From an optimization exercise on the open Yosys and OpenROAD flow, aimed at small area, a short achievable clock period and few clock cycles per item; shortcuts taken in it are not production practice.
Where RTL was checked, it was by simulation tests only, not by an equivalence proof against the original.
Not every run is shown, and edits may drop behaviour that the tests do not exercise.
Only the layout flow was run in runs 3 to 9 and 12 to 14; the RTL was not checked for function there.
Power figures rest on the tool's default switching activity, not on a simulated workload.

## flow/design.v

```verilog
module ISR(reset,
           value,
           clock,
           result,
           done
);
  input wire reset;
  input wire [63:0] value;
  input wire clock;
  output wire [31:0] result;
  output wire done;
  reg  [55:0] d;       
  reg  [31:0] r;       
  reg  [31:0] q;       
  reg  [4:0]  cnt;     
  reg         fin;
  wire [7:0] v8 = value[63:56];
  reg  [3:0] q0;
  reg  [4:0] r0;
  integer k;
  always @* begin
    q0 = 4'd0;
    for (k = 3; k >= 0; k = k - 1)
      if ({4'd0, q0 | (4'd1 << k)} * {4'd0, q0 | (4'd1 << k)} <= {1'b0, v8})
        q0 = q0 | (4'd1 << k);
    r0 = v8 - q0 * q0;
  end
  wire [33:0] rp = {r, d[55:54]};
  wire [33:0] sb = {q, 2'b01};
  wire [34:0] t  = {1'b0, rp} - {1'b0, sb};
  wire        ge = ~t[34];
  always @(posedge clock) begin
    if (reset) begin
      d   <= value[55:0];
      r   <= {27'd0, r0};
      q   <= {28'd0, q0};
      cnt <= 5'd28;
      fin <= 1'b0;
    end else begin
      d   <= {d[53:0], 2'b00};
      r   <= ge ? t[31:0] : rp[31:0];
      cnt <= cnt - 5'd1;
      if (!fin) begin
        q   <= {q[30:0], ge};
        if (cnt == 5'd1) fin <= 1'b1;
      end
    end
  end
  assign result = q;
  assign done   = fin;
endmodule
```

## flow/run.sh

```bash
#!/bin/bash
# synth_recipe.tcl (not shown) runs the flow's synth.tcl, then flattens the netlist and writes it again
# the make line also repeats each setting of config.mk as NAME=value (left out here)
make -C /OpenROAD-flow-scripts/flow DESIGN_CONFIG=/design/flow/config.mk WORK_HOME=/design/flow/orfs CLKGATE_MAP_FILE= SYNTH_SCRIPT=/design/flow/synth_recipe.tcl finish
```

## flow/config.mk

```make
export PLATFORM = sky130hd
export DESIGN_NAME = ISR
export DESIGN_NICKNAME = ISR
export VERILOG_FILES = /design/flow/design.v
export SDC_FILE = /design/flow/constraint.sdc
export NUM_CORES = 4
export LEC_CHECK = 0
export CAP_MARGIN = 20
export CORE_MARGIN = 2
export CORE_UTILIZATION = 40
export PLACE_DENSITY = 0.6
export SLEW_MARGIN = 20
```

## flow/constraint.sdc

```tcl
create_clock -name core_clock -period 10.0 [get_ports {clock}]
set_input_delay 2.0000 -clock core_clock [delete_from_list [all_inputs] [get_ports {clock}]]
set_output_delay 2.0000 -clock core_clock [all_outputs]
set_load 0.01 [all_outputs]
```

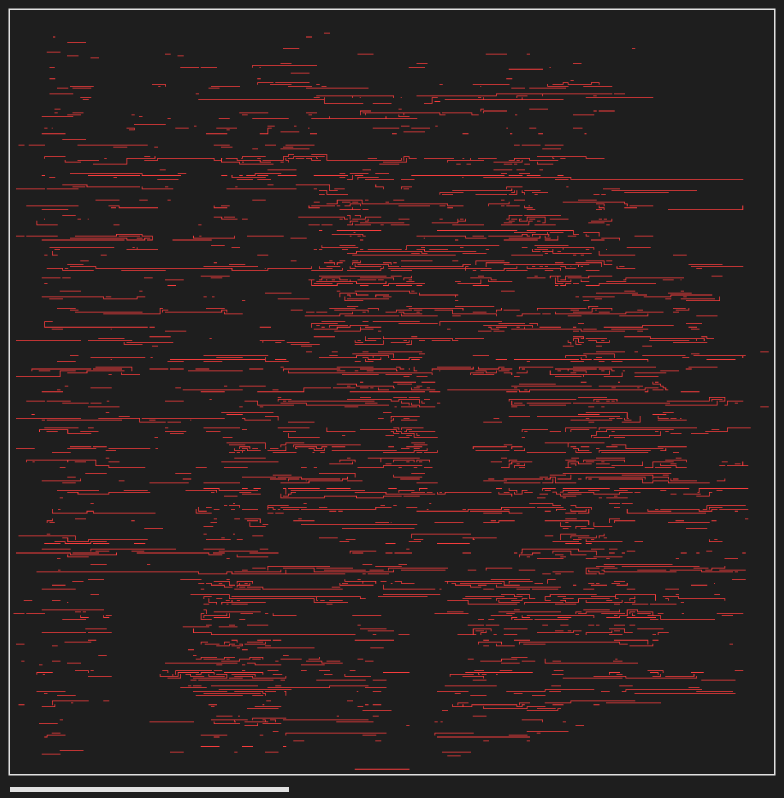
Figure 1: run 1, M1 wires.
The bar under the picture is 50 um long.
nets with wire on the layer = 883
main direction = horizontal
share of all routed wire = 45%
wire length on this layer = 7,030 um

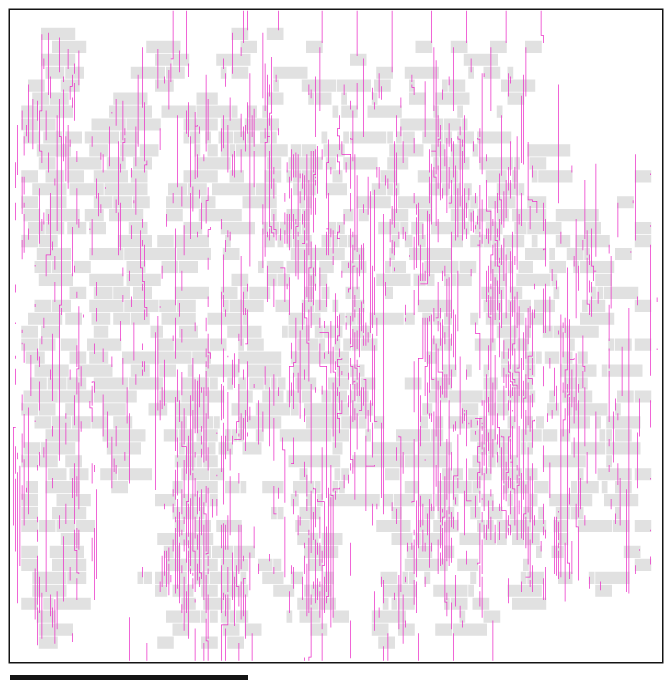
Figure 2: run 1, M2 wires.
The bar under the picture is 50 um long. Cells faint in the background.
share of all routed wire = 48%
main direction = vertical
wire length on this layer = 7,610 um

==> notes.md, run 1 <==
outcome: complete, no violations
hold_ws: 0.452 ns
Synth top cells by count: 122 x dfxtp_1, 72 x nor2_1, 62 x inv_1
Hold Path Stages: 1
Buf/Inv on CP: 3
CTS buffer count: 17
worst r2r src: q[1]$_DFFE_PP_
Initial Util: 0.409
Top Family by Delay on Critical Path: adder cells
post-DR vias/cell: 5.15
Min-Delay Path Class: flop to flop
hold path endpoint: d[53]$_DFF_P_
r2r setup slk: 6.27 ns
fraction of area in multi-input gates: 0.466
count of state elements after synthesis: 126
Max Freq: 121 MHz
largest net degree at the start of global routing: 92
layout cells sized above 1: 0.123
clock slew at reported path FFs: 0.06 ns
top-count cell post-synth: dfxtp_1
Area contributors post-synth: dfxtp_1 35%, ha_1 11%, mux2_2 8.8%
top sig layer: met4
max capacitance violation total: 0
Power, Total: 2.48 mW
power share of the sequential group: 0.255
combinational share of power: 0.491
Sequential Area: 0.00256 mm^2
Post-Syn Area: 0.00707 mm^2
first-pass GRT wire length: 26.5 mm
IO Pins: 99
RD Place Congestion: 0.855
most common cell after layout, fill and taps aside: dfxtp_1
leading area contributor after synthesis: dfxtp_1
core footprint: 0.0173 mm^2
max reg flops: 56
crit path capture: r[4]$_DFF_P_
biggest regs: d (56), q (32), r (32)
Non-clock inverters: 62
Seq group: 0.632 mW
Die Ht: 137 um
Final min period: 8.27 ns
drt pass-1 iters: 4
peak supply drop: 0.151 mV
Testbench counts for the RTL of run 1, summed over its fixed seeds: cycles 13,920, items 480.
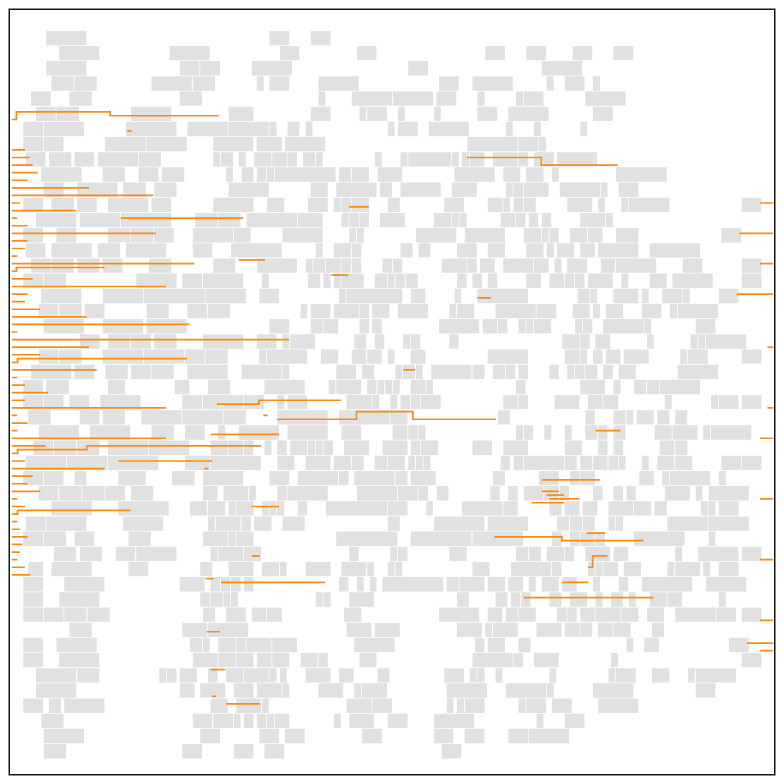
Figure 3: run 1, the metal 3 layer.
Cells faint in the background.
main direction = horizontal
nets with wire on the layer = 89
share of all routed wire = 5.7%
wire length on this layer = 895 um

Figure 4. The clock tree on the layout (run 1).
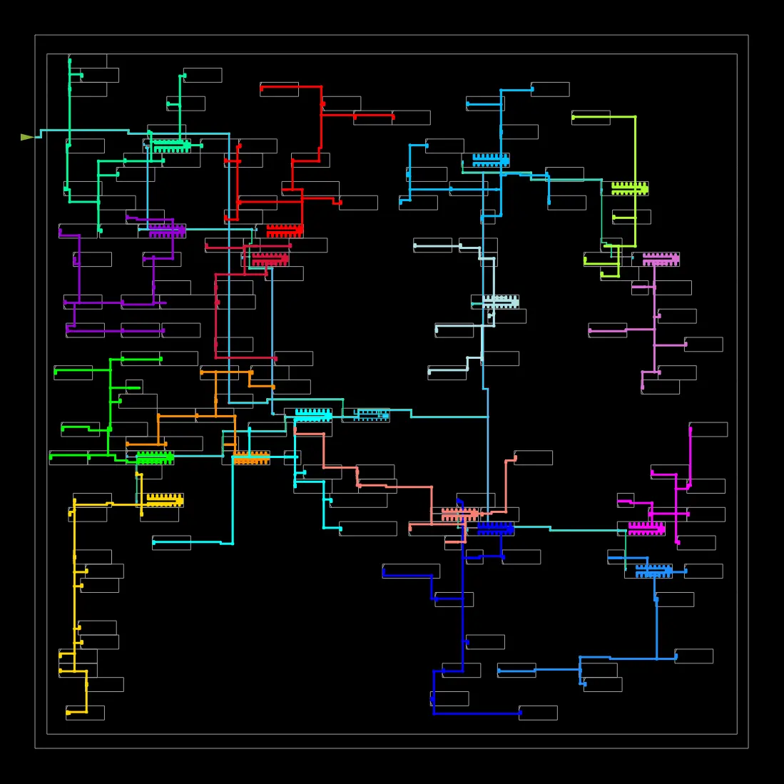

--- run 2 (diff from run 1) ---
==> flow/design.v (replaced) <==
module ISR(reset,
           value,
           clock,
           result,
           done
);
  input wire reset;
  input wire [63:0] value;
  input wire clock;
  output wire [31:0] result;
  output wire done;
  reg  [55:0] d;       
  reg  [30:0] r;       
  reg  [31:0] q;       
  reg  [3:0]  cnt;     
  reg         fin;
  wire [7:0] v8 = value[63:56];
  reg  [3:0] q0;
  reg  [4:0] r0;
  integer k;
  always @* begin
    q0 = 4'd0;
    for (k = 3; k >= 0; k = k - 1)
      if ({4'd0, q0 | (4'd1 << k)} * {4'd0, q0 | (4'd1 << k)} <= {1'b0, v8})
        q0 = q0 | (4'd1 << k);
    r0 = v8 - q0 * q0;
  end
  wire [29:0] qs = q[29:0];
  wire [34:0] x  = {r, d[55:52]};             
  wire [33:0] t1 = {1'b0, x[34:2]} - {2'b00, qs, 2'b01};
  wire        ge1 = ~t1[33];
  wire [35:0] t2a = {1'b0, x} - {3'b000, qs, 3'b001};
  wire        ge2a = ~t2a[35];
  wire [35:0] m1 = {~{2'b00, qs}, 4'b1111};
  wire [35:0] m2 = {~{3'b000, qs}, 3'b000};
  wire [35:0] xe = {1'b0, x};
  wire [35:0] cs = xe ^ m1 ^ m2;
  wire [35:0] cc = (xe & m1) | (xe & m2) | (m1 & m2);
  wire [35:0] t2b = cs + {cc[34:0], 1'b0};
  wire        ge2b = ~t2b[35];
  wire        ge2 = ge1 ? ge2b : ge2a;
  wire [30:0] r1 = ge1 ? (ge2 ? t2b[30:0] : {t1[28:0], x[1:0]})
                       : (ge2 ? t2a[30:0] : x[30:0]);
  always @(posedge clock) begin
    if (reset) begin
      d   <= value[55:0];
      r   <= {26'd0, r0};
      q   <= {28'd0, q0};
      cnt <= 4'd14;
      fin <= 1'b0;
    end else begin
      d   <= {d[51:0], 4'b0000};
      r   <= r1;
      cnt <= cnt - 4'd1;
      if (!fin) begin
        q   <= {q[29:0], ge1, ge2};
        if (cnt == 4'd1) fin <= 1'b1;
      end
    end
  end
  assign result = q;
  assign done   = fin;
endmodule
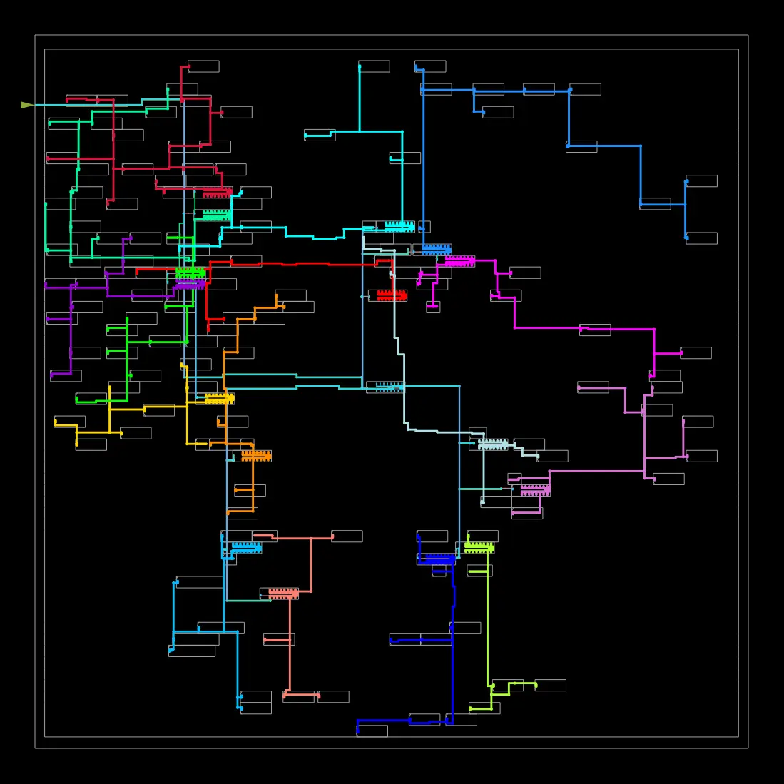
Figure 5: run 2, the clock tree on the layout.
CTS buffer count: 17
Seq Cell Count: 124
htree depth: 4
clock sinks: 124
cell at the root of the clock tree: clkbuf_16

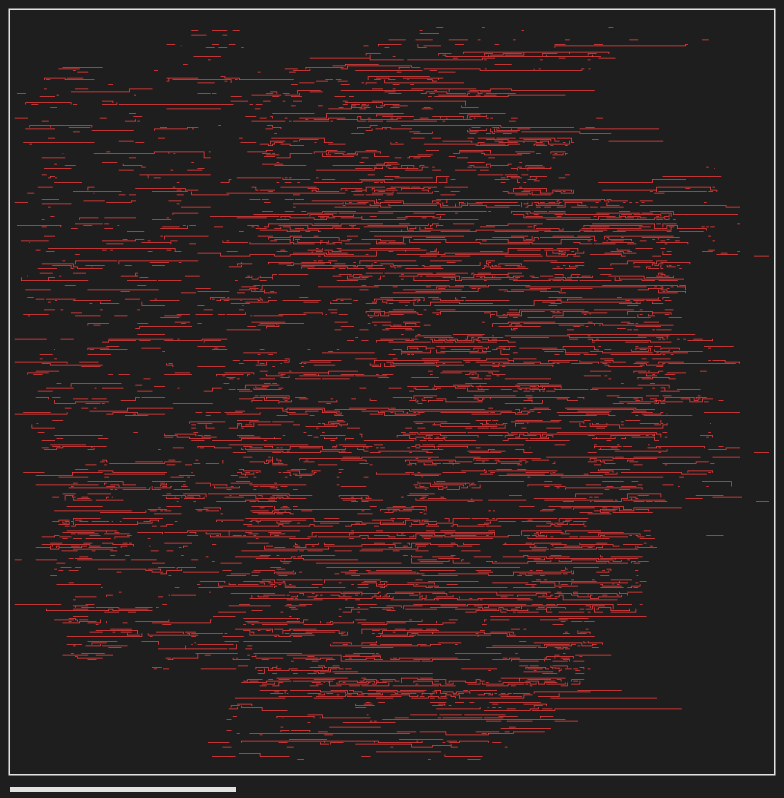
Figure 6: run 2, M1 wires.
The bar under the picture is 50 um long.
nets with wire on the layer = 1,433
share of all routed wire = 46%
main direction = horizontal

==> run 2 against run 1 <==
Flip-flop and latch count shrank 2. Area after synthesis grew 55%. Synthesized cell count grew 64%. Routed wire length grew 88%. Critical endpoint unchanged. Highest routed layer unchanged.
==> notes.md, run 2 <==
r2r setup slk: 5.09 ns (-1.18 ns)
Sequential Area: 0.00252 mm^2 (-1.6%)
RD Place Congestion: 0.927 (+8.5%)
clock slew at reported path FFs: 0.06 ns (about the same)
final hold violations: 0
hold_ws: 0.451 ns (-0.00101 ns)
Post-Syn Area: 0.0109 mm^2 (+55%)
fraction of area in multi-input gates: 0.619 (+0.154)
Hold Path Stages: 1 (unchanged)
fin nets: 1,548
Non-clock inverters: 76 (+23%)
Synth top cells by count: 127 x ha_1, 120 x dfxtp_1, 99 x nor2_1
Area contributors post-synth: dfxtp_1 22%, ha_1 15%, fa_1 6.2%
count of state elements after synthesis: 124 (-1.6%)
drt pass-1 iters: 5 (+1)
synthesized area per cell: 8.77 um^2
worst r2r src: q[12]$_SDFFE_PP0N_
combinational share of power: 0.713 (+0.222)
max capacitance violation total: 0 (unchanged)
most common cell after layout, fill and taps aside: ha_1
Seq group: 0.708 mW (+12%)
most flop-heavy register: d
hold path endpoint: cnt[0]$_SDFF_PP0_
Min-Delay Path Class: flop to flop
IO Pins: 99 (unchanged)
layout cells sized above 1: 0.0892 (-0.0333)
Initial Util: 0.407 (-0.00198)
top-count cell post-synth: ha_1
Buf/Inv on CP: 3 (unchanged)
largest net degree at the start of global routing: 78 (-15%)
Final min period: 8.24 ns (-0.0283 ns)
Worst Tran Pin Value: 0.969 ns
crit path capture: r[4]$_DFF_P_
Max Buffers Root-to-Sink: 2
DP Worst Slack: 1.27 ns
top sig layer: met4
DPL Wire Length: 22.8 mm
Die Ht: 169 um (+24%)
leading area contributor after synthesis: dfxtp_1
max reg flops: 56 (unchanged)
outcome: complete, no violations
peak supply drop: 0.160 mV (+5.8%)
power share of the sequential group: 0.151 (-0.104)
Max Freq: 121 MHz (+0.34%)
Top Family by Delay on Critical Path: adder cells
first-pass GRT wire length: 49.5 mm (+87%)
crit path DAT: 8.58 ns
Testbench counts for the RTL of run 2, summed over its fixed seeds: cycles 7,200, items 480.
Figure 7. Signal wires on met4 (run 2).
The bar under the picture is 50 um long. Cells faint in the background.
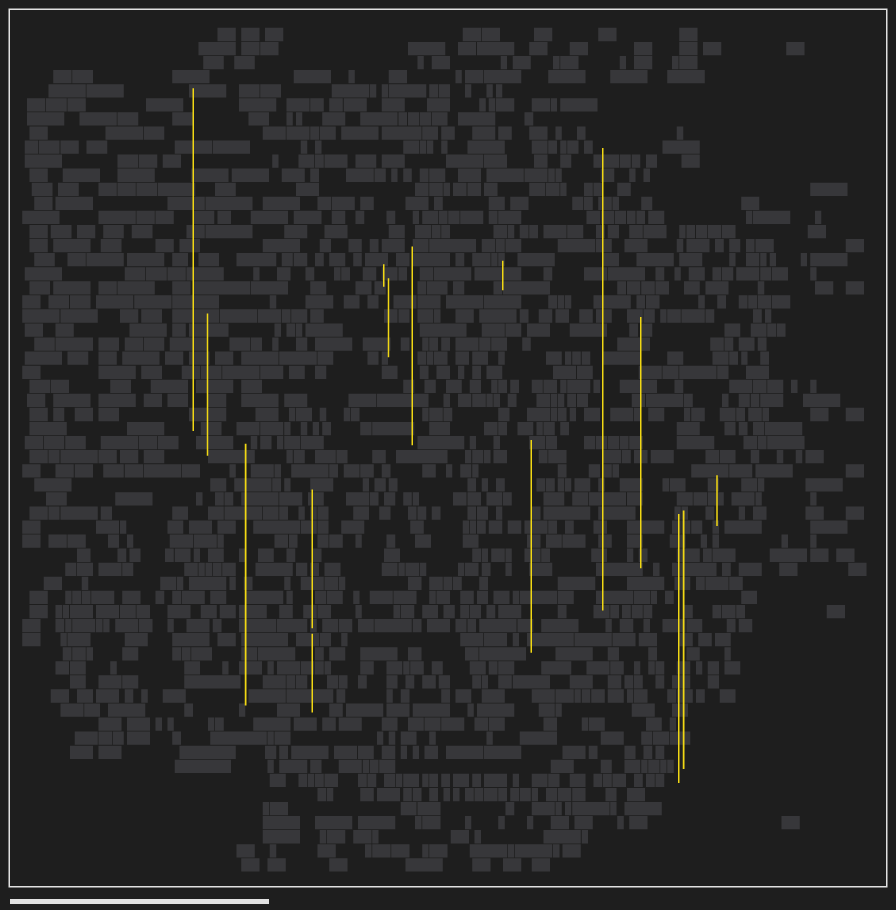

## Run 3: files that changed since run 2, shown whole
removed: flow/run.sh
==> flow/design.v <==
module ISR(reset,
           value,
           clock,
           result,
           done
);
  input wire reset;
  input wire [63:0] value;
  input wire clock;
  output wire [31:0] result;
  output wire done;
  reg  [59:0] d;       
  reg  [30:0] r;       
  reg  [31:0] q;       
  reg  [3:0]  cnt;     
  reg         fin;
  reg         lead;    
  wire [3:0] vt = value[63:60];
  reg  [1:0] q0;
  reg  [2:0] r0;
  wire [4:0] ge;
  assign ge[0] = 1'b1;
  assign ge[4] = 1'b0;
  assign ge[1] = vt >= 4'd1;
  assign ge[2] = vt >= 4'd4;
  assign ge[3] = vt >= 4'd9;
  integer kk;
  always @* begin
    q0 = 2'd0;
    r0 = 3'd0;
    for (kk = 1; kk < 4; kk = kk + 1)
      if (ge[kk]) q0 = kk;
    for (kk = 0; kk < 4; kk = kk + 1)
      if (ge[kk] & ~ge[kk + 1]) r0 = r0 | (vt[2:0] - kk * kk);
  end
  wire [29:0] qs = q[29:0];
  wire [34:0] x  = {r, d[59:56]};             
  wire [33:0] t1;
  prefix_add #(.W(34), .KIND(0)) u_t1(.a({1'b0, x[34:2]}), .b(~{2'b00, qs, 2'b01}), .ci(1'b1), .y(t1));
  wire        ge1 = ~t1[33];
  wire [35:0] t2a;
  prefix_add #(.W(36), .KIND(0)) u_t2a(.a({1'b0, x}), .b(~{3'b000, qs, 3'b001}), .ci(1'b1), .y(t2a));
  wire        ge2a = ~t2a[35];
  wire [35:0] m1 = {~{2'b00, qs}, 4'b1111};
  wire [35:0] m2 = {~{3'b000, qs}, 3'b000};
  wire [35:0] xe = {1'b0, x};
  wire [35:0] cs = xe ^ m1 ^ m2;
  wire [35:0] cc = (xe & m1) | (xe & m2) | (m1 & m2);
  wire [35:0] t2b;
  prefix_add #(.W(36), .KIND(0)) u_t2b(.a(cs), .b({cc[34:0], 1'b0}), .ci(1'b0), .y(t2b));
  wire        ge2b = ~t2b[35];
  wire        ge2 = ge1 ? ge2b : ge2a;
  wire [30:0] r1 = ge1 ? (ge2 ? t2b[30:0] : {t1[28:0], x[1:0]})
                       : (ge2 ? t2a[30:0] : x[30:0]);
  wire        skip = lead && (d[59:44] == 16'd0) && (cnt > 4'd4);
  always @(posedge clock) begin
    if (reset) begin
      d   <= value[59:0];
      r   <= {28'd0, r0};
      q   <= {30'd0, q0};
      cnt <= 4'd15;
      fin <= 1'b0;
      lead <= (vt == 4'd0);
    end else begin
      d   <= skip ? {d[43:0], 16'd0} : {d[55:0], 4'b0000};
      lead <= lead && (d[59:56] == 4'd0);
      r   <= r1;
      cnt <= cnt - (skip ? 4'd4 : 4'd1);
      if (!fin) begin
        q   <= {q[29:0], ge1, ge2};
        if (cnt == 4'd1) fin <= 1'b1;
      end
    end
  end
  assign result = q;
  assign done   = fin;
endmodule
module prefix_add #(parameter W = 8, parameter KIND = 0)
  (input wire [W-1:0] a, input wire [W-1:0] b, input wire ci,
   output wire [W-1:0] y);
  reg [W-1:0] g, p, pp;
  reg [W-1:0] gn, pn;
  reg [W:0]   c;
  integer i, j, l, s;
  localparam integer TOP = (W > 32) ? 32 : (W > 16) ? 16 : (W > 8) ? 8 :
                           (W > 4) ? 4 : (W > 2) ? 2 : 1;
  always @* begin
    for (i = 0; i < W; i = i + 1) begin
      g[i]  = a[i] & b[i];
      pp[i] = a[i] ^ b[i];
      p[i]  = pp[i];
    end
    g[0] = g[0] | (p[0] & ci);
    if (KIND == 0) begin
      for (l = 1; l < W; l = l * 2)
        for (j = 2 * l - 1; j < W; j = j + 2 * l) begin
          g[j] = g[j] | (p[j] & g[j - l]);
          p[j] = p[j] & p[j - l];
        end
      for (l = TOP / 2; l >= 1; l = l / 2)
        for (j = 3 * l - 1; j < W; j = j + 2 * l) begin
          g[j] = g[j] | (p[j] & g[j - l]);
          p[j] = p[j] & p[j - l];
        end
    end else if (KIND == 1) begin
      for (l = 1; l < W; l = l * 2) begin
        gn = g; pn = p;
        for (j = 0; j < W; j = j + 1)
          if ((j / l) % 2 == 1) begin
            s = (j / l) * l - 1;
            gn[j] = g[j] | (p[j] & g[s]);
            pn[j] = p[j] & p[s];
          end
        g = gn; p = pn;
      end
    end else if (KIND == 2) begin
      for (l = 1; l < W; l = l * 2) begin
        gn = g; pn = p;
        for (j = l; j < W; j = j + 1) begin
          gn[j] = g[j] | (p[j] & g[j - l]);
          pn[j] = p[j] & p[j - l];
        end
        g = gn; p = pn;
      end
    end else begin
      for (l = 1; l < W; l = l * 2) begin
        gn = g; pn = p;
        for (j = 1; j < W; j = j + 2)
          if (j - l >= 0) begin
            if (l == 1) begin
              gn[j] = g[j] | (p[j] & g[j - 1]);
              pn[j] = p[j] & p[j - 1];
            end else if (j - l >= 1) begin
              gn[j] = g[j] | (p[j] & g[j - l]);
              pn[j] = p[j] & p[j - l];
            end
          end
        g = gn; p = pn;
      end
      gn = g; pn = p;
      for (j = 2; j < W; j = j + 2) begin
        gn[j] = g[j] | (p[j] & g[j - 1]);
        pn[j] = p[j] & p[j - 1];
      end
      g = gn; p = pn;
    end
    c[0] = ci;
    for (i = 0; i < W; i = i + 1)
      c[i + 1] = g[i];
  end
  assign y = pp ^ c[W-1:0];
endmodule
==> flow/flow/run.sh <==
#!/bin/bash
bash standard.sh BUFFER_PORTS_ARGS="-buffer_cell sky130_fd_sc_hd__buf_1" SETUP_SLACK_MARGIN=6.5 ABC_AREA=1 CTS_BUF_LIST="sky130_fd_sc_hd__clkbuf_4 sky130_fd_sc_hd__clkbuf_8" finish > standard.log 2>&1
==> flow/standard.sh <==
#!/bin/bash
# synth_recipe.tcl (not shown) runs the flow's synth.tcl, then flattens the netlist and writes it again
# the make line also repeats each setting of config.mk as NAME=value (left out here)
make -C /OpenROAD-flow-scripts/flow DESIGN_CONFIG=/design/flow/config.mk WORK_HOME=/design/flow/orfs CLKGATE_MAP_FILE= SYNTH_SCRIPT=/design/flow/synth_recipe.tcl "${@:-finish}"
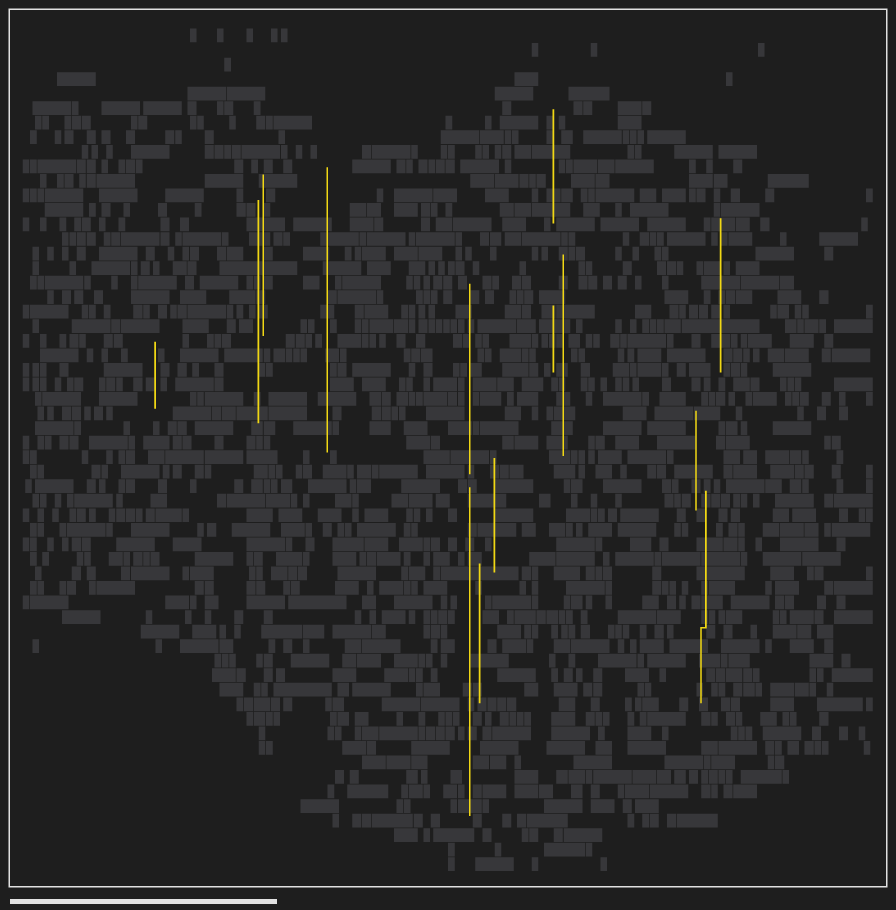
Figure 8: run 3, signal wires on met4.
The bar under the picture is 50 um long. Cells faint in the background.
main direction = vertical
nets with wire on the layer = 9
longest straight run = 61.2 um
via count: 9,095
final WL: 28.2 mm

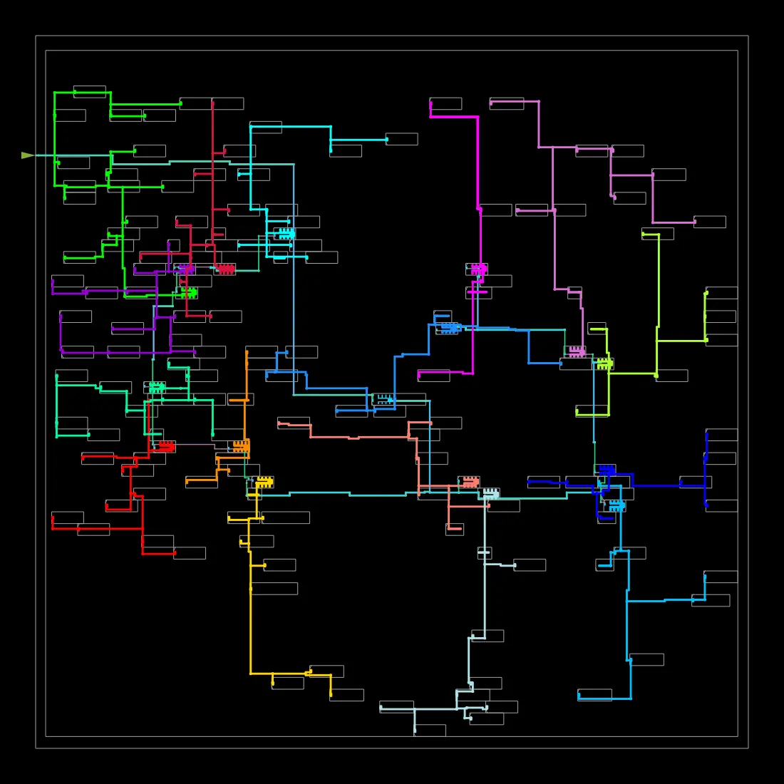
Figure 9: run 3, the clock tree on the layout.
Seq Cell Count: 129
clock sinks: 129
cell at the root of the clock tree: clkbuf_8

==> run 3 against run 2 <==
Final cell count increased by 6.1%. Synthesized cell count increased by 8.6%. Still clean on timing, DRC and antenna. Area after synthesis down 6.4%. Hold slack better by 0.013 ns. Via count decreased by 2.6%. Final area shrank 10%. Die area fell by 6.3%. Global-route usage is 0.14 points lower. Critical path type is now flop to output port.
==> notes.md, run 3 <==
htree depth: 4 (unchanged)
hold_ws: 0.464 ns (+0.0131 ns)
worst r2r src: q[16]$_SDFFE_PP0N_
count of state elements after synthesis: 129 (+4.0%)
DP Worst Slack: 5.49 ns (+4.23 ns)
crit path capture: done
layout cells sized above 1: 0.0760 (-0.0132)
top sig layer: met4
Max Buffers Root-to-Sink: 2 (unchanged)
DPL Wire Length: 20.0 mm (-12%)
most flop-heavy register: d
final hold violations: 0 (unchanged)
hold path endpoint: d[11]$_DFF_P_
Hold Path Stages: 2 (+1)
drt pass-1 iters: 5 (unchanged)
Max Freq: 297 MHz (+140%)
power share of the sequential group: 0.171 (+0.020)
fin nets: 1,677 (+8.3%)
crit path DAT: 1.37 ns (-7.21 ns)
fraction of area in multi-input gates: 0.601 (-0.0179)
IO Pins: 99 (unchanged)
Final min period: 3.37 ns (-4.87 ns)
synthesized area per cell: 7.56 um^2 (-14%)
Die Ht: 164 um (-3.2%)
Initial Util: 0.407 (+0.000558)
peak supply drop: 0.169 mV (+5.8%)
max reg flops: 60 (+7.1%)
first-pass GRT wire length: 45.2 mm (-8.7%)
Synth top cells by count: 290 x nand2_1, 168 x inv_1, 163 x a21oi_1
Sequential Area: 0.00262 mm^2 (+3.8%)
combinational share of power: 0.720 (+0.007)
Worst Tran Pin Value: 0.669 ns (-0.300 ns)
leading area contributor after synthesis: dfxtp_1
outcome: complete, no violations
Figure 10. M1 wires (run 3).
The bar under the picture is 50 um long.
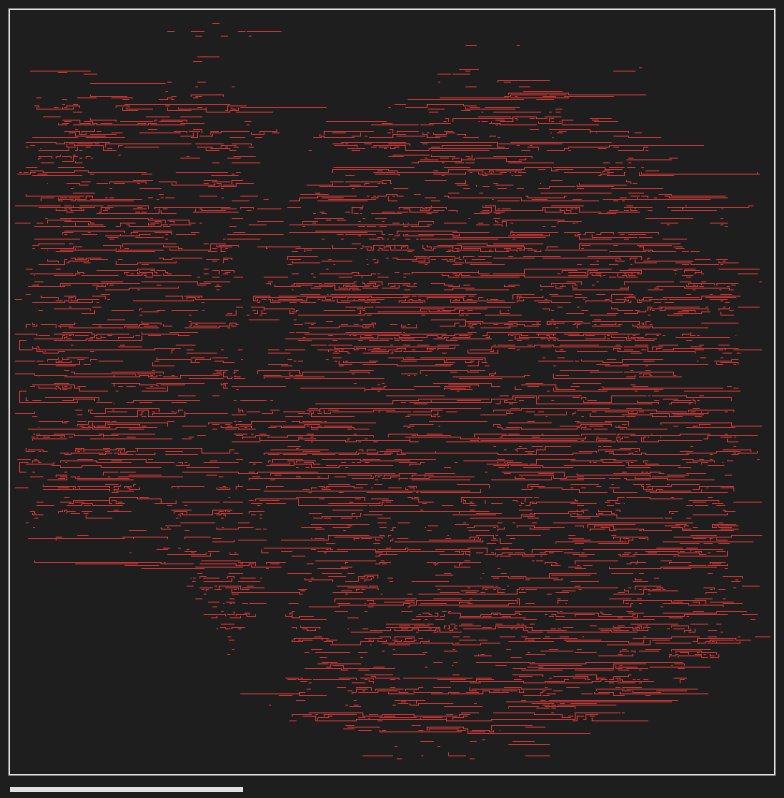

--- run 4 (diff from run 3) ---
--- a/flow/design.v
+++ b/flow/design.v
@@ -15,4 +15,5 @@
   reg  [3:0]  cnt;     
   reg         fin;
+  reg         run;     
   reg         lead;    
   wire [3:0] vt = value[63:60];
@@ -61,4 +62,5 @@
       cnt <= 4'd15;
       fin <= 1'b0;
+      run <= 1'b1;
       lead <= (vt == 4'd0);
     end else begin
@@ -67,7 +69,10 @@
       r   <= r1;
       cnt <= cnt - (skip ? 4'd4 : 4'd1);
-      if (!fin) begin
+      if (run) begin
         q   <= {q[29:0], ge1, ge2};
-        if (cnt == 4'd1) fin <= 1'b1;
+        if (cnt == 4'd1) begin
+          fin <= 1'b1;
+          run <= 1'b0;
+        end
       end
     end
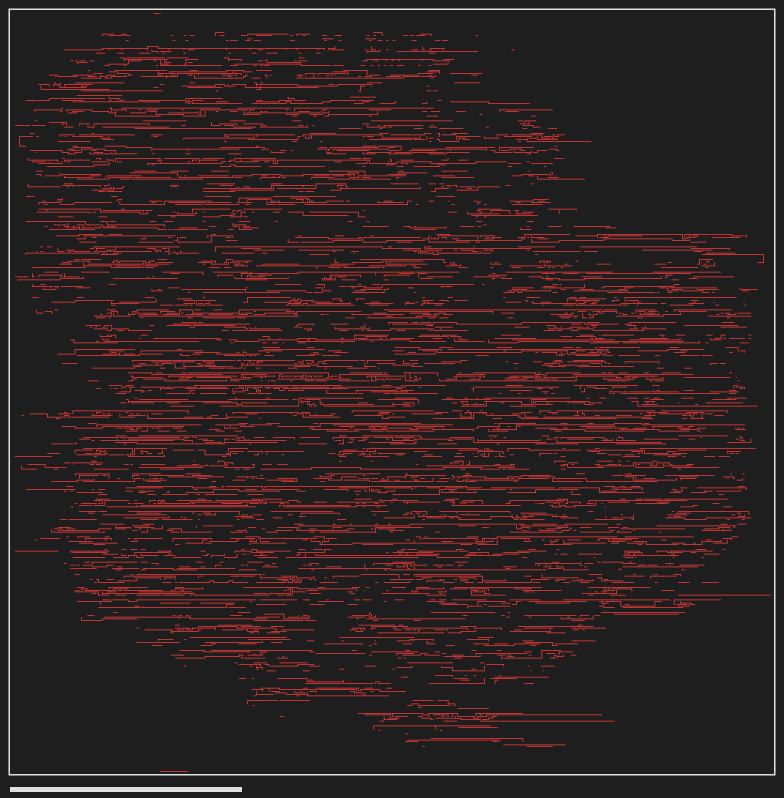
Figure 11: run 4, M1 wires.
The bar under the picture is 50 um long.
main direction = horizontal
longest straight run = 46.9 um
nets with wire on the layer = 1,555
share of all routed wire = 48%
wire length on this layer = 13,500 um

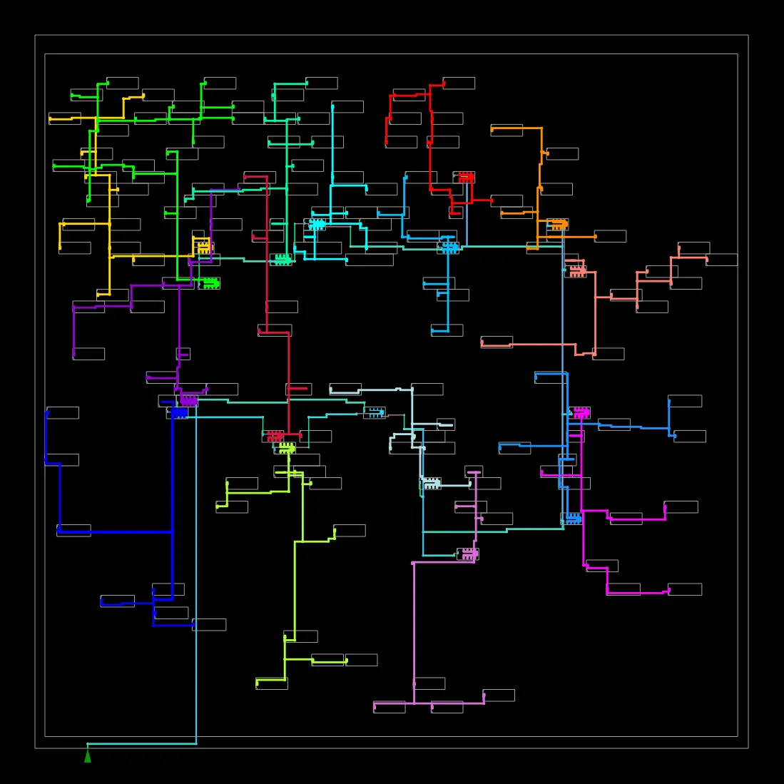
Figure 12: run 4, the clock tree on the layout.
clock sinks: 130
Seq Cell Count: 130

==> run 4 against run 3 <==
Still clean. Combinational power about the same. Setup slack better by 0.048 ns. Non-clock buffer count rose by 1. First-iteration DRC count is 1.6% higher. Critical endpoint is now r[27]$_SDFF_PP0_. Highest routed layer unchanged.
==> notes.md, run 4 <==
cell at the root of the clock tree: clkbuf_8
asr flop ratio synth: 0
most flop-heavy register: d
critical path class: flop to flop
crit path capture: r[27]$_SDFF_PP0_
power share of the sequential group: 0.172 (about the same)
combinational share of power: 0.718 (-0.002)
peak supply drop: 0.228 mV (+35%)
fin nets: 1,683 (+0.36%)
IO Pins: 99 (unchanged)
post-route cell area: 0.0115 mm^2
hold path endpoint: d[10]$_DFF_P_
DP Worst Slack: 5.85 ns (+0.357 ns)
Initial Util: 0.410 (+0.00252)
fraction of area in multi-input gates: 0.600 (-0.00164)
DPL Wire Length: 20.6 mm (+2.7%)
hold_ws: 0.462 ns (-0.00195 ns)
Max Buffers Root-to-Sink: 2 (unchanged)
drt pass-1 iters: 7 (+2)
layout cells sized above 1: 0.0922 (+0.0162)
top sig layer: met4
htree depth: 4 (unchanged)
synthesized area per cell: 7.58 um^2 (+0.31%)
outcome: complete, no violations
via count: 9,054 (-0.45%)
leading area contributor after synthesis: dfxtp_1
first-pass GRT wire length: 44.7 mm (-0.98%)
Final min period: 3.32 ns (-0.0481 ns)
Sequential Area: 0.00264 mm^2 (+0.81%)
Figure 13. Signal wires on met4 (run 4).
The bar under the picture is 50 um long. Cells faint in the background.
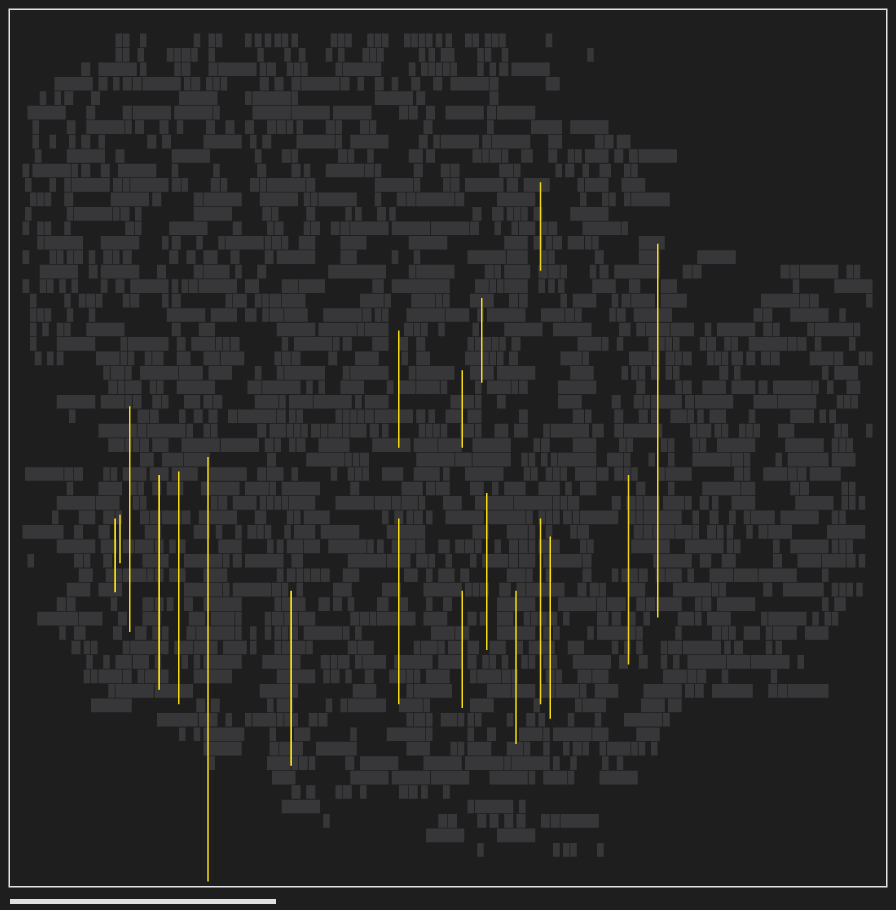

--- run 5 (diff from run 4) ---
--- a/flow/config.mk
+++ b/flow/config.mk
@@ -6,7 +6,7 @@
 export NUM_CORES = 4
 export LEC_CHECK = 0
-export CAP_MARGIN = 20
+export CAP_MARGIN = 0
 export CORE_MARGIN = 2
 export CORE_UTILIZATION = 40
 export PLACE_DENSITY = 0.6
-export SLEW_MARGIN = 20
+export SLEW_MARGIN = 0
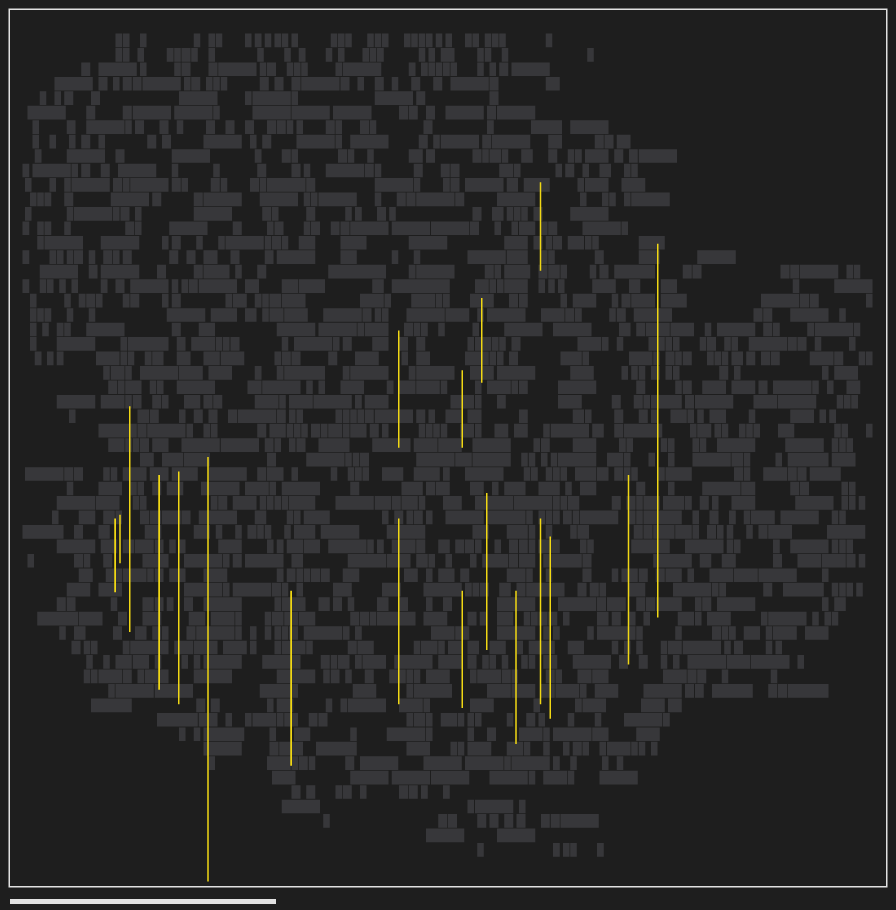
Figure 14: run 5, signal wires on met4.
The bar under the picture is 50 um long. Cells faint in the background.
final WL: 28.1 mm
via count: 9,055

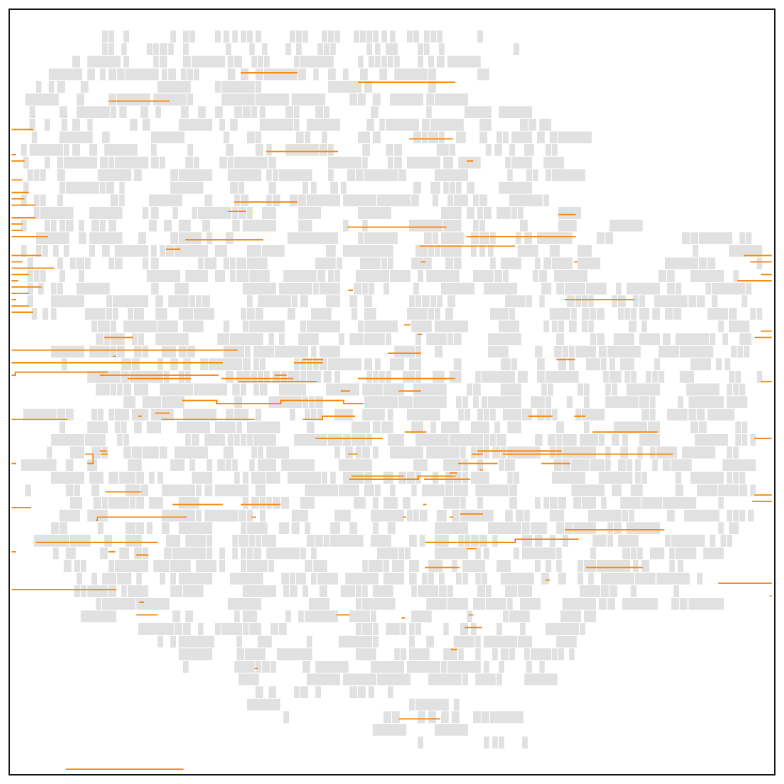
Figure 15: run 5, the metal 3 layer.
Cells faint in the background.
nets with wire on the layer = 91
share of all routed wire = 3.7%
main direction = horizontal
longest straight run = 48.5 um
wire length on this layer = 1,040 um
met3 Use GR: 0.0394

==> run 5 against run 4 <==
Non-clock buffer count unchanged. Clock skew up 0.00076 ns. Clock-buffer cell count unchanged. Sequential power about the same. Final area barely moved. Sequential share of layout area about the same. Via count is essentially flat. Utilization is essentially flat. Area after synthesis stayed put. Critical path depth down 13. Die area stayed put. Routed wire length barely moved. Largest power group unchanged.
==> notes.md, run 5 <==
Buf/Inv on CP: 3
power share of the sequential group: 0.172 (about the same)
Worst Tran Pin Value: 1.08 ns
Hold Startpoint: d[6]$_DFF_P_
combinational share of power: 0.718 (about the same)
Initial DRC Count: 583
Synth Area in Compound Gates: 0.138
drt pass-1 iters: 7 (unchanged)
Synth Area in XOR/XNOR: 0.0356
outcome: complete, no violations
post-route cell area: 0.0115 mm^2 (about the same)
post-DR vias/cell: 5.08
Final min period: 3.32 ns (+0.00147 ns)
fin nets: 1,683 (unchanged)
Non-clock inverters: 182
hold path endpoint: d[10]$_DFF_P_
cell at the root of the clock tree: clkbuf_8
CTS tree: done
leading area contributor after synthesis: dfxtp_1
clock buffer count: 17
peak supply drop: 0.228 mV (-0.25%)
crit path cell chain: clkbuf_4 -> inv_2 -> buf_4 -> nand2_1
clock sinks: 130 (unchanged)
comb_multi_in: 1,002
crit path max-delay cell type: buf_4
crit path capture: q[1]$_DFFE_PP_
hold_ws: 0.462 ns (+0.0000370 ns)
RSZ-0062 raised after global routing: yes
R2R cell count: 17
most flop-heavy register: d
WL met2: 13.0 mm
htree depth: 4 (unchanged)
Seq Cell Count: 130 (unchanged)
end-of-flow core utilization: 0.456
synthesized area per cell: 7.58 um^2 (unchanged)
RD Place Congestion: 0.860
Sequential Area: 0.00264 mm^2 (about the same)
DPL Wire Length: 20.6 mm (unchanged)
first-pass GRT wire length: 44.7 mm (unchanged)
top sig layer: met4
critical path class: primary input to flop
Clock-cell share: 0.0338
Max Buffers Root-to-Sink: 2 (unchanged)
asr flop ratio synth: 0 (unchanged)
DP Worst Slack: 5.85 ns (unchanged)
top-count cell post-synth: nand2_1
r2r setup slk: 6.68 ns
Post-DP Area: 0.0109 mm^2
simple-gate share of the synthesized area: 0.219
Initial Util: 0.410 (unchanged)
Figure 16. M1 wires (run 5).
The bar under the picture is 50 um long.
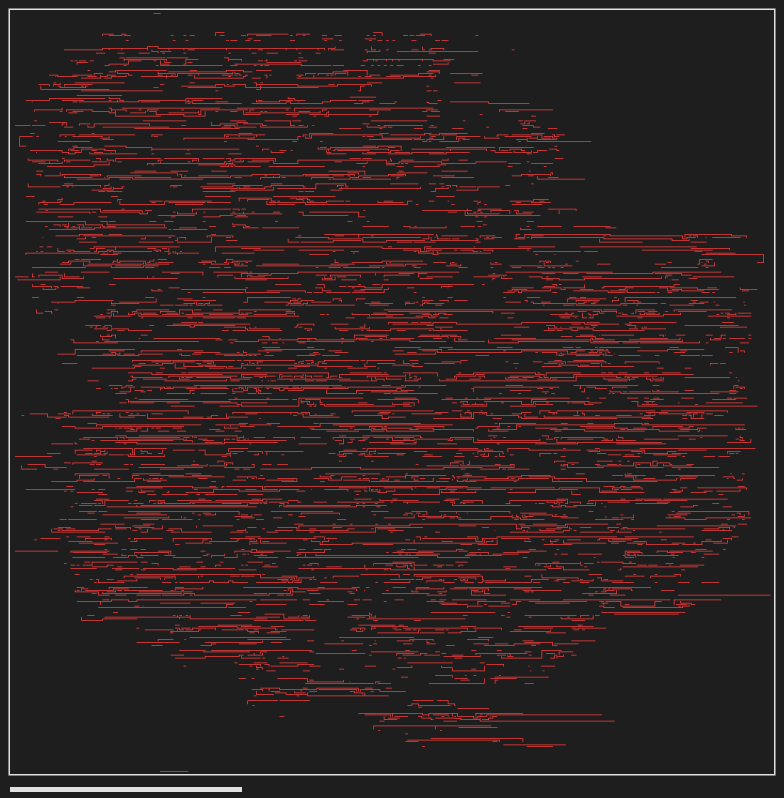

--- run 6 (diff from run 5) ---
--- a/flow/design.v
+++ b/flow/design.v
@@ -15,5 +15,4 @@
   reg  [3:0]  cnt;     
   reg         fin;
-  reg         run;     
   reg         lead;    
   wire [3:0] vt = value[63:60];
@@ -55,4 +54,5 @@
                        : (ge2 ? t2a[30:0] : x[30:0]);
   wire        skip = lead && (d[59:44] == 16'd0) && (cnt > 4'd4);
+  wire        skip2 = !skip && lead && (d[59:52] == 8'd0) && (cnt > 4'd2);
   always @(posedge clock) begin
     if (reset) begin
@@ -62,17 +62,13 @@
       cnt <= 4'd15;
       fin <= 1'b0;
-      run <= 1'b1;
       lead <= (vt == 4'd0);
     end else begin
-      d   <= skip ? {d[43:0], 16'd0} : {d[55:0], 4'b0000};
+      d   <= skip ? {d[43:0], 16'd0} : skip2 ? {d[51:0], 8'd0} : {d[55:0], 4'b0000};
       lead <= lead && (d[59:56] == 4'd0);
       r   <= r1;
-      cnt <= cnt - (skip ? 4'd4 : 4'd1);
-      if (run) begin
+      cnt <= cnt - (skip ? 4'd4 : skip2 ? 4'd2 : 4'd1);
+      if (!fin) begin
         q   <= {q[29:0], ge1, ge2};
-        if (cnt == 4'd1) begin
-          fin <= 1'b1;
-          run <= 1'b0;
-        end
+        if (cnt == 4'd1) fin <= 1'b1;
       end
     end
--- a/flow/config.mk
+++ b/flow/config.mk
@@ -6,7 +6,7 @@
 export NUM_CORES = 4
 export LEC_CHECK = 0
-export CAP_MARGIN = 0
+export CAP_MARGIN = 20
 export CORE_MARGIN = 2
 export CORE_UTILIZATION = 40
 export PLACE_DENSITY = 0.6
-export SLEW_MARGIN = 0
+export SLEW_MARGIN = 20
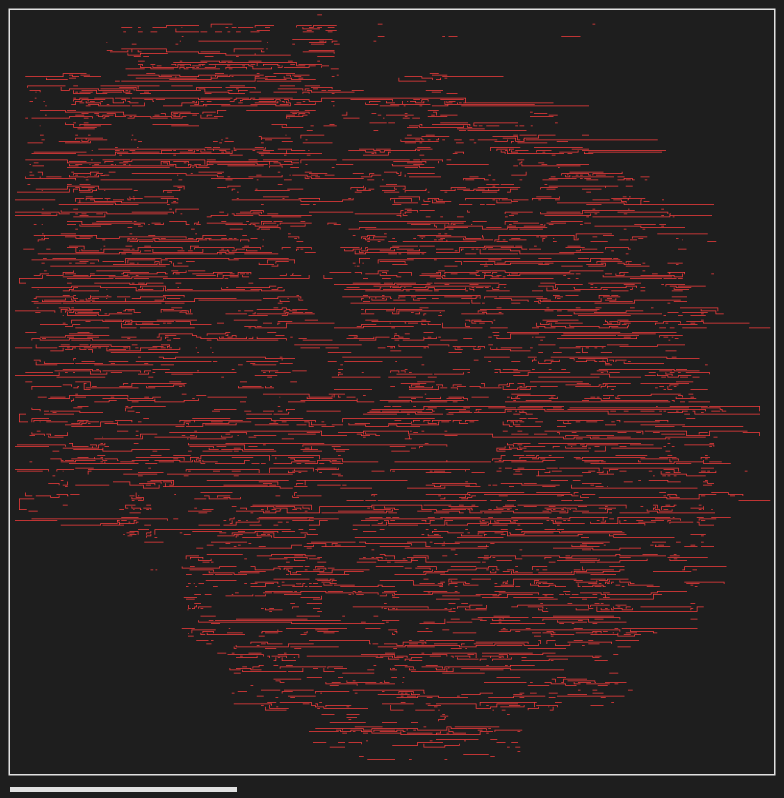
Figure 17: run 6, M1 wires.
The bar under the picture is 50 um long.
wire length on this layer = 13,300 um
share of all routed wire = 45%
main direction = horizontal

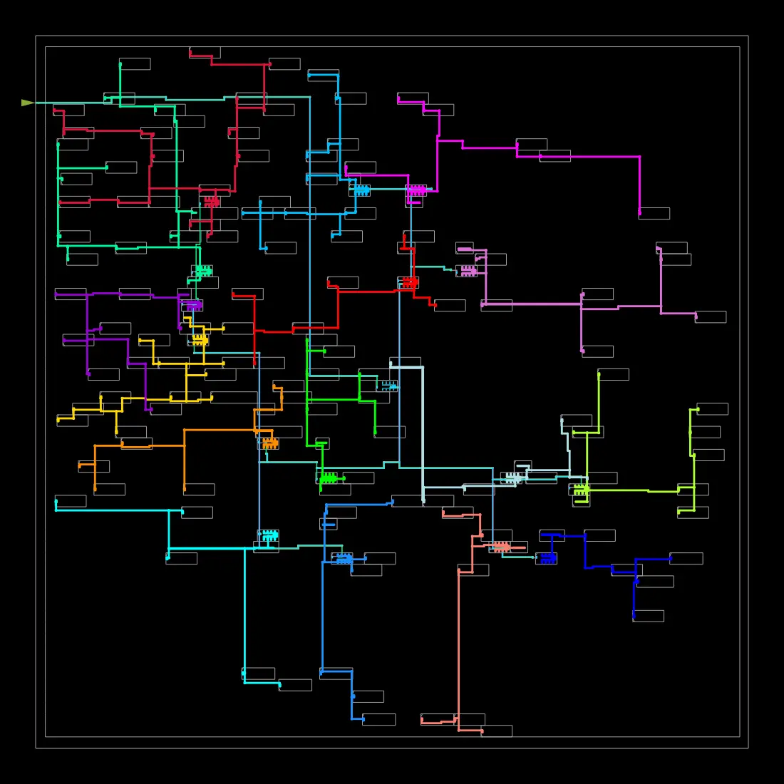
Figure 18: run 6, the clock tree on the layout.
Seq Cell Count: 129
clock sinks: 129

==> run 6 against run 5 <==
Sequential power is essentially flat. Critical path type is now flop to flop. Via count grew 6.3%. Global-route usage is essentially flat. Highest routed layer unchanged. Largest power group unchanged. Clock-buffer cell count is the same. Register-to-register slack lost 0.02 ns. Area after synthesis grew 4.7%. Non-clock buffer count grew 7.
==> notes.md, run 6 <==
outcome: complete, no violations
power share of the sequential group: 0.177 (+0.005)
crit path cell chain: inv_2 -> fa_1 -> ha_1 -> nand2_1 -> inv_1 -> a21oi_1 -> nand2_2 -> nand2_1 -> nand2_2 -> nand2_1 -> nand2_2 -> nand2_1 -> nand2_1 -> fa_1 -> xnor2_1 -> nand2_1 -> nand3_1 -> a21oi_2
asr flop ratio synth: 0 (unchanged)
Crit. Startpoint: q[3]$_SDFFE_PP0N_
simple-gate share of the synthesized area: 0.202 (-0.0170)
met3 Use GR: 0.0327 (-0.00669)
R2R cell count: 18 (+1)
fin nets: 1,768 (+5.1%)
Buf/Inv on CP: 2 (-1)
Clock-cell share: 0.0347 (+0.000882)
Worst Tran Pin Value: 1.03 ns (-0.0432 ns)
Post-DP Area: 0.0114 mm^2 (+4.2%)
Sequential Area: 0.00262 mm^2 (-0.90%)
crit path capture: r[29]$_SDFF_PP0_
Hold Path Stages: 2
via count: 9,629 (+6.3%)
hold_ws: 0.470 ns (+0.00739 ns)
drt pass-1 iters: 5 (-2)
clock buffer count: 17 (unchanged)
Synth Area in Compound Gates: 0.158 (+0.0201)
top sig layer: met4
combinational share of power: 0.701 (-0.017)
synthesized area per cell: 7.48 um^2 (-1.3%)
critical path class: flop to flop
final WL: 29.4 mm (+4.5%)
hold path endpoint: d[5]$_DFF_P_
Non-clock inverters: 236 (+30%)
Initial DRC Count: 555 (-4.8%)
leading area contributor after synthesis: dfxtp_1
post-route cell area: 0.0120 mm^2 (+4.7%)
Hold Startpoint: d[1]$_SDFF_PN0_
Max Buffers Root-to-Sink: 2 (unchanged)
count of state elements after synthesis: 129
DP Worst Slack: 5.72 ns (-0.133 ns)
Unique masters post-synth: 51
Final min period: 3.34 ns (+0.0245 ns)
Initial Util: 0.404 (-0.00567)
first-pass GRT wire length: 48.4 mm (+8.3%)
peak supply drop: 0.170 mV (-25%)
Synth Area in XOR/XNOR: 0.0348 (-0.000773)
DPL Wire Length: 20.8 mm (+1.0%)
comb_multi_in: 1,025 (+2.3%)
top-count cell post-synth: nand2_1
Figure 19. Finished layout with every layer on (run 6).
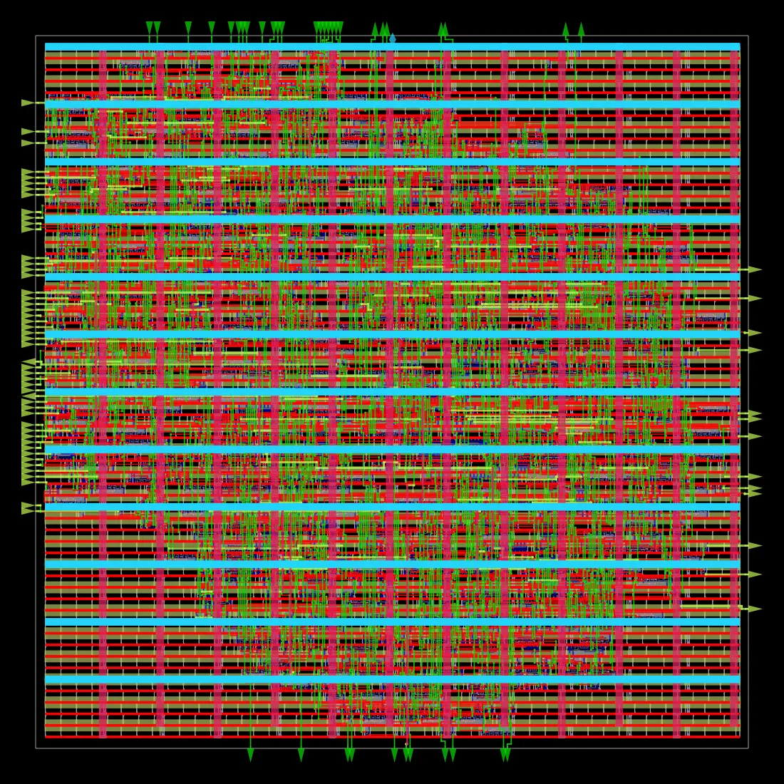

--- run 7 (diff from run 6) ---
--- a/flow/design.v
+++ b/flow/design.v
@@ -37,8 +37,8 @@
   wire [34:0] x  = {r, d[59:56]};             
   wire [33:0] t1;
-  prefix_add #(.W(34), .KIND(0)) u_t1(.a({1'b0, x[34:2]}), .b(~{2'b00, qs, 2'b01}), .ci(1'b1), .y(t1));
+  prefix_add #(.W(34), .KIND(1)) u_t1(.a({1'b0, x[34:2]}), .b(~{2'b00, qs, 2'b01}), .ci(1'b1), .y(t1));
   wire        ge1 = ~t1[33];
   wire [35:0] t2a;
-  prefix_add #(.W(36), .KIND(0)) u_t2a(.a({1'b0, x}), .b(~{3'b000, qs, 3'b001}), .ci(1'b1), .y(t2a));
+  prefix_add #(.W(36), .KIND(1)) u_t2a(.a({1'b0, x}), .b(~{3'b000, qs, 3'b001}), .ci(1'b1), .y(t2a));
   wire        ge2a = ~t2a[35];
   wire [35:0] m1 = {~{2'b00, qs}, 4'b1111};
@@ -48,5 +48,5 @@
   wire [35:0] cc = (xe & m1) | (xe & m2) | (m1 & m2);
   wire [35:0] t2b;
-  prefix_add #(.W(36), .KIND(0)) u_t2b(.a(cs), .b({cc[34:0], 1'b0}), .ci(1'b0), .y(t2b));
+  prefix_add #(.W(36), .KIND(1)) u_t2b(.a(cs), .b({cc[34:0], 1'b0}), .ci(1'b0), .y(t2b));
   wire        ge2b = ~t2b[35];
   wire        ge2 = ge1 ? ge2b : ge2a;
@@ -54,5 +54,4 @@
                        : (ge2 ? t2a[30:0] : x[30:0]);
   wire        skip = lead && (d[59:44] == 16'd0) && (cnt > 4'd4);
-  wire        skip2 = !skip && lead && (d[59:52] == 8'd0) && (cnt > 4'd2);
   always @(posedge clock) begin
     if (reset) begin
@@ -64,8 +63,8 @@
       lead <= (vt == 4'd0);
     end else begin
-      d   <= skip ? {d[43:0], 16'd0} : skip2 ? {d[51:0], 8'd0} : {d[55:0], 4'b0000};
+      d   <= skip ? {d[43:0], 16'd0} : {d[55:0], 4'b0000};
       lead <= lead && (d[59:56] == 4'd0);
       r   <= r1;
-      cnt <= cnt - (skip ? 4'd4 : skip2 ? 4'd2 : 4'd1);
+      cnt <= cnt - (skip ? 4'd4 : 4'd1);
       if (!fin) begin
         q   <= {q[29:0], ge1, ge2};
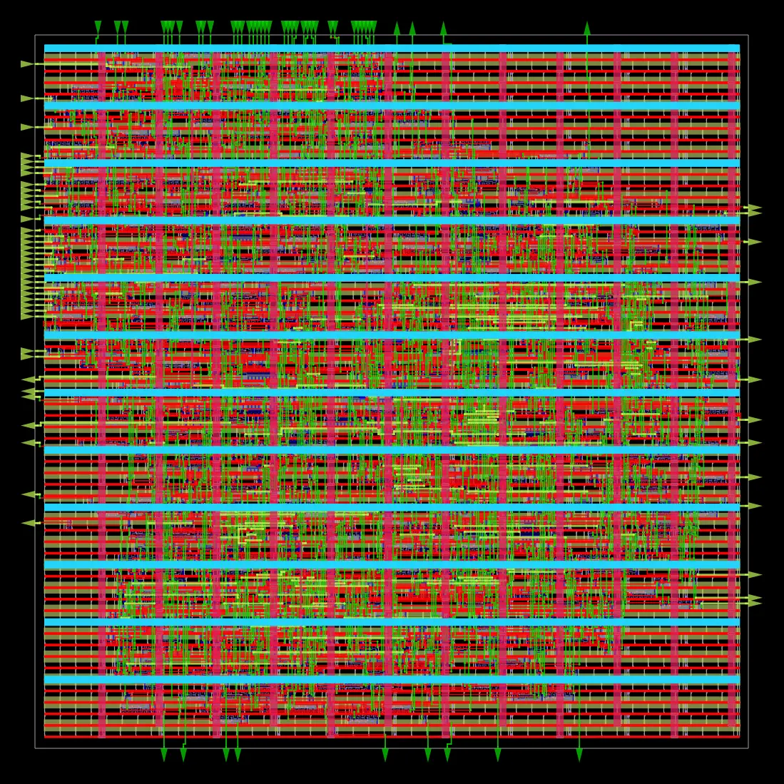
Figure 20: run 7, finished layout with every layer on.
non-filler instance count after layout: 2,058
FP Rows: 60
Die Wd: 169 um

==> run 7 against run 6 <==
Utilization is 0.28 points higher. Final cell count is 9.6% higher. Clock power hardly changed. Critical path depth is 2 higher. Fmax is 0.91% higher. Register-to-register slack better by 0.03 ns. Hold slack worse by 0.025 ns. Final area is 0.91% higher. Via count is 10% higher. Combinational power is about 20% higher. Clock-buffer cell count stayed put. Area after synthesis is 0.65% higher. Critical path type unchanged. Largest power group unchanged.
==> notes.md, run 7 <==
outcome: complete, no violations
crit path cell chain: buf_4 -> fa_1 -> inv_1 -> ha_1 -> nand2_1 -> nor2_1 -> nand3_1 -> nand2_2 -> nand2_1 -> nand2_4 -> nand2_1 -> nand2_1 -> nand2_4 -> nand2_8 -> nand2_8 -> clkinvlp_4 -> buf_4 -> nand2_1 -> o21ai_0 -> inv_1
met3 Use GR: 0.0348 (+0.00210)
Post-DP Area: 0.0115 mm^2 (+0.91%)
P_leak: 6.05 nW
Seq Cell Count: 129 (unchanged)
Crit. Startpoint: q[1]$_DFFE_PP_
Final min period: 3.31 ns (-0.0302 ns)
top-count cell post-synth: nand2_1
Worst Tran Pin Value: 0.801 ns (-0.233 ns)
DP Worst Slack: 5.31 ns (-0.404 ns)
largest family of logic cells by synthesized area: simple AND/OR/NAND/NOR gates
Initial DRC Count: 712 (+28%)
comb_multi_in: 1,213 (+18%)
fin nets: 1,917 (+8.4%)
DPL Wire Length: 21.7 mm (+4.4%)
Buf/Inv on CP: 5 (+3)
top sig layer: met4
most flop-heavy register: d
clock buffer count: 17 (unchanged)
Sequential Area: 0.00261 mm^2 (about the same)
post-route cell area: 0.0122 mm^2 (+0.91%)
leading area contributor after synthesis: dfxtp_1
Synth Area in Compound Gates: 0.151 (-0.00722)
hold_ws: 0.445 ns (-0.0246 ns)
Non-clock inverters: 226 (-4.2%)
Initial Util: 0.406 (+0.00148)
asr flop ratio synth: 0 (unchanged)
Synth Area in XOR/XNOR: 0.0297 (-0.00505)
drt pass-1 iters: 5 (unchanged)
combinational share of power: 0.740 (+0.039)
critical path class: flop to flop
final WL: 30.0 mm (+2.3%)
power share of the sequential group: 0.154 (-0.023)
Hold Path Stages: 2 (unchanged)
peak supply drop: 0.156 mV (-8.1%)
Hold Startpoint: d[21]$_DFF_P_
simple-gate share of the synthesized area: 0.279 (+0.0777)
first-pass GRT wire length: 48.6 mm (+0.41%)
Clock-cell share: 0.0343 (-0.000417)
synthesized area per cell: 6.72 um^2 (-10%)
hold path endpoint: d[25]$_DFF_P_
Warnings, synthesis: 3
crit path max-delay cell type: fa_1
clock sinks: 129 (unchanged)
count of state elements after synthesis: 129 (unchanged)
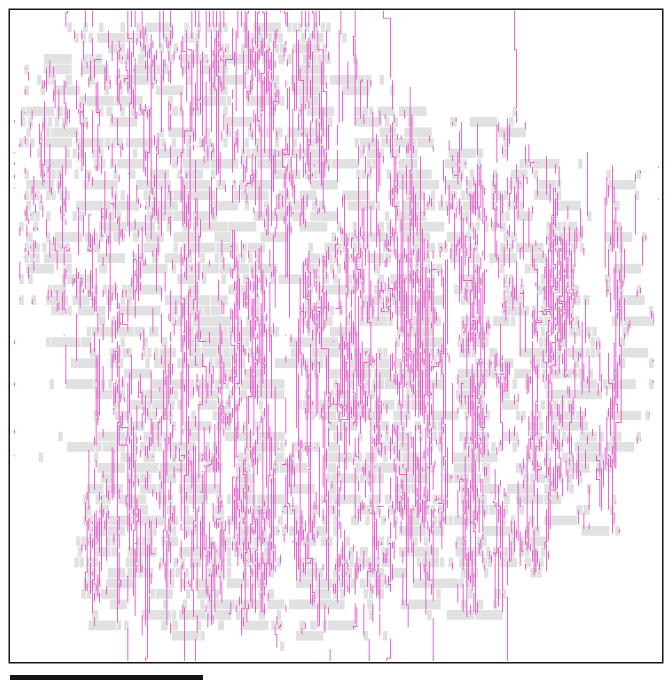
Figure 21: run 7, M2 wires.
The bar under the picture is 50 um long. Cells faint in the background.
share of all routed wire = 44%
nets with wire on the layer = 1,456
wire length on this layer = 13,300 um

Figure 22. The metal 3 layer (run 7).
Cells faint in the background.
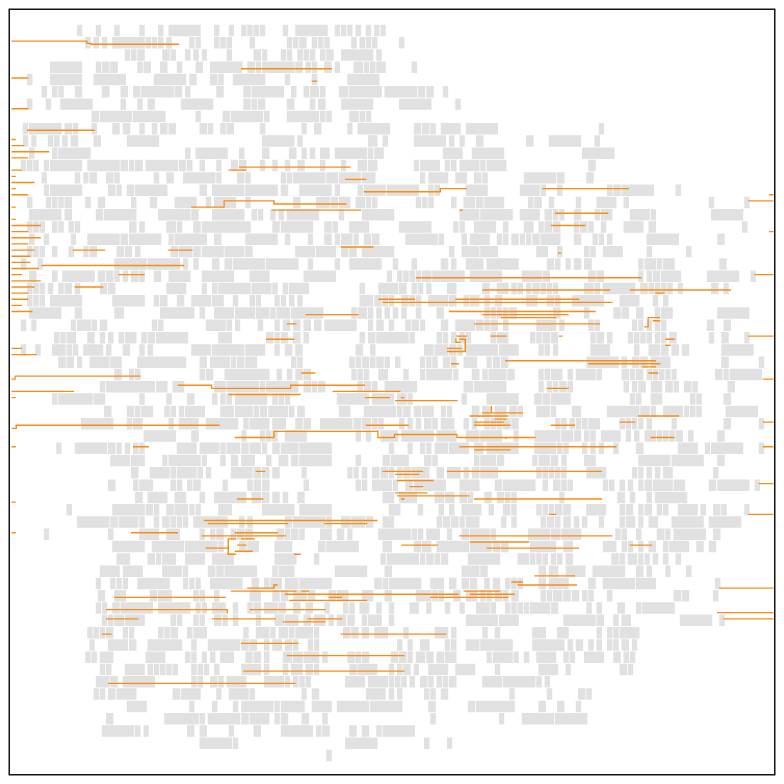

--- run 8 (diff from run 7) ---
--- a/flow/design.v
+++ b/flow/design.v
@@ -37,8 +37,8 @@
   wire [34:0] x  = {r, d[59:56]};             
   wire [33:0] t1;
-  prefix_add #(.W(34), .KIND(1)) u_t1(.a({1'b0, x[34:2]}), .b(~{2'b00, qs, 2'b01}), .ci(1'b1), .y(t1));
+  prefix_add #(.W(34), .KIND(3)) u_t1(.a({1'b0, x[34:2]}), .b(~{2'b00, qs, 2'b01}), .ci(1'b1), .y(t1));
   wire        ge1 = ~t1[33];
   wire [35:0] t2a;
-  prefix_add #(.W(36), .KIND(1)) u_t2a(.a({1'b0, x}), .b(~{3'b000, qs, 3'b001}), .ci(1'b1), .y(t2a));
+  prefix_add #(.W(36), .KIND(3)) u_t2a(.a({1'b0, x}), .b(~{3'b000, qs, 3'b001}), .ci(1'b1), .y(t2a));
   wire        ge2a = ~t2a[35];
   wire [35:0] m1 = {~{2'b00, qs}, 4'b1111};
@@ -48,5 +48,5 @@
   wire [35:0] cc = (xe & m1) | (xe & m2) | (m1 & m2);
   wire [35:0] t2b;
-  prefix_add #(.W(36), .KIND(1)) u_t2b(.a(cs), .b({cc[34:0], 1'b0}), .ci(1'b0), .y(t2b));
+  prefix_add #(.W(36), .KIND(3)) u_t2b(.a(cs), .b({cc[34:0], 1'b0}), .ci(1'b0), .y(t2b));
   wire        ge2b = ~t2b[35];
   wire        ge2 = ge1 ? ge2b : ge2a;
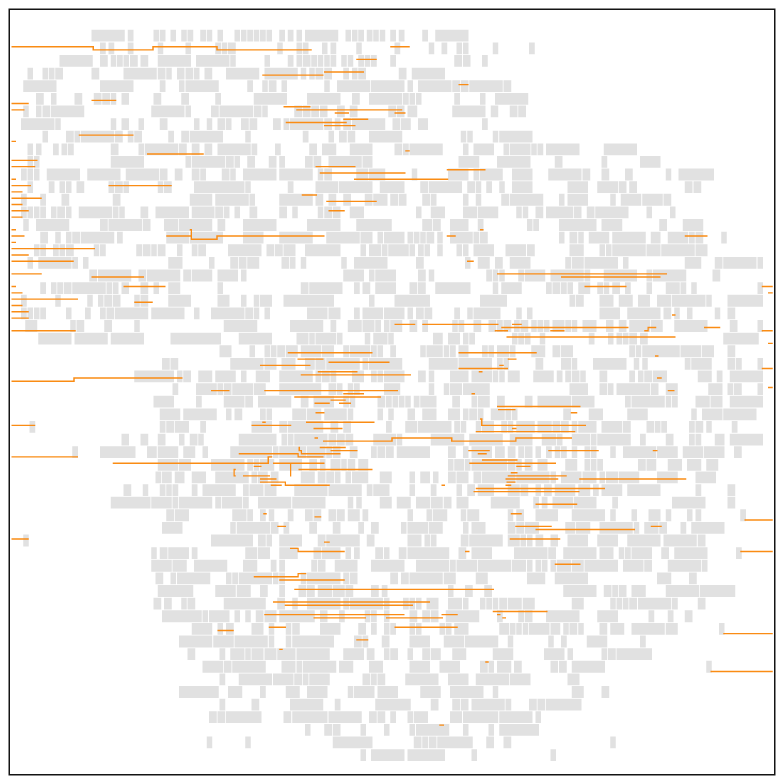
Figure 23: run 8, the metal 3 layer.
Cells faint in the background.
main direction = horizontal
nets with wire on the layer = 123
longest straight run = 42.8 um
wire length on this layer = 1,630 um

==> run 8 against run 7 <==
Flip-flop and latch count unchanged. Largest cell class unchanged. Critical endpoint is now q[1]$_DFFE_PP_. First-iteration DRC count decreased by 1.1%. Highest routed layer unchanged. Clock power about the same.
==> notes.md, run 8 <==
outcome: complete, no violations
clock buffer count: 17 (unchanged)
peak supply drop: 0.228 mV (+46%)
Crit. Startpoint: reset
DP Worst Slack: 5.93 ns (+0.613 ns)
synthesized area per cell: 7.67 um^2 (+14%)
FP Rows: 58 (-3.3%)
fin nets: 1,693 (-12%)
Non-clock inverters: 160 (-29%)
Sequential Area: 0.00265 mm^2 (+1.4%)
Synth Area in XOR/XNOR: 0.0356 (+0.00590)
leading area contributor after synthesis: dfxtp_1
non-filler instance count after layout: 1,794 (-13%)
final WL: 30.9 mm (+2.9%)
post-route cell area: 0.0119 mm^2 (-2.3%)
combinational share of power: 0.723 (-0.017)
Synth Area in Compound Gates: 0.185 (+0.0341)
Die Wd: 165 um (-2.6%)
largest family of logic cells by synthesized area: adder cells
Final min period: 3.35 ns (+0.0373 ns)
critical path class: primary input to flop
drt pass-1 iters: 7 (+2)
clock sinks: 129 (unchanged)
top-count cell post-synth: nand2_1
simple-gate share of the synthesized area: 0.181 (-0.0989)
crit path max-delay cell type: buf_4
count of state elements after synthesis: 129 (unchanged)
P_leak: 5.30 nW (-12%)
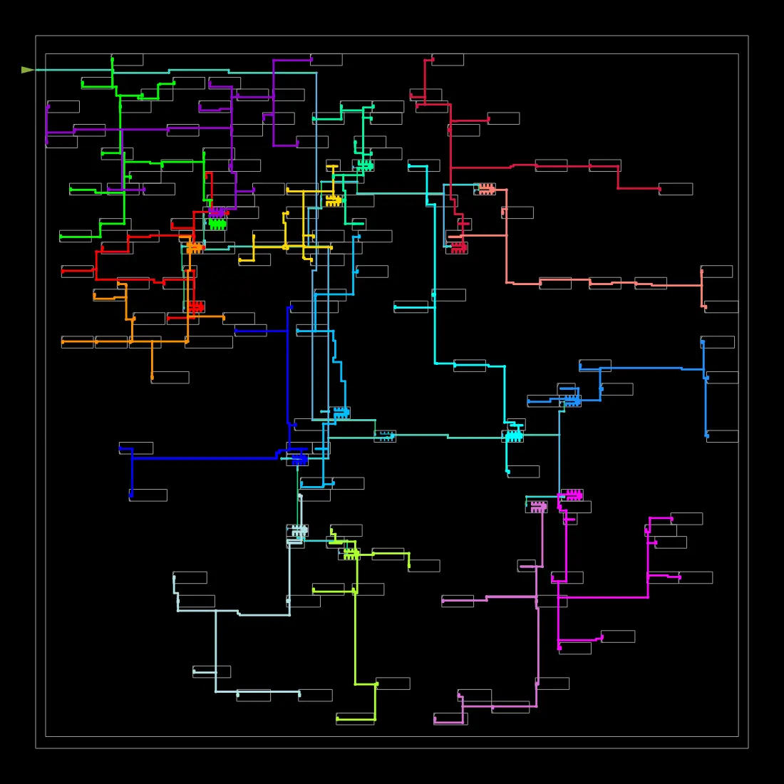
Figure 24: run 8, the clock tree on the layout.

Figure 25. M1 wires (run 8).
The bar under the picture is 50 um long.
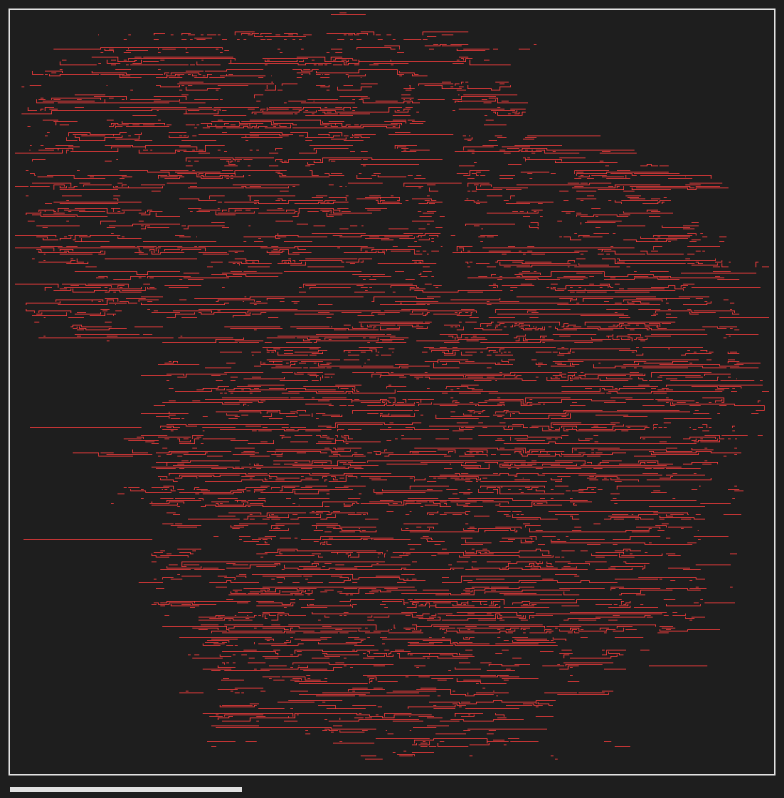

--- run 9 (diff from run 8) ---
--- a/flow/design.v
+++ b/flow/design.v
@@ -10,35 +10,46 @@
   output wire [31:0] result;
   output wire done;
-  reg  [59:0] d;       
+  reg  [55:0] d;       
   reg  [30:0] r;       
   reg  [31:0] q;       
   reg  [3:0]  cnt;     
   reg         fin;
-  reg         lead;    
-  wire [3:0] vt = value[63:60];
-  reg  [1:0] q0;
-  reg  [2:0] r0;
-  wire [4:0] ge;
+  wire [7:0] vt = value[63:56];
+  reg  [3:0] q0;
+  reg  [4:0] r0;
+  wire [16:0] ge;
   assign ge[0] = 1'b1;
-  assign ge[4] = 1'b0;
-  assign ge[1] = vt >= 4'd1;
-  assign ge[2] = vt >= 4'd4;
-  assign ge[3] = vt >= 4'd9;
+  assign ge[16] = 1'b0;
+  assign ge[1] = vt >= 8'd1;
+  assign ge[2] = vt >= 8'd4;
+  assign ge[3] = vt >= 8'd9;
+  assign ge[4] = vt >= 8'd16;
+  assign ge[5] = vt >= 8'd25;
+  assign ge[6] = vt >= 8'd36;
+  assign ge[7] = vt >= 8'd49;
+  assign ge[8] = vt >= 8'd64;
+  assign ge[9] = vt >= 8'd81;
+  assign ge[10] = vt >= 8'd100;
+  assign ge[11] = vt >= 8'd121;
+  assign ge[12] = vt >= 8'd144;
+  assign ge[13] = vt >= 8'd169;
+  assign ge[14] = vt >= 8'd196;
+  assign ge[15] = vt >= 8'd225;
   integer kk;
   always @* begin
-    q0 = 2'd0;
-    r0 = 3'd0;
-    for (kk = 1; kk < 4; kk = kk + 1)
+    q0 = 4'd0;
+    r0 = 5'd0;
+    for (kk = 1; kk < 16; kk = kk + 1)
       if (ge[kk]) q0 = kk;
-    for (kk = 0; kk < 4; kk = kk + 1)
-      if (ge[kk] & ~ge[kk + 1]) r0 = r0 | (vt[2:0] - kk * kk);
+    for (kk = 0; kk < 16; kk = kk + 1)
+      if (ge[kk] & ~ge[kk + 1]) r0 = r0 | (vt[4:0] - kk * kk);
   end
   wire [29:0] qs = q[29:0];
-  wire [34:0] x  = {r, d[59:56]};             
+  wire [34:0] x  = {r, d[55:52]};             
   wire [33:0] t1;
-  prefix_add #(.W(34), .KIND(3)) u_t1(.a({1'b0, x[34:2]}), .b(~{2'b00, qs, 2'b01}), .ci(1'b1), .y(t1));
+  prefix_add #(.W(34), .KIND(0)) u_t1(.a({1'b0, x[34:2]}), .b(~{2'b00, qs, 2'b01}), .ci(1'b1), .y(t1));
   wire        ge1 = ~t1[33];
   wire [35:0] t2a;
-  prefix_add #(.W(36), .KIND(3)) u_t2a(.a({1'b0, x}), .b(~{3'b000, qs, 3'b001}), .ci(1'b1), .y(t2a));
+  prefix_add #(.W(36), .KIND(0)) u_t2a(.a({1'b0, x}), .b(~{3'b000, qs, 3'b001}), .ci(1'b1), .y(t2a));
   wire        ge2a = ~t2a[35];
   wire [35:0] m1 = {~{2'b00, qs}, 4'b1111};
@@ -48,23 +59,20 @@
   wire [35:0] cc = (xe & m1) | (xe & m2) | (m1 & m2);
   wire [35:0] t2b;
-  prefix_add #(.W(36), .KIND(3)) u_t2b(.a(cs), .b({cc[34:0], 1'b0}), .ci(1'b0), .y(t2b));
+  prefix_add #(.W(36), .KIND(0)) u_t2b(.a(cs), .b({cc[34:0], 1'b0}), .ci(1'b0), .y(t2b));
   wire        ge2b = ~t2b[35];
   wire        ge2 = ge1 ? ge2b : ge2a;
   wire [30:0] r1 = ge1 ? (ge2 ? t2b[30:0] : {t1[28:0], x[1:0]})
                        : (ge2 ? t2a[30:0] : x[30:0]);
-  wire        skip = lead && (d[59:44] == 16'd0) && (cnt > 4'd4);
   always @(posedge clock) begin
     if (reset) begin
-      d   <= value[59:0];
-      r   <= {28'd0, r0};
-      q   <= {30'd0, q0};
-      cnt <= 4'd15;
+      d   <= value[55:0];
+      r   <= {26'd0, r0};
+      q   <= {28'd0, q0};
+      cnt <= 4'd14;
       fin <= 1'b0;
-      lead <= (vt == 4'd0);
     end else begin
-      d   <= skip ? {d[43:0], 16'd0} : {d[55:0], 4'b0000};
-      lead <= lead && (d[59:56] == 4'd0);
+      d   <= {d[51:0], 4'b0000};
       r   <= r1;
-      cnt <= cnt - (skip ? 4'd4 : 4'd1);
+      cnt <= cnt - 4'd1;
       if (!fin) begin
         q   <= {q[29:0], ge1, ge2};
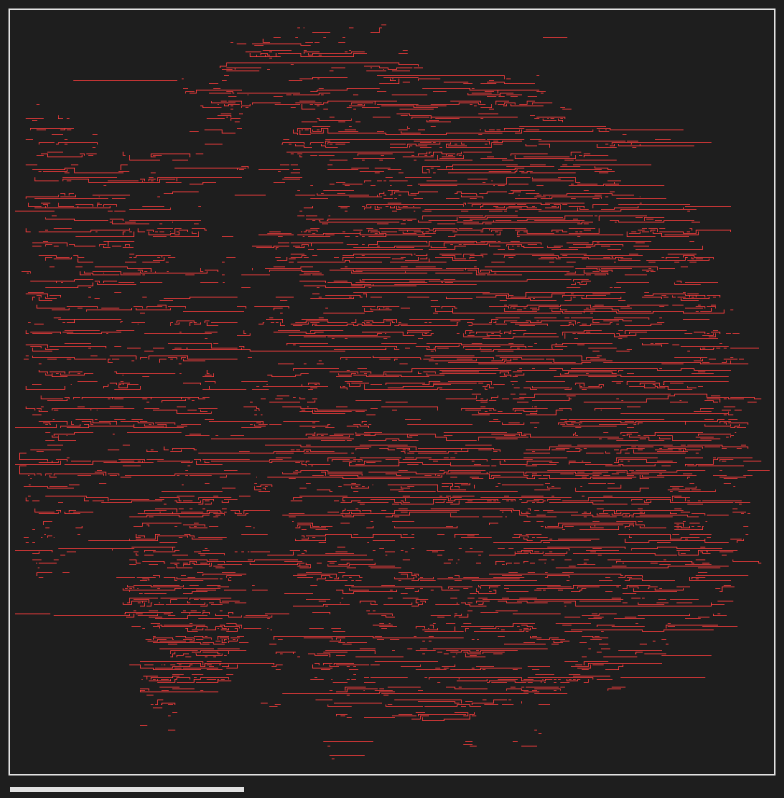
Figure 26: run 9, M1 wires.
The bar under the picture is 50 um long.
final WL: 26.4 mm
grt met1 use: 0.268
via count: 8,805

==> run 9 against run 8 <==
Still clean. Clock skew is 0.0094 ns lower. Clock power is 12% lower. Hold slack worse by 0.046 ns. Power is 7.1% lower. Utilization is 1.0 points lower. Global-route usage is 2.8 points lower. Combinational power is 6.9% lower. Synthesized cell count is 0.22% higher. Highest routed layer is now met5.
==> notes.md, run 9 <==
outcome: complete, no violations
non-filler instance count after layout: 1,786 (-0.45%)
Final min period: 3.35 ns (-0.00590 ns)
count of state elements after synthesis: 124 (-3.9%)
Final period util: 0.335
clock buffer count: 20 (+3)
Synth Area in XOR/XNOR: 0.0380 (+0.00242)
RSZ-0062 raised after global routing: yes
Die Wd: 163 um (-0.93%)
comb_multi_in: 1,014
register area share after synthesis: 0.249
Min-Delay Path Class: flop to flop
initial antenna violation count: 1
power share of the sequential group: 0.170
drt pass-1 iters: 4 (-3)
crit path max-delay cell type: a211oi_2
Buf/Inv on CP: 5
P_leak: 5.46 nW (+2.9%)
post-route cell area: 0.0115 mm^2 (-3.1%)
DP Worst Slack: 5.20 ns (-0.726 ns)
crit path capture: r[4]$_DFF_P_
placed cell count: 1,737
post-DR vias/cell: 4.93
synthesized area per cell: 7.50 um^2 (-2.1%)
Wirelength per Cell: 14.8 um
RD Place Congestion: 0.850
Main synth FF type: dfxtp_1
Synth Area in Compound Gates: 0.133 (-0.0525)
fin nets: 1,688 (-0.30%)
Non-clock inverters: 173 (+8.1%)
CP Depth: 16
Sw Share: 0.517
clock sinks: 124 (-3.9%)
Crit. Startpoint: value[56]
CP max FO: 4
top cell type's share of synthesized area: 0.237
FP Rows: 58 (unchanged)
critical path class: primary input to flop
simple-gate share of the synthesized area: 0.221 (+0.0408)
top-count cell post-synth: nand2_1
peak supply drop: 0.195 mV (-14%)
most common cell after layout, fill and taps aside: nand2_1
leading area contributor after synthesis: dfxtp_1
Sequential Area: 0.00254 mm^2 (-4.0%)
largest family of logic cells by synthesized area: adder cells
Die ar.: 0.0266 mm^2
Initial Util: 0.405
Synth top cells by count: 414 x nand2_1, 169 x inv_1, 120 x dfxtp_1
combinational share of power: 0.724 (about the same)
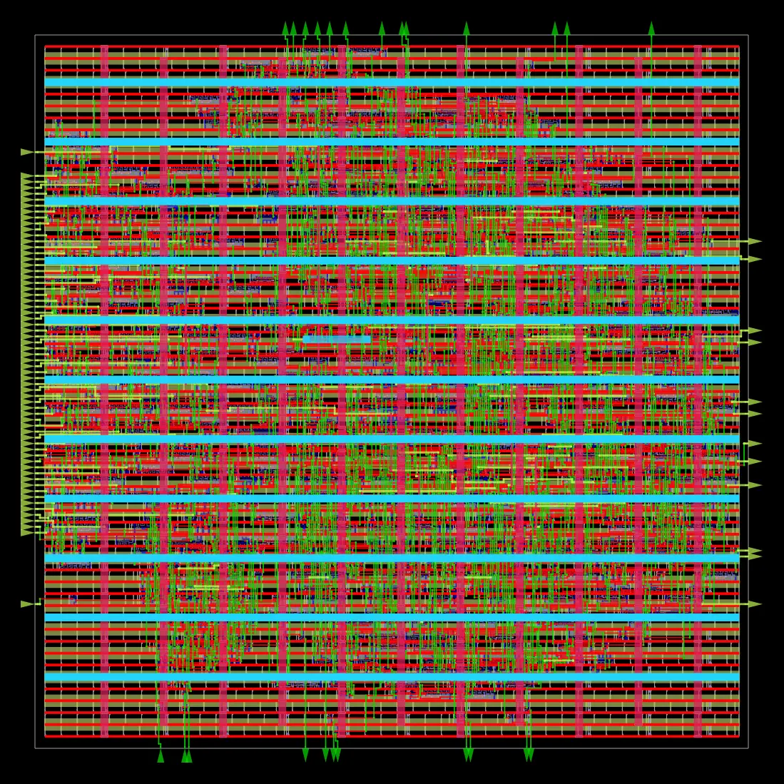
Figure 27: run 9, finished layout with every layer on.
IO Pins: 99
end-of-flow core utilization: 0.460

Figure 28. The clock tree on the layout (run 9).
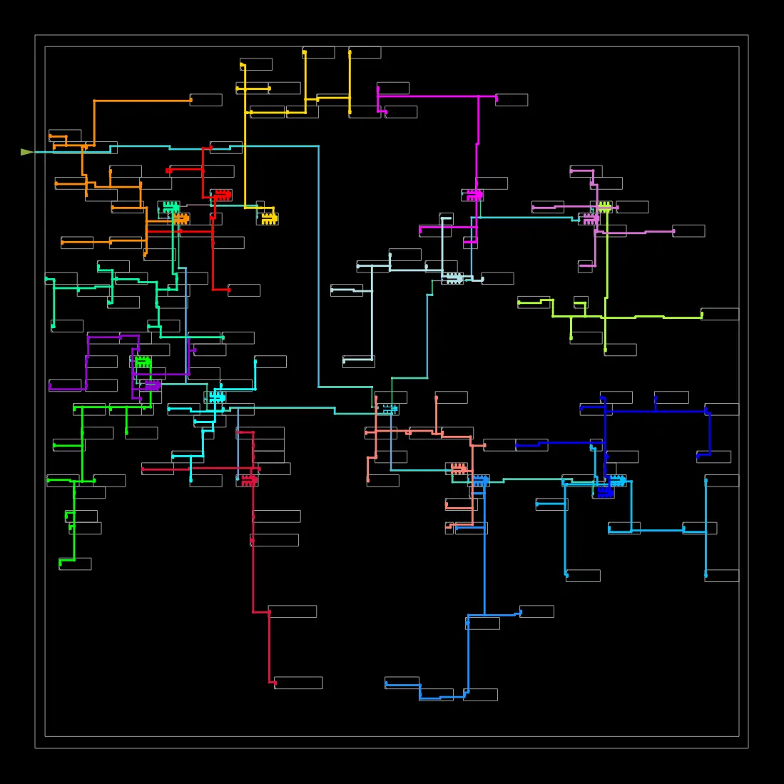

--- run 10 (diff from run 9) ---
--- a/flow/design.v
+++ b/flow/design.v
@@ -15,4 +15,5 @@
   reg  [3:0]  cnt;     
   reg         fin;
+  reg         lead;    
   wire [7:0] vt = value[63:56];
   reg  [3:0] q0;
@@ -64,4 +65,5 @@
   wire [30:0] r1 = ge1 ? (ge2 ? t2b[30:0] : {t1[28:0], x[1:0]})
                        : (ge2 ? t2a[30:0] : x[30:0]);
+  wire        skip = lead && (d[55:40] == 16'd0) && (cnt > 4'd4);
   always @(posedge clock) begin
     if (reset) begin
@@ -71,8 +73,10 @@
       cnt <= 4'd14;
       fin <= 1'b0;
+      lead <= (vt == 8'd0);
     end else begin
-      d   <= {d[51:0], 4'b0000};
+      d   <= skip ? {d[39:0], 16'd0} : {d[51:0], 4'b0000};
+      lead <= lead && (d[55:52] == 4'd0);
       r   <= r1;
-      cnt <= cnt - 4'd1;
+      cnt <= cnt - (skip ? 4'd4 : 4'd1);
       if (!fin) begin
         q   <= {q[29:0], ge1, ge2};
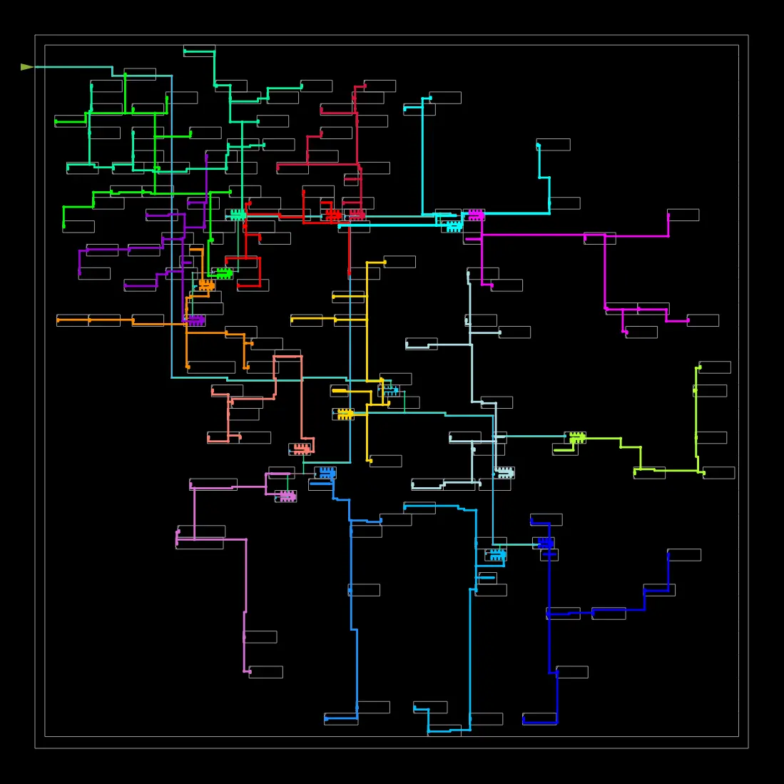
Figure 29: run 10, the clock tree on the layout.
Seq Cell Count: 125
clock sinks: 125

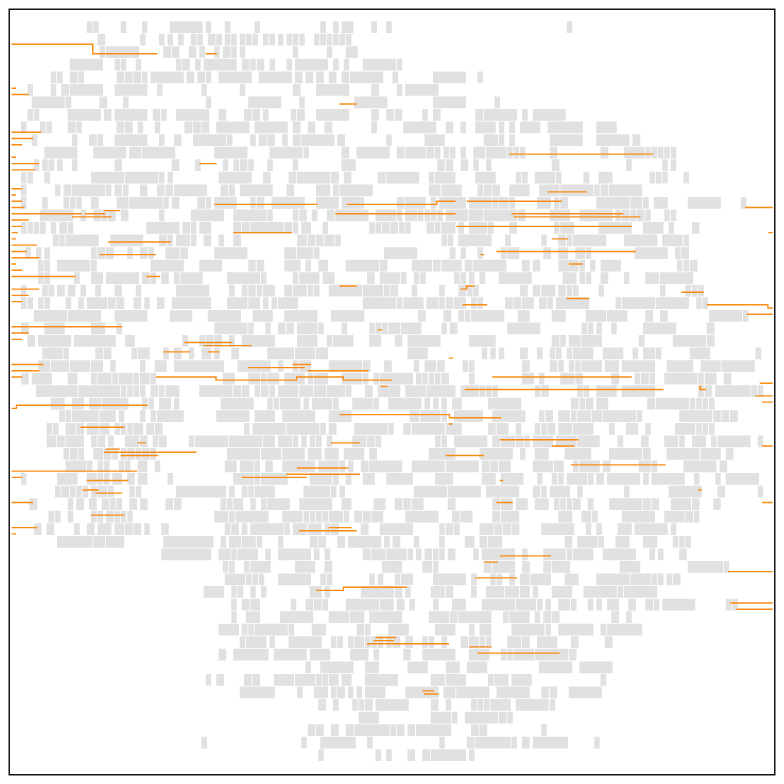
Figure 30: run 10, the metal 3 layer.
Cells faint in the background.
nets with wire on the layer = 108
longest straight run = 42.8 um
share of all routed wire = 4.0%
wire length on this layer = 1,150 um
main direction = horizontal
via count: 9,318
met3 Use GR: 0.0297

==> run 10 against run 9 <==
Clock skew rose by 0.0025 ns. Sequential share of layout area fell by 0.57 points. Setup slack got worse by 0.051 ns. First-iteration DRC count fell by 2.2%. Clock power rose by 7.1%. Hold slack improved by 0.049 ns. Largest cell class unchanged. Flip-flop and latch count rose by 1.
==> notes.md, run 10 <==
PortBufs: 98
peak supply drop: 0.305 mV (+56%)
Synth top cells by count: 326 x nand2_1, 158 x a21oi_1, 155 x inv_1
synthesized area per cell: 7.53 um^2 (+0.37%)
final WL: 28.9 mm (+9.2%)
DP Worst Slack: 5.52 ns (+0.319 ns)
Crit. Startpoint: value[59]
Hold Startpoint: d[20]$_DFF_P_
drt pass-1 iters: 5 (+1)
clock buffer count: 17 (-15%)
Buf/Inv on CP: 4 (-1)
Initial Util: 0.404 (-0.000577)
Non-clock inverters: 166 (-4.0%)
non-filler instance count after layout: 1,823 (+2.1%)
Die Wd: 166 um (+1.5%)
asr flop ratio synth: 0
post-route cell area: 0.0119 mm^2 (+3.5%)
top cell type's share of synthesized area: 0.232 (-0.00510)
grt met1 use: 0.282 (+0.0138)
Wirelength per Cell: 15.8 um (+7.0%)
FP Rows: 59 (+1.7%)
crit path capture: r[1]$_DFF_P_
largest family of logic cells by synthesized area: adder cells
Final min period: 3.40 ns (+0.0506 ns)
Sequential Area: 0.00256 mm^2 (+0.79%)
power share of the sequential group: 0.179 (+0.009)
RSZ-0062 raised after global routing: yes
Die ar.: 0.0274 mm^2 (+3.0%)
fin nets: 1,723 (+2.1%)
outcome: complete, no violations
R2R cell count: 17
count of state elements after synthesis: 125 (+0.81%)
crit path max-delay cell type: nor3_4
post-DR vias/cell: 5.11 (+3.7%)
RD Place Congestion: 0.881 (+3.6%)
register area share after synthesis: 0.244 (-0.00546)
CP max FO: 4 (unchanged)
initial antenna violation count: 0 (-1)
Power, Total: 3.98 mW
CP Depth: 15 (-1)
biggest regs: d (56), q (32), r (31)
Biggest consumer: combinational logic
Final period util: 0.340 (+0.00506)
Sw Share: 0.528 (+0.0112)
comb_multi_in: 1,048 (+3.4%)
Synth Area in XOR/XNOR: 0.0369 (-0.00113)
Worst-Skew Late Latency: 0.46 ns
critical path class: primary input to flop
Warnings, synthesis: 3
most common cell after layout, fill and taps aside: nand2_1
Main synth FF type: dfxtp_1
Min-Delay Path Class: flop to flop
IO Pins: 99 (unchanged)
Synth Area in Compound Gates: 0.179 (+0.0467)
combinational share of power: 0.704 (-0.020)
placed cell count: 1,774 (+2.1%)
leading area contributor after synthesis: dfxtp_1
Testbench counts for the RTL of run 10, summed over its fixed seeds: cycles 6,012, items 480.
--- run 11 (diff from run 10) ---
--- a/flow/config.mk
+++ b/flow/config.mk
@@ -6,7 +6,7 @@
 export NUM_CORES = 4
 export LEC_CHECK = 0
-export CAP_MARGIN = 20
+export CAP_MARGIN = 0
 export CORE_MARGIN = 2
 export CORE_UTILIZATION = 40
 export PLACE_DENSITY = 0.6
-export SLEW_MARGIN = 20
+export SLEW_MARGIN = 0
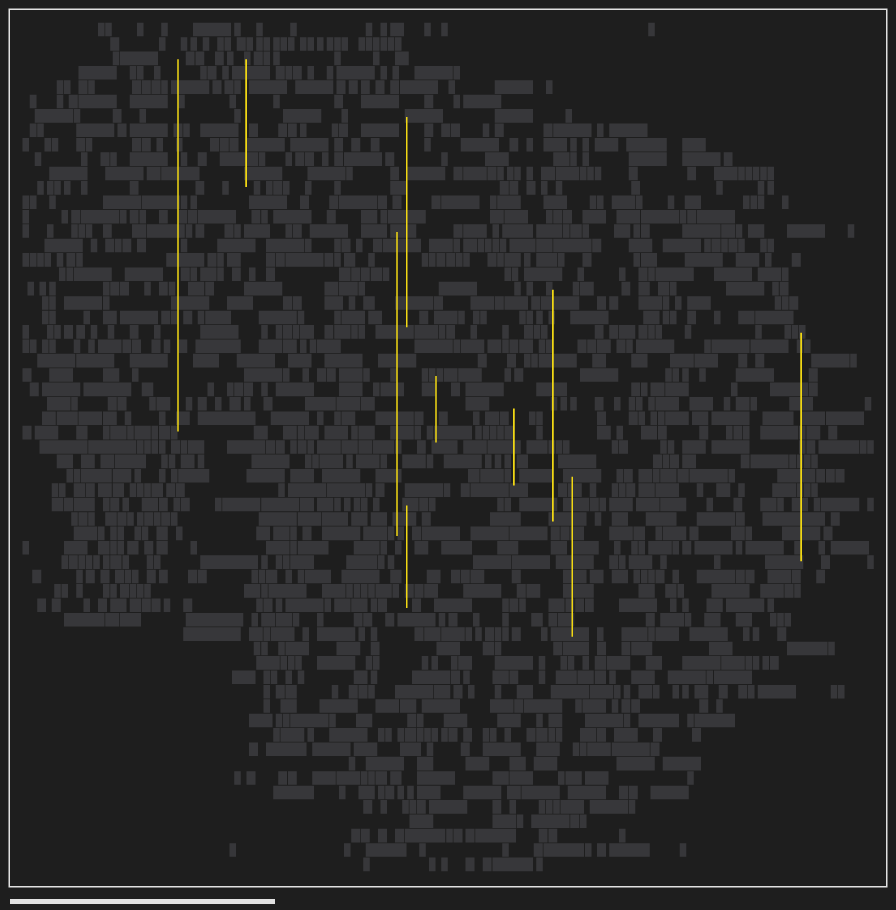
Figure 31: run 11, signal wires on met4.
The bar under the picture is 50 um long. Cells faint in the background.
main direction = vertical
nets with wire on the layer = 9
share of all routed wire = 1.2%
longest straight run = 70.0 um
wire length on this layer = 352 um
final WL: 28.9 mm

==> run 11 against run 10 <==
Flip-flop and latch count is the same. Area after synthesis is the same. Hold slack is the same. Sequential power is essentially flat. Critical path type unchanged.
==> notes.md, run 11 <==
outcome: complete, no violations
core footprint: 0.0258 mm^2
largest net degree at the start of global routing: 90
comb_multi_in: 1,048 (unchanged)
biggest regs: d (56), q (32), r (31)
Worst-Skew Late Latency: 0.46 ns (about the same)
Main synth FF type: dfxtp_1
post-route cell area: 0.0119 mm^2 (unchanged)
Buf/Inv on CP: 4 (unchanged)
Crit. Startpoint: value[59]
placed cell count: 1,774 (unchanged)
Final period util: 0.340 (unchanged)
initial antenna violation count: 0 (unchanged)
Die ar.: 0.0274 mm^2 (unchanged)
Unique masters post-synth: 43
Synth Area in XOR/XNOR: 0.0369 (unchanged)
post-DR vias/cell: 5.11 (unchanged)
Sequential Area: 0.00256 mm^2 (unchanged)
Non-clock inverters: 166 (unchanged)
register area share after synthesis: 0.244 (unchanged)
crit path max-delay cell type: nor3_4
top cell type's share of synthesized area: 0.232 (unchanged)
peak supply drop: 0.305 mV (unchanged)
Power, Total: 3.98 mW (unchanged)
largest family of logic cells by synthesized area: adder cells
critical path class: primary input to flop
Setup crit end kind: flop
Wirelength per Cell: 15.8 um (unchanged)
IO Pins: 99 (unchanged)
Warnings, synthesis: 3 (unchanged)
FP Rows: 59 (unchanged)
Biggest consumer: combinational logic
via count: 9,318 (unchanged)
power share of the sequential group: 0.179 (about the same)
clock sinks: 125 (unchanged)
Sw Share: 0.528 (unchanged)
Hold Startpoint: d[20]$_DFF_P_
crit path capture: r[1]$_DFF_P_
Initial Util: 0.404 (unchanged)
RSZ-0062 raised after global routing: yes
DP Worst Slack: 5.52 ns (unchanged)
non-filler instance count after layout: 1,823 (unchanged)
R2R cell count: 17 (unchanged)
leading area contributor after synthesis: dfxtp_1
Synth Area in Compound Gates: 0.179 (unchanged)
met3 Use GR: 0.0297 (unchanged)
CP max FO: 4 (unchanged)
PortBufs: 98 (unchanged)
combinational share of power: 0.704 (about the same)
CP Depth: 15 (unchanged)
RD Place Congestion: 0.881 (unchanged)
Synth top cells by count: 326 x nand2_1, 158 x a21oi_1, 155 x inv_1
crit path DAT: 3.73 ns
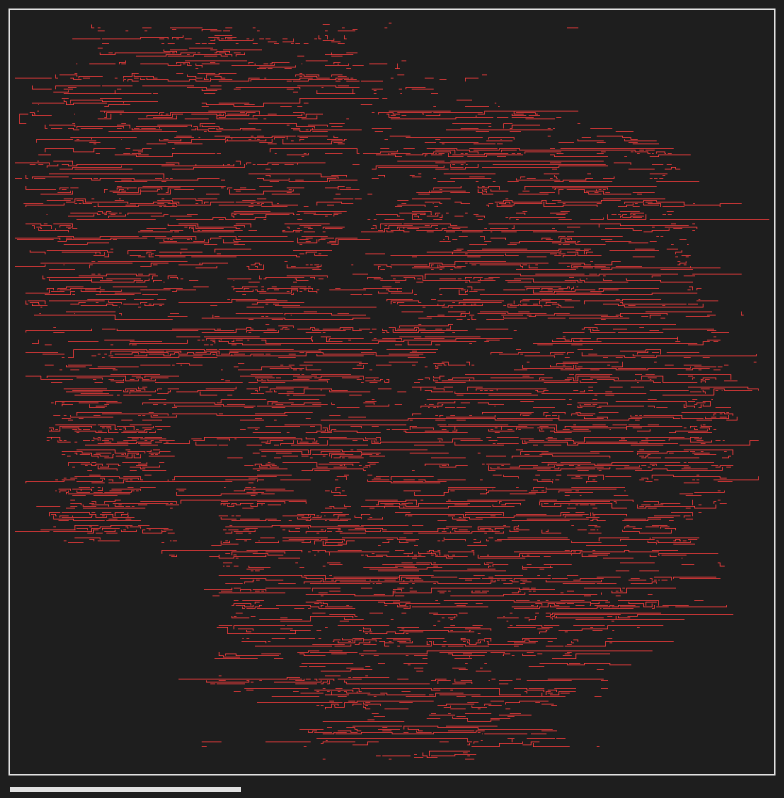
Figure 32: run 11, M1 wires.
The bar under the picture is 50 um long.
wire length on this layer = 13,700 um
main direction = horizontal
grt met1 use: 0.282

Figure 33. Finished layout with every layer on (run 11).
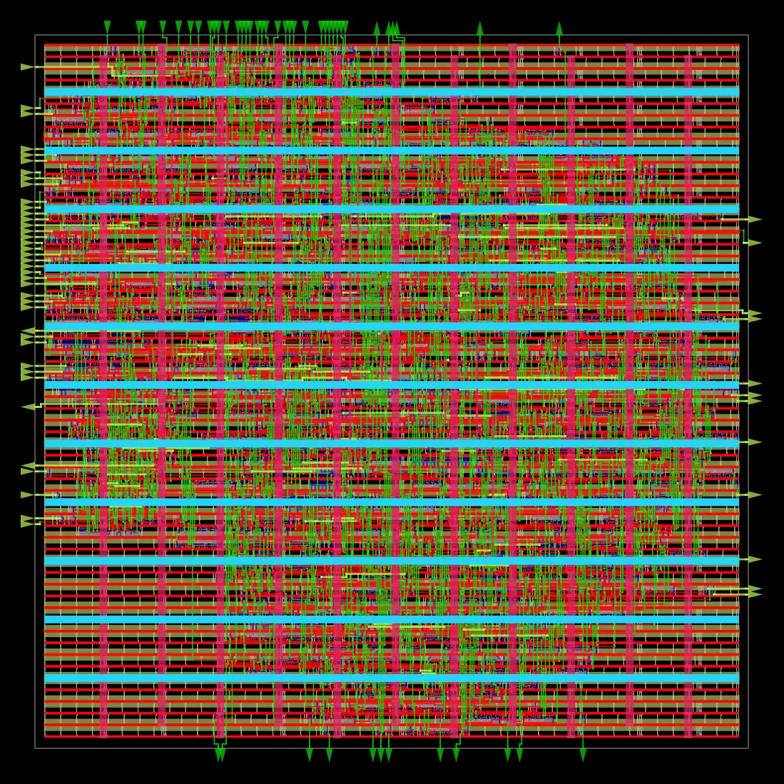

--- run 12 (diff from run 11) ---
--- a/flow/design.v
+++ b/flow/design.v
@@ -15,4 +15,5 @@
   reg  [3:0]  cnt;     
   reg         fin;
+  reg         run;     
   reg         lead;    
   wire [7:0] vt = value[63:56];
@@ -73,4 +74,5 @@
       cnt <= 4'd14;
       fin <= 1'b0;
+      run <= 1'b1;
       lead <= (vt == 8'd0);
     end else begin
@@ -79,7 +81,10 @@
       r   <= r1;
       cnt <= cnt - (skip ? 4'd4 : 4'd1);
-      if (!fin) begin
+      if (run) begin
         q   <= {q[29:0], ge1, ge2};
-        if (cnt == 4'd1) fin <= 1'b1;
+        if (cnt == 4'd1) begin
+          fin <= 1'b1;
+          run <= 1'b0;
+        end
       end
     end
--- a/flow/config.mk
+++ b/flow/config.mk
@@ -6,7 +6,7 @@
 export NUM_CORES = 4
 export LEC_CHECK = 0
-export CAP_MARGIN = 0
+export CAP_MARGIN = 20
 export CORE_MARGIN = 2
 export CORE_UTILIZATION = 40
 export PLACE_DENSITY = 0.6
-export SLEW_MARGIN = 0
+export SLEW_MARGIN = 20
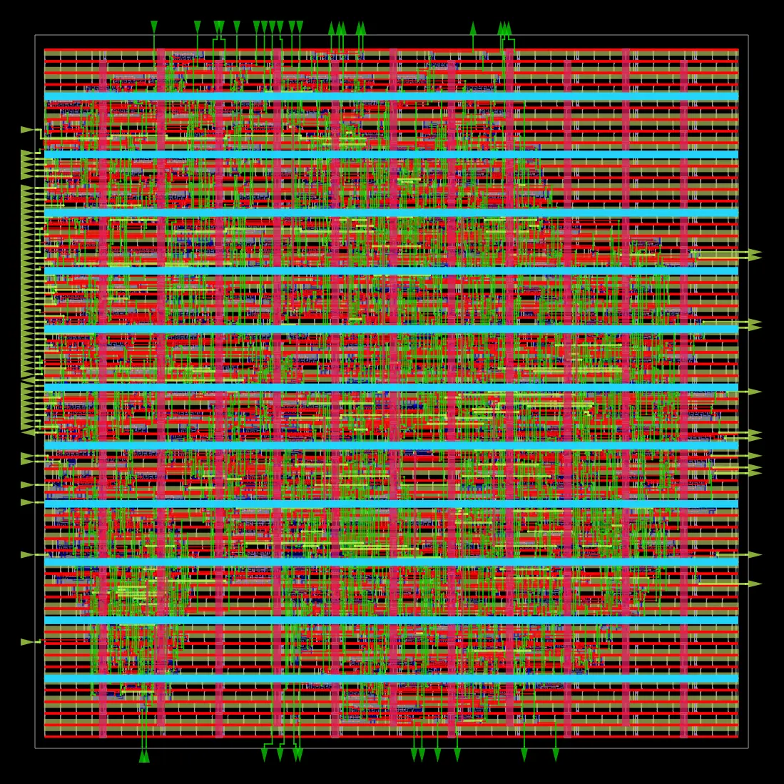
Figure 34: run 12, finished layout with every layer on.
Die ar.: 0.0278 mm^2
FP Rows: 59
Die Ht: 167 um

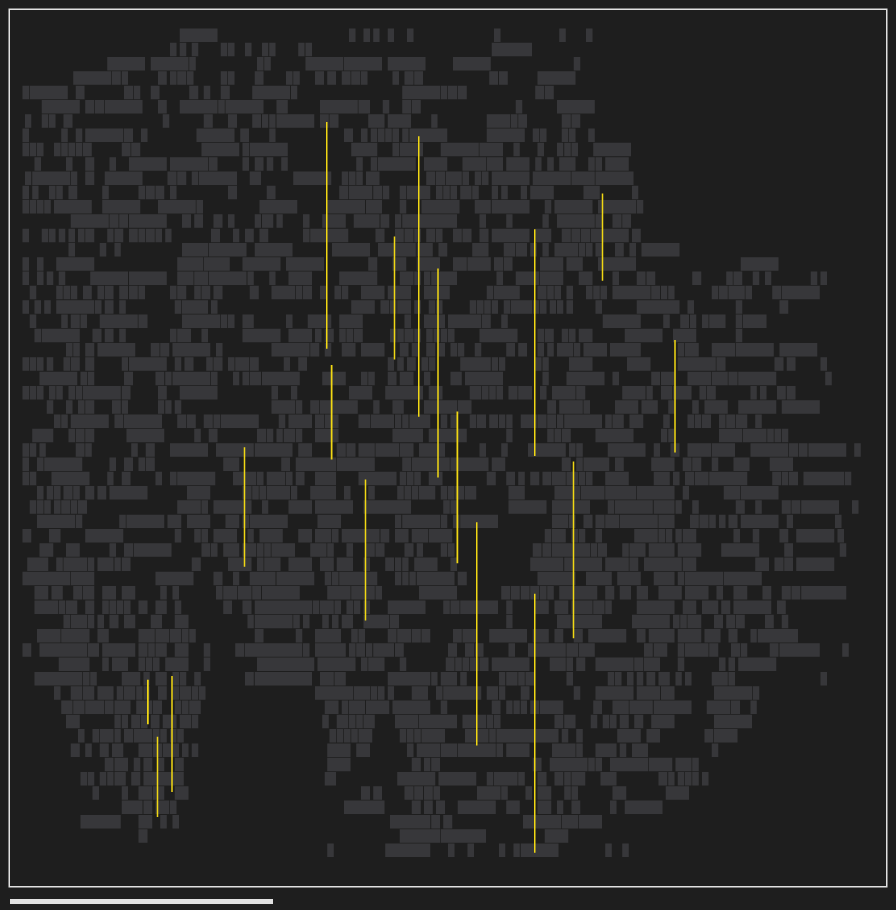
Figure 35: run 12, signal wires on met4.
The bar under the picture is 50 um long. Cells faint in the background.
longest straight run = 53.0 um
share of all routed wire = 1.8%
wire length on this layer = 503 um
nets with wire on the layer = 15

==> run 12 against run 11 <==
Setup slack got worse by 0.072 ns. Clock power shrank 0.9%. Combinational power is 4% higher. Highest routed layer unchanged. Routed wire length shrank 0.14%. Still clean on timing, DRC and antenna. Final cell count rose by 1.7%. Critical path depth is 2 lower.
==> notes.md, run 12 <==
IO Pins: 99 (unchanged)
crit path DAT: 3.66 ns (-0.07 ns)
RSZ-0062 raised after global routing: yes
Unique masters post-synth: 47 (+9.3%)
Biggest consumer: combinational logic
post-route cell area: 0.0121 mm^2 (+1.6%)
DP Worst Slack: 5.65 ns (+0.133 ns)
Initial Util: 0.407 (+0.00319)
critical path class: primary input to flop
post-DR vias/cell: 5.16 (+0.92%)
crit path capture: q[0]$_DFFE_PP_
Setup crit end kind: flop
met3 Use GR: 0.0314 (+0.00165)
initial antenna violation count: 0 (unchanged)
Wirelength per Cell: 15.5 um (-1.8%)
non-filler instance count after layout: 1,854 (+1.7%)
Synth Area in Compound Gates: 0.167 (-0.0125)
RD Place Congestion: 0.857 (-2.8%)
PortBufs: 98 (unchanged)
biggest regs: d (56), q (32), r (31)
Power, Total: 4.10 mW (+2.9%)
comb_multi_in: 1,052 (+0.38%)
grt met1 use: 0.285 (+0.00378)
R2R cell count: 17 (unchanged)
clock sinks: 126 (+0.80%)
combinational share of power: 0.714 (+0.010)
largest net degree at the start of global routing: 63 (-30%)
Synth Area in XOR/XNOR: 0.0364 (-0.000498)
Final period util: 0.347 (+0.00717)
final WL: 28.8 mm (-0.14%)
Sw Share: 0.525 (-0.00339)
top cell type's share of synthesized area: 0.231 (-0.00124)
outcome: complete, no violations
peak supply drop: 0.219 mV (-28%)
Worst-Skew Late Latency: 0.47 ns (about the same)
CP Depth: 13 (-2)
Figure 36. The metal 3 layer (run 12).
Cells faint in the background.
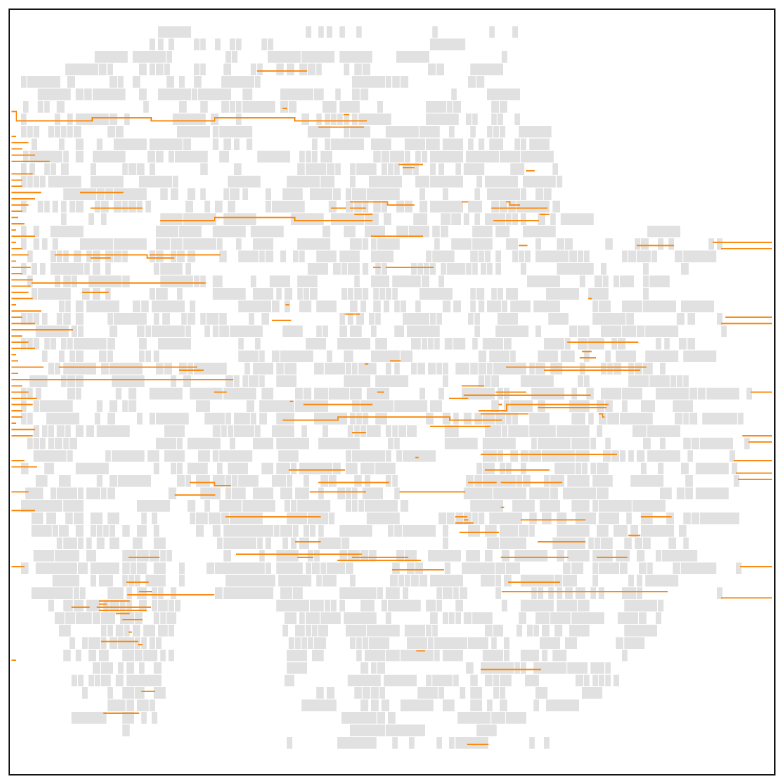

--- run 13 (diff from run 12) ---
--- a/flow/design.v
+++ b/flow/design.v
@@ -15,5 +15,4 @@
   reg  [3:0]  cnt;     
   reg         fin;
-  reg         run;     
   reg         lead;    
   wire [7:0] vt = value[63:56];
@@ -67,4 +66,5 @@
                        : (ge2 ? t2a[30:0] : x[30:0]);
   wire        skip = lead && (d[55:40] == 16'd0) && (cnt > 4'd4);
+  wire        skip2 = !skip && lead && (d[55:48] == 8'd0) && (cnt > 4'd2);
   always @(posedge clock) begin
     if (reset) begin
@@ -74,17 +74,13 @@
       cnt <= 4'd14;
       fin <= 1'b0;
-      run <= 1'b1;
       lead <= (vt == 8'd0);
     end else begin
-      d   <= skip ? {d[39:0], 16'd0} : {d[51:0], 4'b0000};
+      d   <= skip ? {d[39:0], 16'd0} : skip2 ? {d[47:0], 8'd0} : {d[51:0], 4'b0000};
       lead <= lead && (d[55:52] == 4'd0);
       r   <= r1;
-      cnt <= cnt - (skip ? 4'd4 : 4'd1);
-      if (run) begin
+      cnt <= cnt - (skip ? 4'd4 : skip2 ? 4'd2 : 4'd1);
+      if (!fin) begin
         q   <= {q[29:0], ge1, ge2};
-        if (cnt == 4'd1) begin
-          fin <= 1'b1;
-          run <= 1'b0;
-        end
+        if (cnt == 4'd1) fin <= 1'b1;
       end
     end
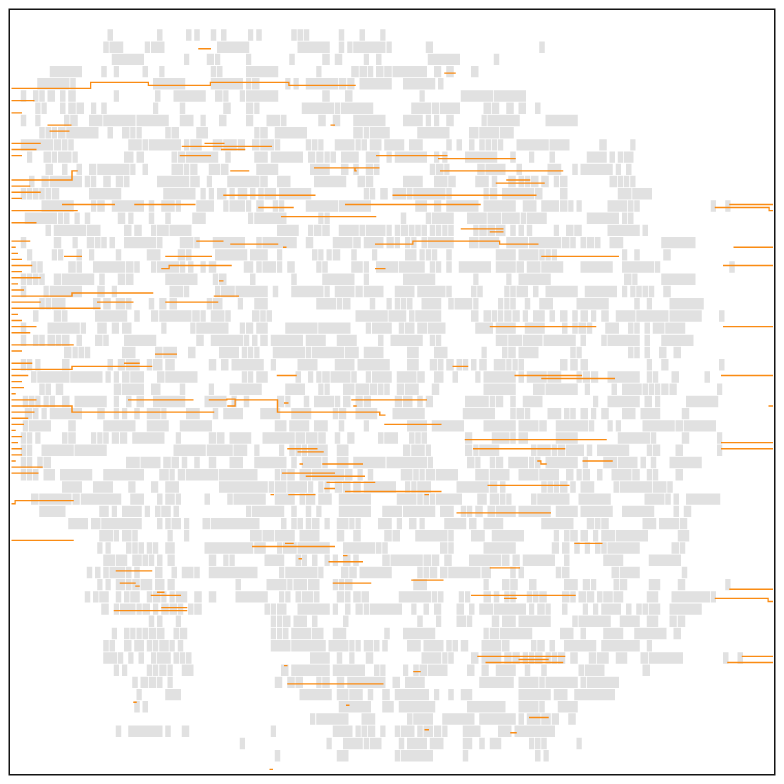
Figure 37: run 13, the metal 3 layer.
Cells faint in the background.
share of all routed wire = 4.8%
longest straight run = 31.7 um
nets with wire on the layer = 125
wire length on this layer = 1,500 um
via count: 10,200
met3 Use GR: 0.0391
final WL: 31.3 mm

==> run 13 against run 12 <==
Hold slack gained 0.016 ns. Combinational power grew 6.8%. Area after synthesis grew 4.3%. Fmax grew 1.4%. Flip-flop and latch count shrank 1. Clock power shrank 0.9%. Global-route usage grew 1.3 points. Routed wire length grew 8.5%. Sequential power shrank 0.7%. Synthesized cell count grew 9.0%. Largest cell class unchanged.
==> notes.md, run 13 <==
DP Worst Slack: 5.69 ns (+0.0339 ns)
Final period util: 0.342 (-0.00487)
initial antenna violation count: 1 (+1)
PortBufs: 98 (unchanged)
R2R cell count: 16 (-1)
largest net degree at the start of global routing: 102 (+62%)
Synth Area in XOR/XNOR: 0.0341 (-0.00230)
DPL Wire Length: 22.3 mm
critical path class: primary input to flop
Initial Util: 0.408 (+0.00126)
Setup crit end kind: flop
leading area contributor after synthesis: dfxtp_1
crit path DAT: 3.62 ns (-0.04 ns)
Worst-Skew Late Latency: 0.47 ns (about the same)
RD Place Congestion: 0.883 (+3.0%)
Wirelength per Cell: 15.8 um (+1.3%)
biggest regs: d (56), q (32), r (31)
outcome: complete, no violations
P_leak: 5.93 nW
top cell type's share of synthesized area: 0.219 (-0.0114)
peak supply drop: 0.194 mV (-11%)
Power, Total: 4.28 mW (+4.5%)
wire length on met3: 1.50 mm
r2r setup slk: 6.65 ns
Synth Area in Compound Gates: 0.155 (-0.0115)
Unique masters post-synth: 49 (+4.3%)
crit path capture: q[0]$_DFFE_PP_
synthesized area per cell: 7.21 um^2
CP Depth: 15 (+2)
comb_multi_in: 1,124 (+6.8%)
post-DR vias/cell: 5.14 (-0.38%)
RSZ-0062 raised after global routing: yes
Biggest consumer: combinational logic
crit path cell chain: buf_2 -> inv_12 -> ha_1 -> nand2_1 -> inv_1 -> nor2_2 -> inv_1 -> o21ai_2 -> nor3_1 -> nor2_1 -> nand3_1 -> nor2_2 -> inv_1 -> nand2_1 -> o21ai_1
grt met1 use: 0.285 (-0.000841)
IO Pins: 99 (unchanged)
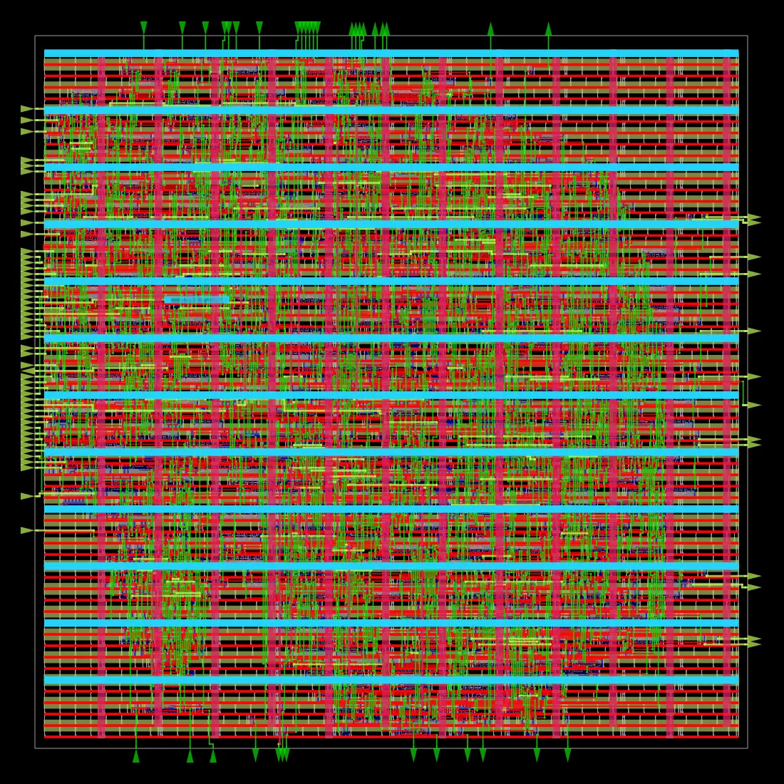
Figure 38: run 13, finished layout with every layer on.
FP Rows: 60
non-filler instance count after layout: 1,985
Die Wd: 170 um
post-route cell area: 0.0127 mm^2
Die ar.: 0.0289 mm^2

Figure 39. M1 wires (run 13).
The bar under the picture is 50 um long.
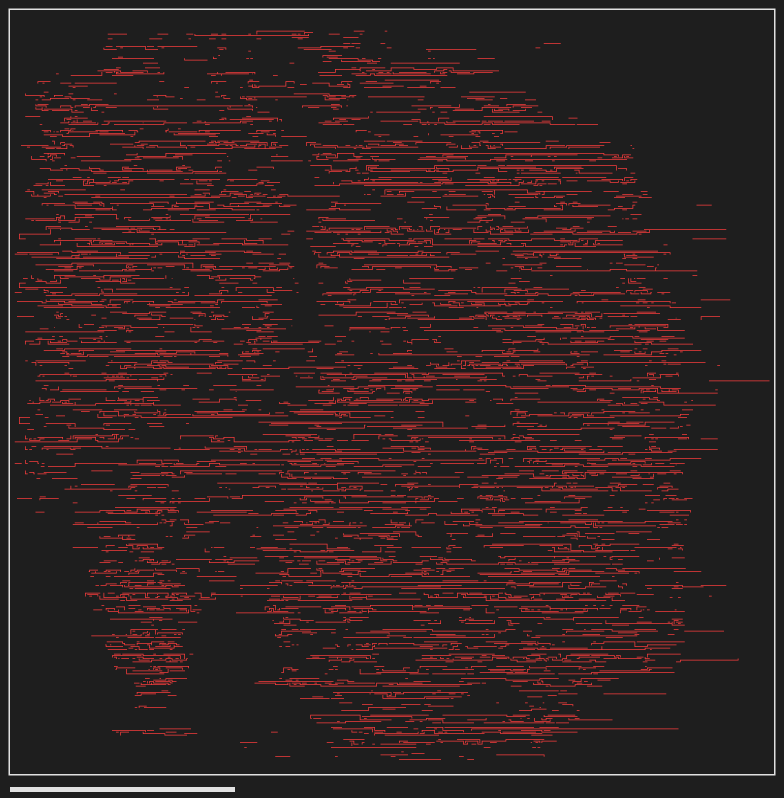

--- run 14 (diff from run 13) ---
--- a/flow/design.v
+++ b/flow/design.v
@@ -65,6 +65,5 @@
   wire [30:0] r1 = ge1 ? (ge2 ? t2b[30:0] : {t1[28:0], x[1:0]})
                        : (ge2 ? t2a[30:0] : x[30:0]);
-  wire        skip = lead && (d[55:40] == 16'd0) && (cnt > 4'd4);
-  wire        skip2 = !skip && lead && (d[55:48] == 8'd0) && (cnt > 4'd2);
+  wire        skip = lead && (d[55:36] == 20'd0) && (cnt > 4'd5);
   always @(posedge clock) begin
     if (reset) begin
@@ -76,8 +75,8 @@
       lead <= (vt == 8'd0);
     end else begin
-      d   <= skip ? {d[39:0], 16'd0} : skip2 ? {d[47:0], 8'd0} : {d[51:0], 4'b0000};
+      d   <= skip ? {d[35:0], 20'd0} : {d[51:0], 4'b0000};
       lead <= lead && (d[55:52] == 4'd0);
       r   <= r1;
-      cnt <= cnt - (skip ? 4'd4 : skip2 ? 4'd2 : 4'd1);
+      cnt <= cnt - (skip ? 4'd5 : 4'd1);
       if (!fin) begin
         q   <= {q[29:0], ge1, ge2};
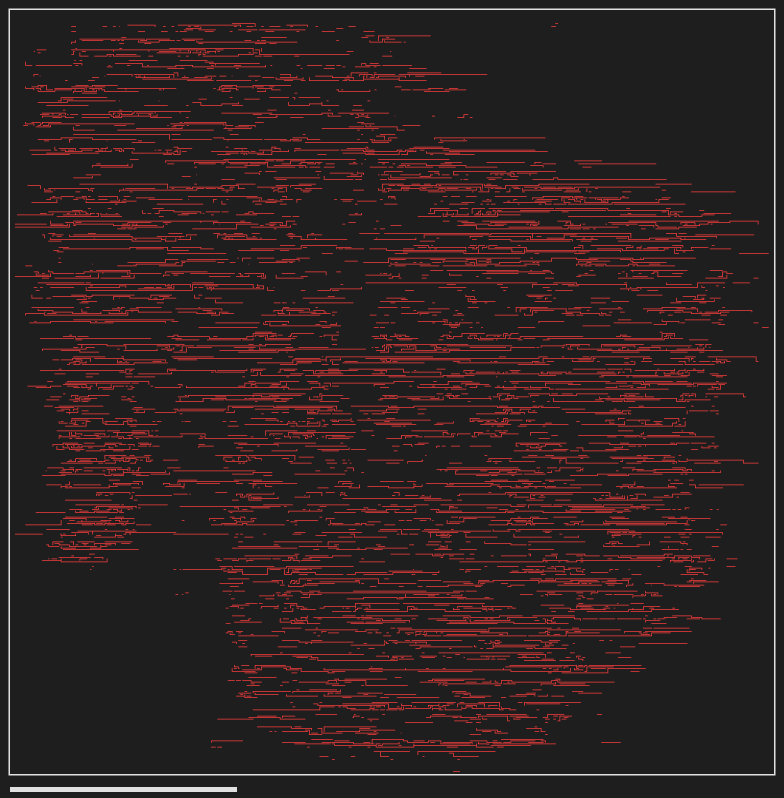
Figure 40: run 14, M1 wires.
The bar under the picture is 50 um long.
wire length on this layer = 13,500 um
longest straight run = 41.2 um
share of all routed wire = 46%
main direction = horizontal
via count: 9,670
final WL: 29.2 mm
grt met1 use: 0.267

==> run 14 against run 13 <==
Largest power group unchanged. First-iteration DRC count is 5.5% lower. Sequential power hardly changed. Still clean on timing, DRC and antenna. Critical path type unchanged. Non-clock buffer count is 11 lower.
==> notes.md, run 14 <==
Worst-Skew Late Latency: 0.47 ns (about the same)
largest net degree at the start of global routing: 72 (-29%)
non-filler instance count after layout: 1,904 (-4.1%)
Initial DRC Count: 572
Synth Area in XOR/XNOR: 0.0364 (+0.00233)
Initial Util: 0.405 (-0.00384)
RD Place Congestion: 0.860 (-2.6%)
met3 Use GR: 0.0306 (-0.00851)
post-DR vias/cell: 5.08 (-1.2%)
leading area contributor after synthesis: dfxtp_1
post-route cell area: 0.0121 mm^2 (-4.1%)
top cell type's share of synthesized area: 0.224 (+0.00457)
Synth Area in Compound Gates: 0.148 (-0.00741)
outcome: complete, no violations
crit path capture: r[1]$_DFF_P_
critical path class: primary input to flop
r2r setup slk: 6.69 ns (+0.04 ns)
P_leak: 5.68 nW (-4.1%)
synthesized area per cell: 7.43 um^2 (+3.1%)
crit path cell chain: clkbuf_2 -> inv_1 -> ha_2 -> nand2_1 -> a21oi_1 -> nand2_1 -> nand3_1 -> nand3_1 -> a21oi_2 -> inv_1 -> o21ai_0 -> o21ai_0 -> nand2_1 -> o21ai_1
DPL Wire Length: 20.4 mm (-8.4%)
Unique masters post-synth: 47 (-4.1%)
Setup crit end kind: flop
CP Depth: 14 (-1)
Die Wd: 168 um (-1.0%)
IO Pins: 99 (unchanged)
R2R cell count: 17 (+1)
Wirelength per Cell: 15.3 um (-2.7%)
wire length on met3: 1.24 mm (-18%)
Biggest consumer: combinational logic
peak supply drop: 0.180 mV (-7.5%)
RSZ-0062 raised after global routing: yes
biggest regs: d (56), q (32), r (31)
initial antenna violation count: 0 (-1)
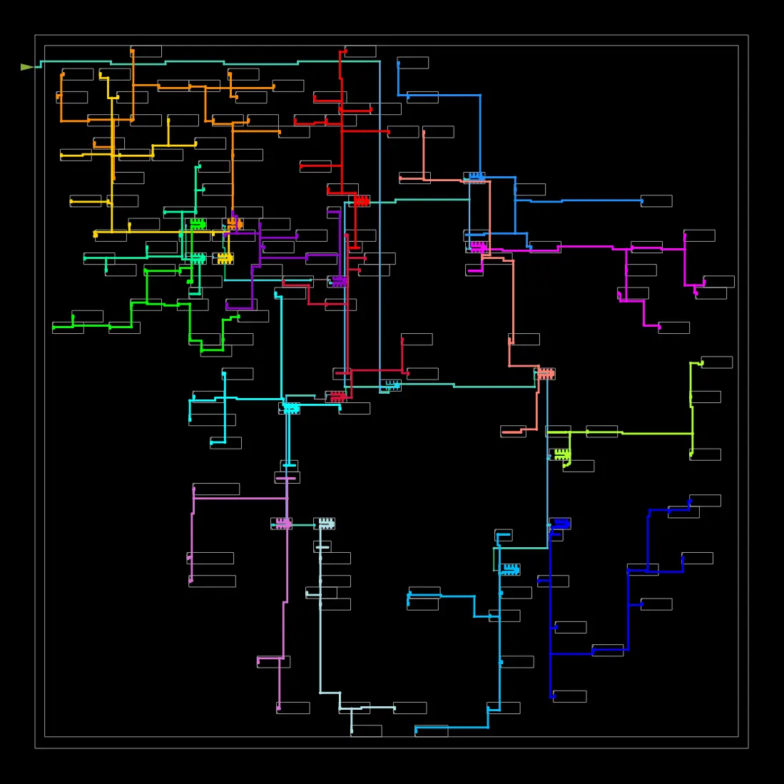
Figure 41: run 14, the clock tree on the layout.

separate check: timing with driven ports:
The flow's constraints put no driver on any port. The routed layouts listed below were extracted and timed again, unchanged, in two steps.
Step 1: set_driving_cell puts a clkbuf_16 on clock and a buf_2 on each other input, an assumption about the parent block.
Step 2 times the ports against the registers' clock, not the clock port: input delays grow and output delays shrink by t, the midpoint of the rising clock arrivals with the driver on.
Slacks: ideal ports / drivers / drivers and shift; pairs: ideal ports / drivers.
run	t, ns	setup WS [ns]	worst hold slack (ns)	clock arrival spread, ns
run 1	0.456	1.730 / 1.745 / 1.289	0.452 / 0.452 / 0.452	0.008 / 0.009
run 2	0.470	1.759 / 1.786 / 1.316	0.451 / 0.451 / 0.451	0.012 / 0.012
run 3	0.499	6.633 / 6.592 / 6.249	0.464 / 0.464 / 0.464	0.023 / 0.024
run 4	0.512	6.681 / 6.681 / 6.191	0.462 / 0.462 / 0.462	0.025 / 0.024
run 5	0.510	6.680 / 6.683 / 6.191	0.462 / 0.462 / 0.462	0.025 / 0.025
run 6	0.518	6.655 / 6.655 / 6.303	0.470 / 0.470 / 0.470	0.021 / 0.020
run 7	0.502	6.685 / 6.685 / 6.494	0.445 / 0.445 / 0.445	0.024 / 0.025
run 8	0.505	6.648 / 6.664 / 6.169	0.465 / 0.465 / 0.465	0.022 / 0.022
run 9	0.485	6.654 / 6.664 / 6.179	0.419 / 0.419 / 0.419	0.013 / 0.013
run 10	0.498	6.603 / 6.634 / 6.135	0.468 / 0.468 / 0.468	0.017 / 0.017
run 11	0.498	6.603 / 6.634 / 6.135	0.468 / 0.468 / 0.468	0.017 / 0.017
run 12	0.502	6.532 / 6.551 / 6.050	0.460 / 0.460 / 0.460	0.021 / 0.021
run 13	0.508	6.580 / 6.598 / 6.091	0.476 / 0.476 / 0.476	0.018 / 0.017
run 14	0.508	6.591 / 6.618 / 6.110	0.458 / 0.458 / 0.458	0.021 / 0.021
After both steps setup and hold are still met in every run listed. For run 4, which loses most, drivers alone change the setup slack by 0.000 ns; drivers and shift together by -0.490 ns.
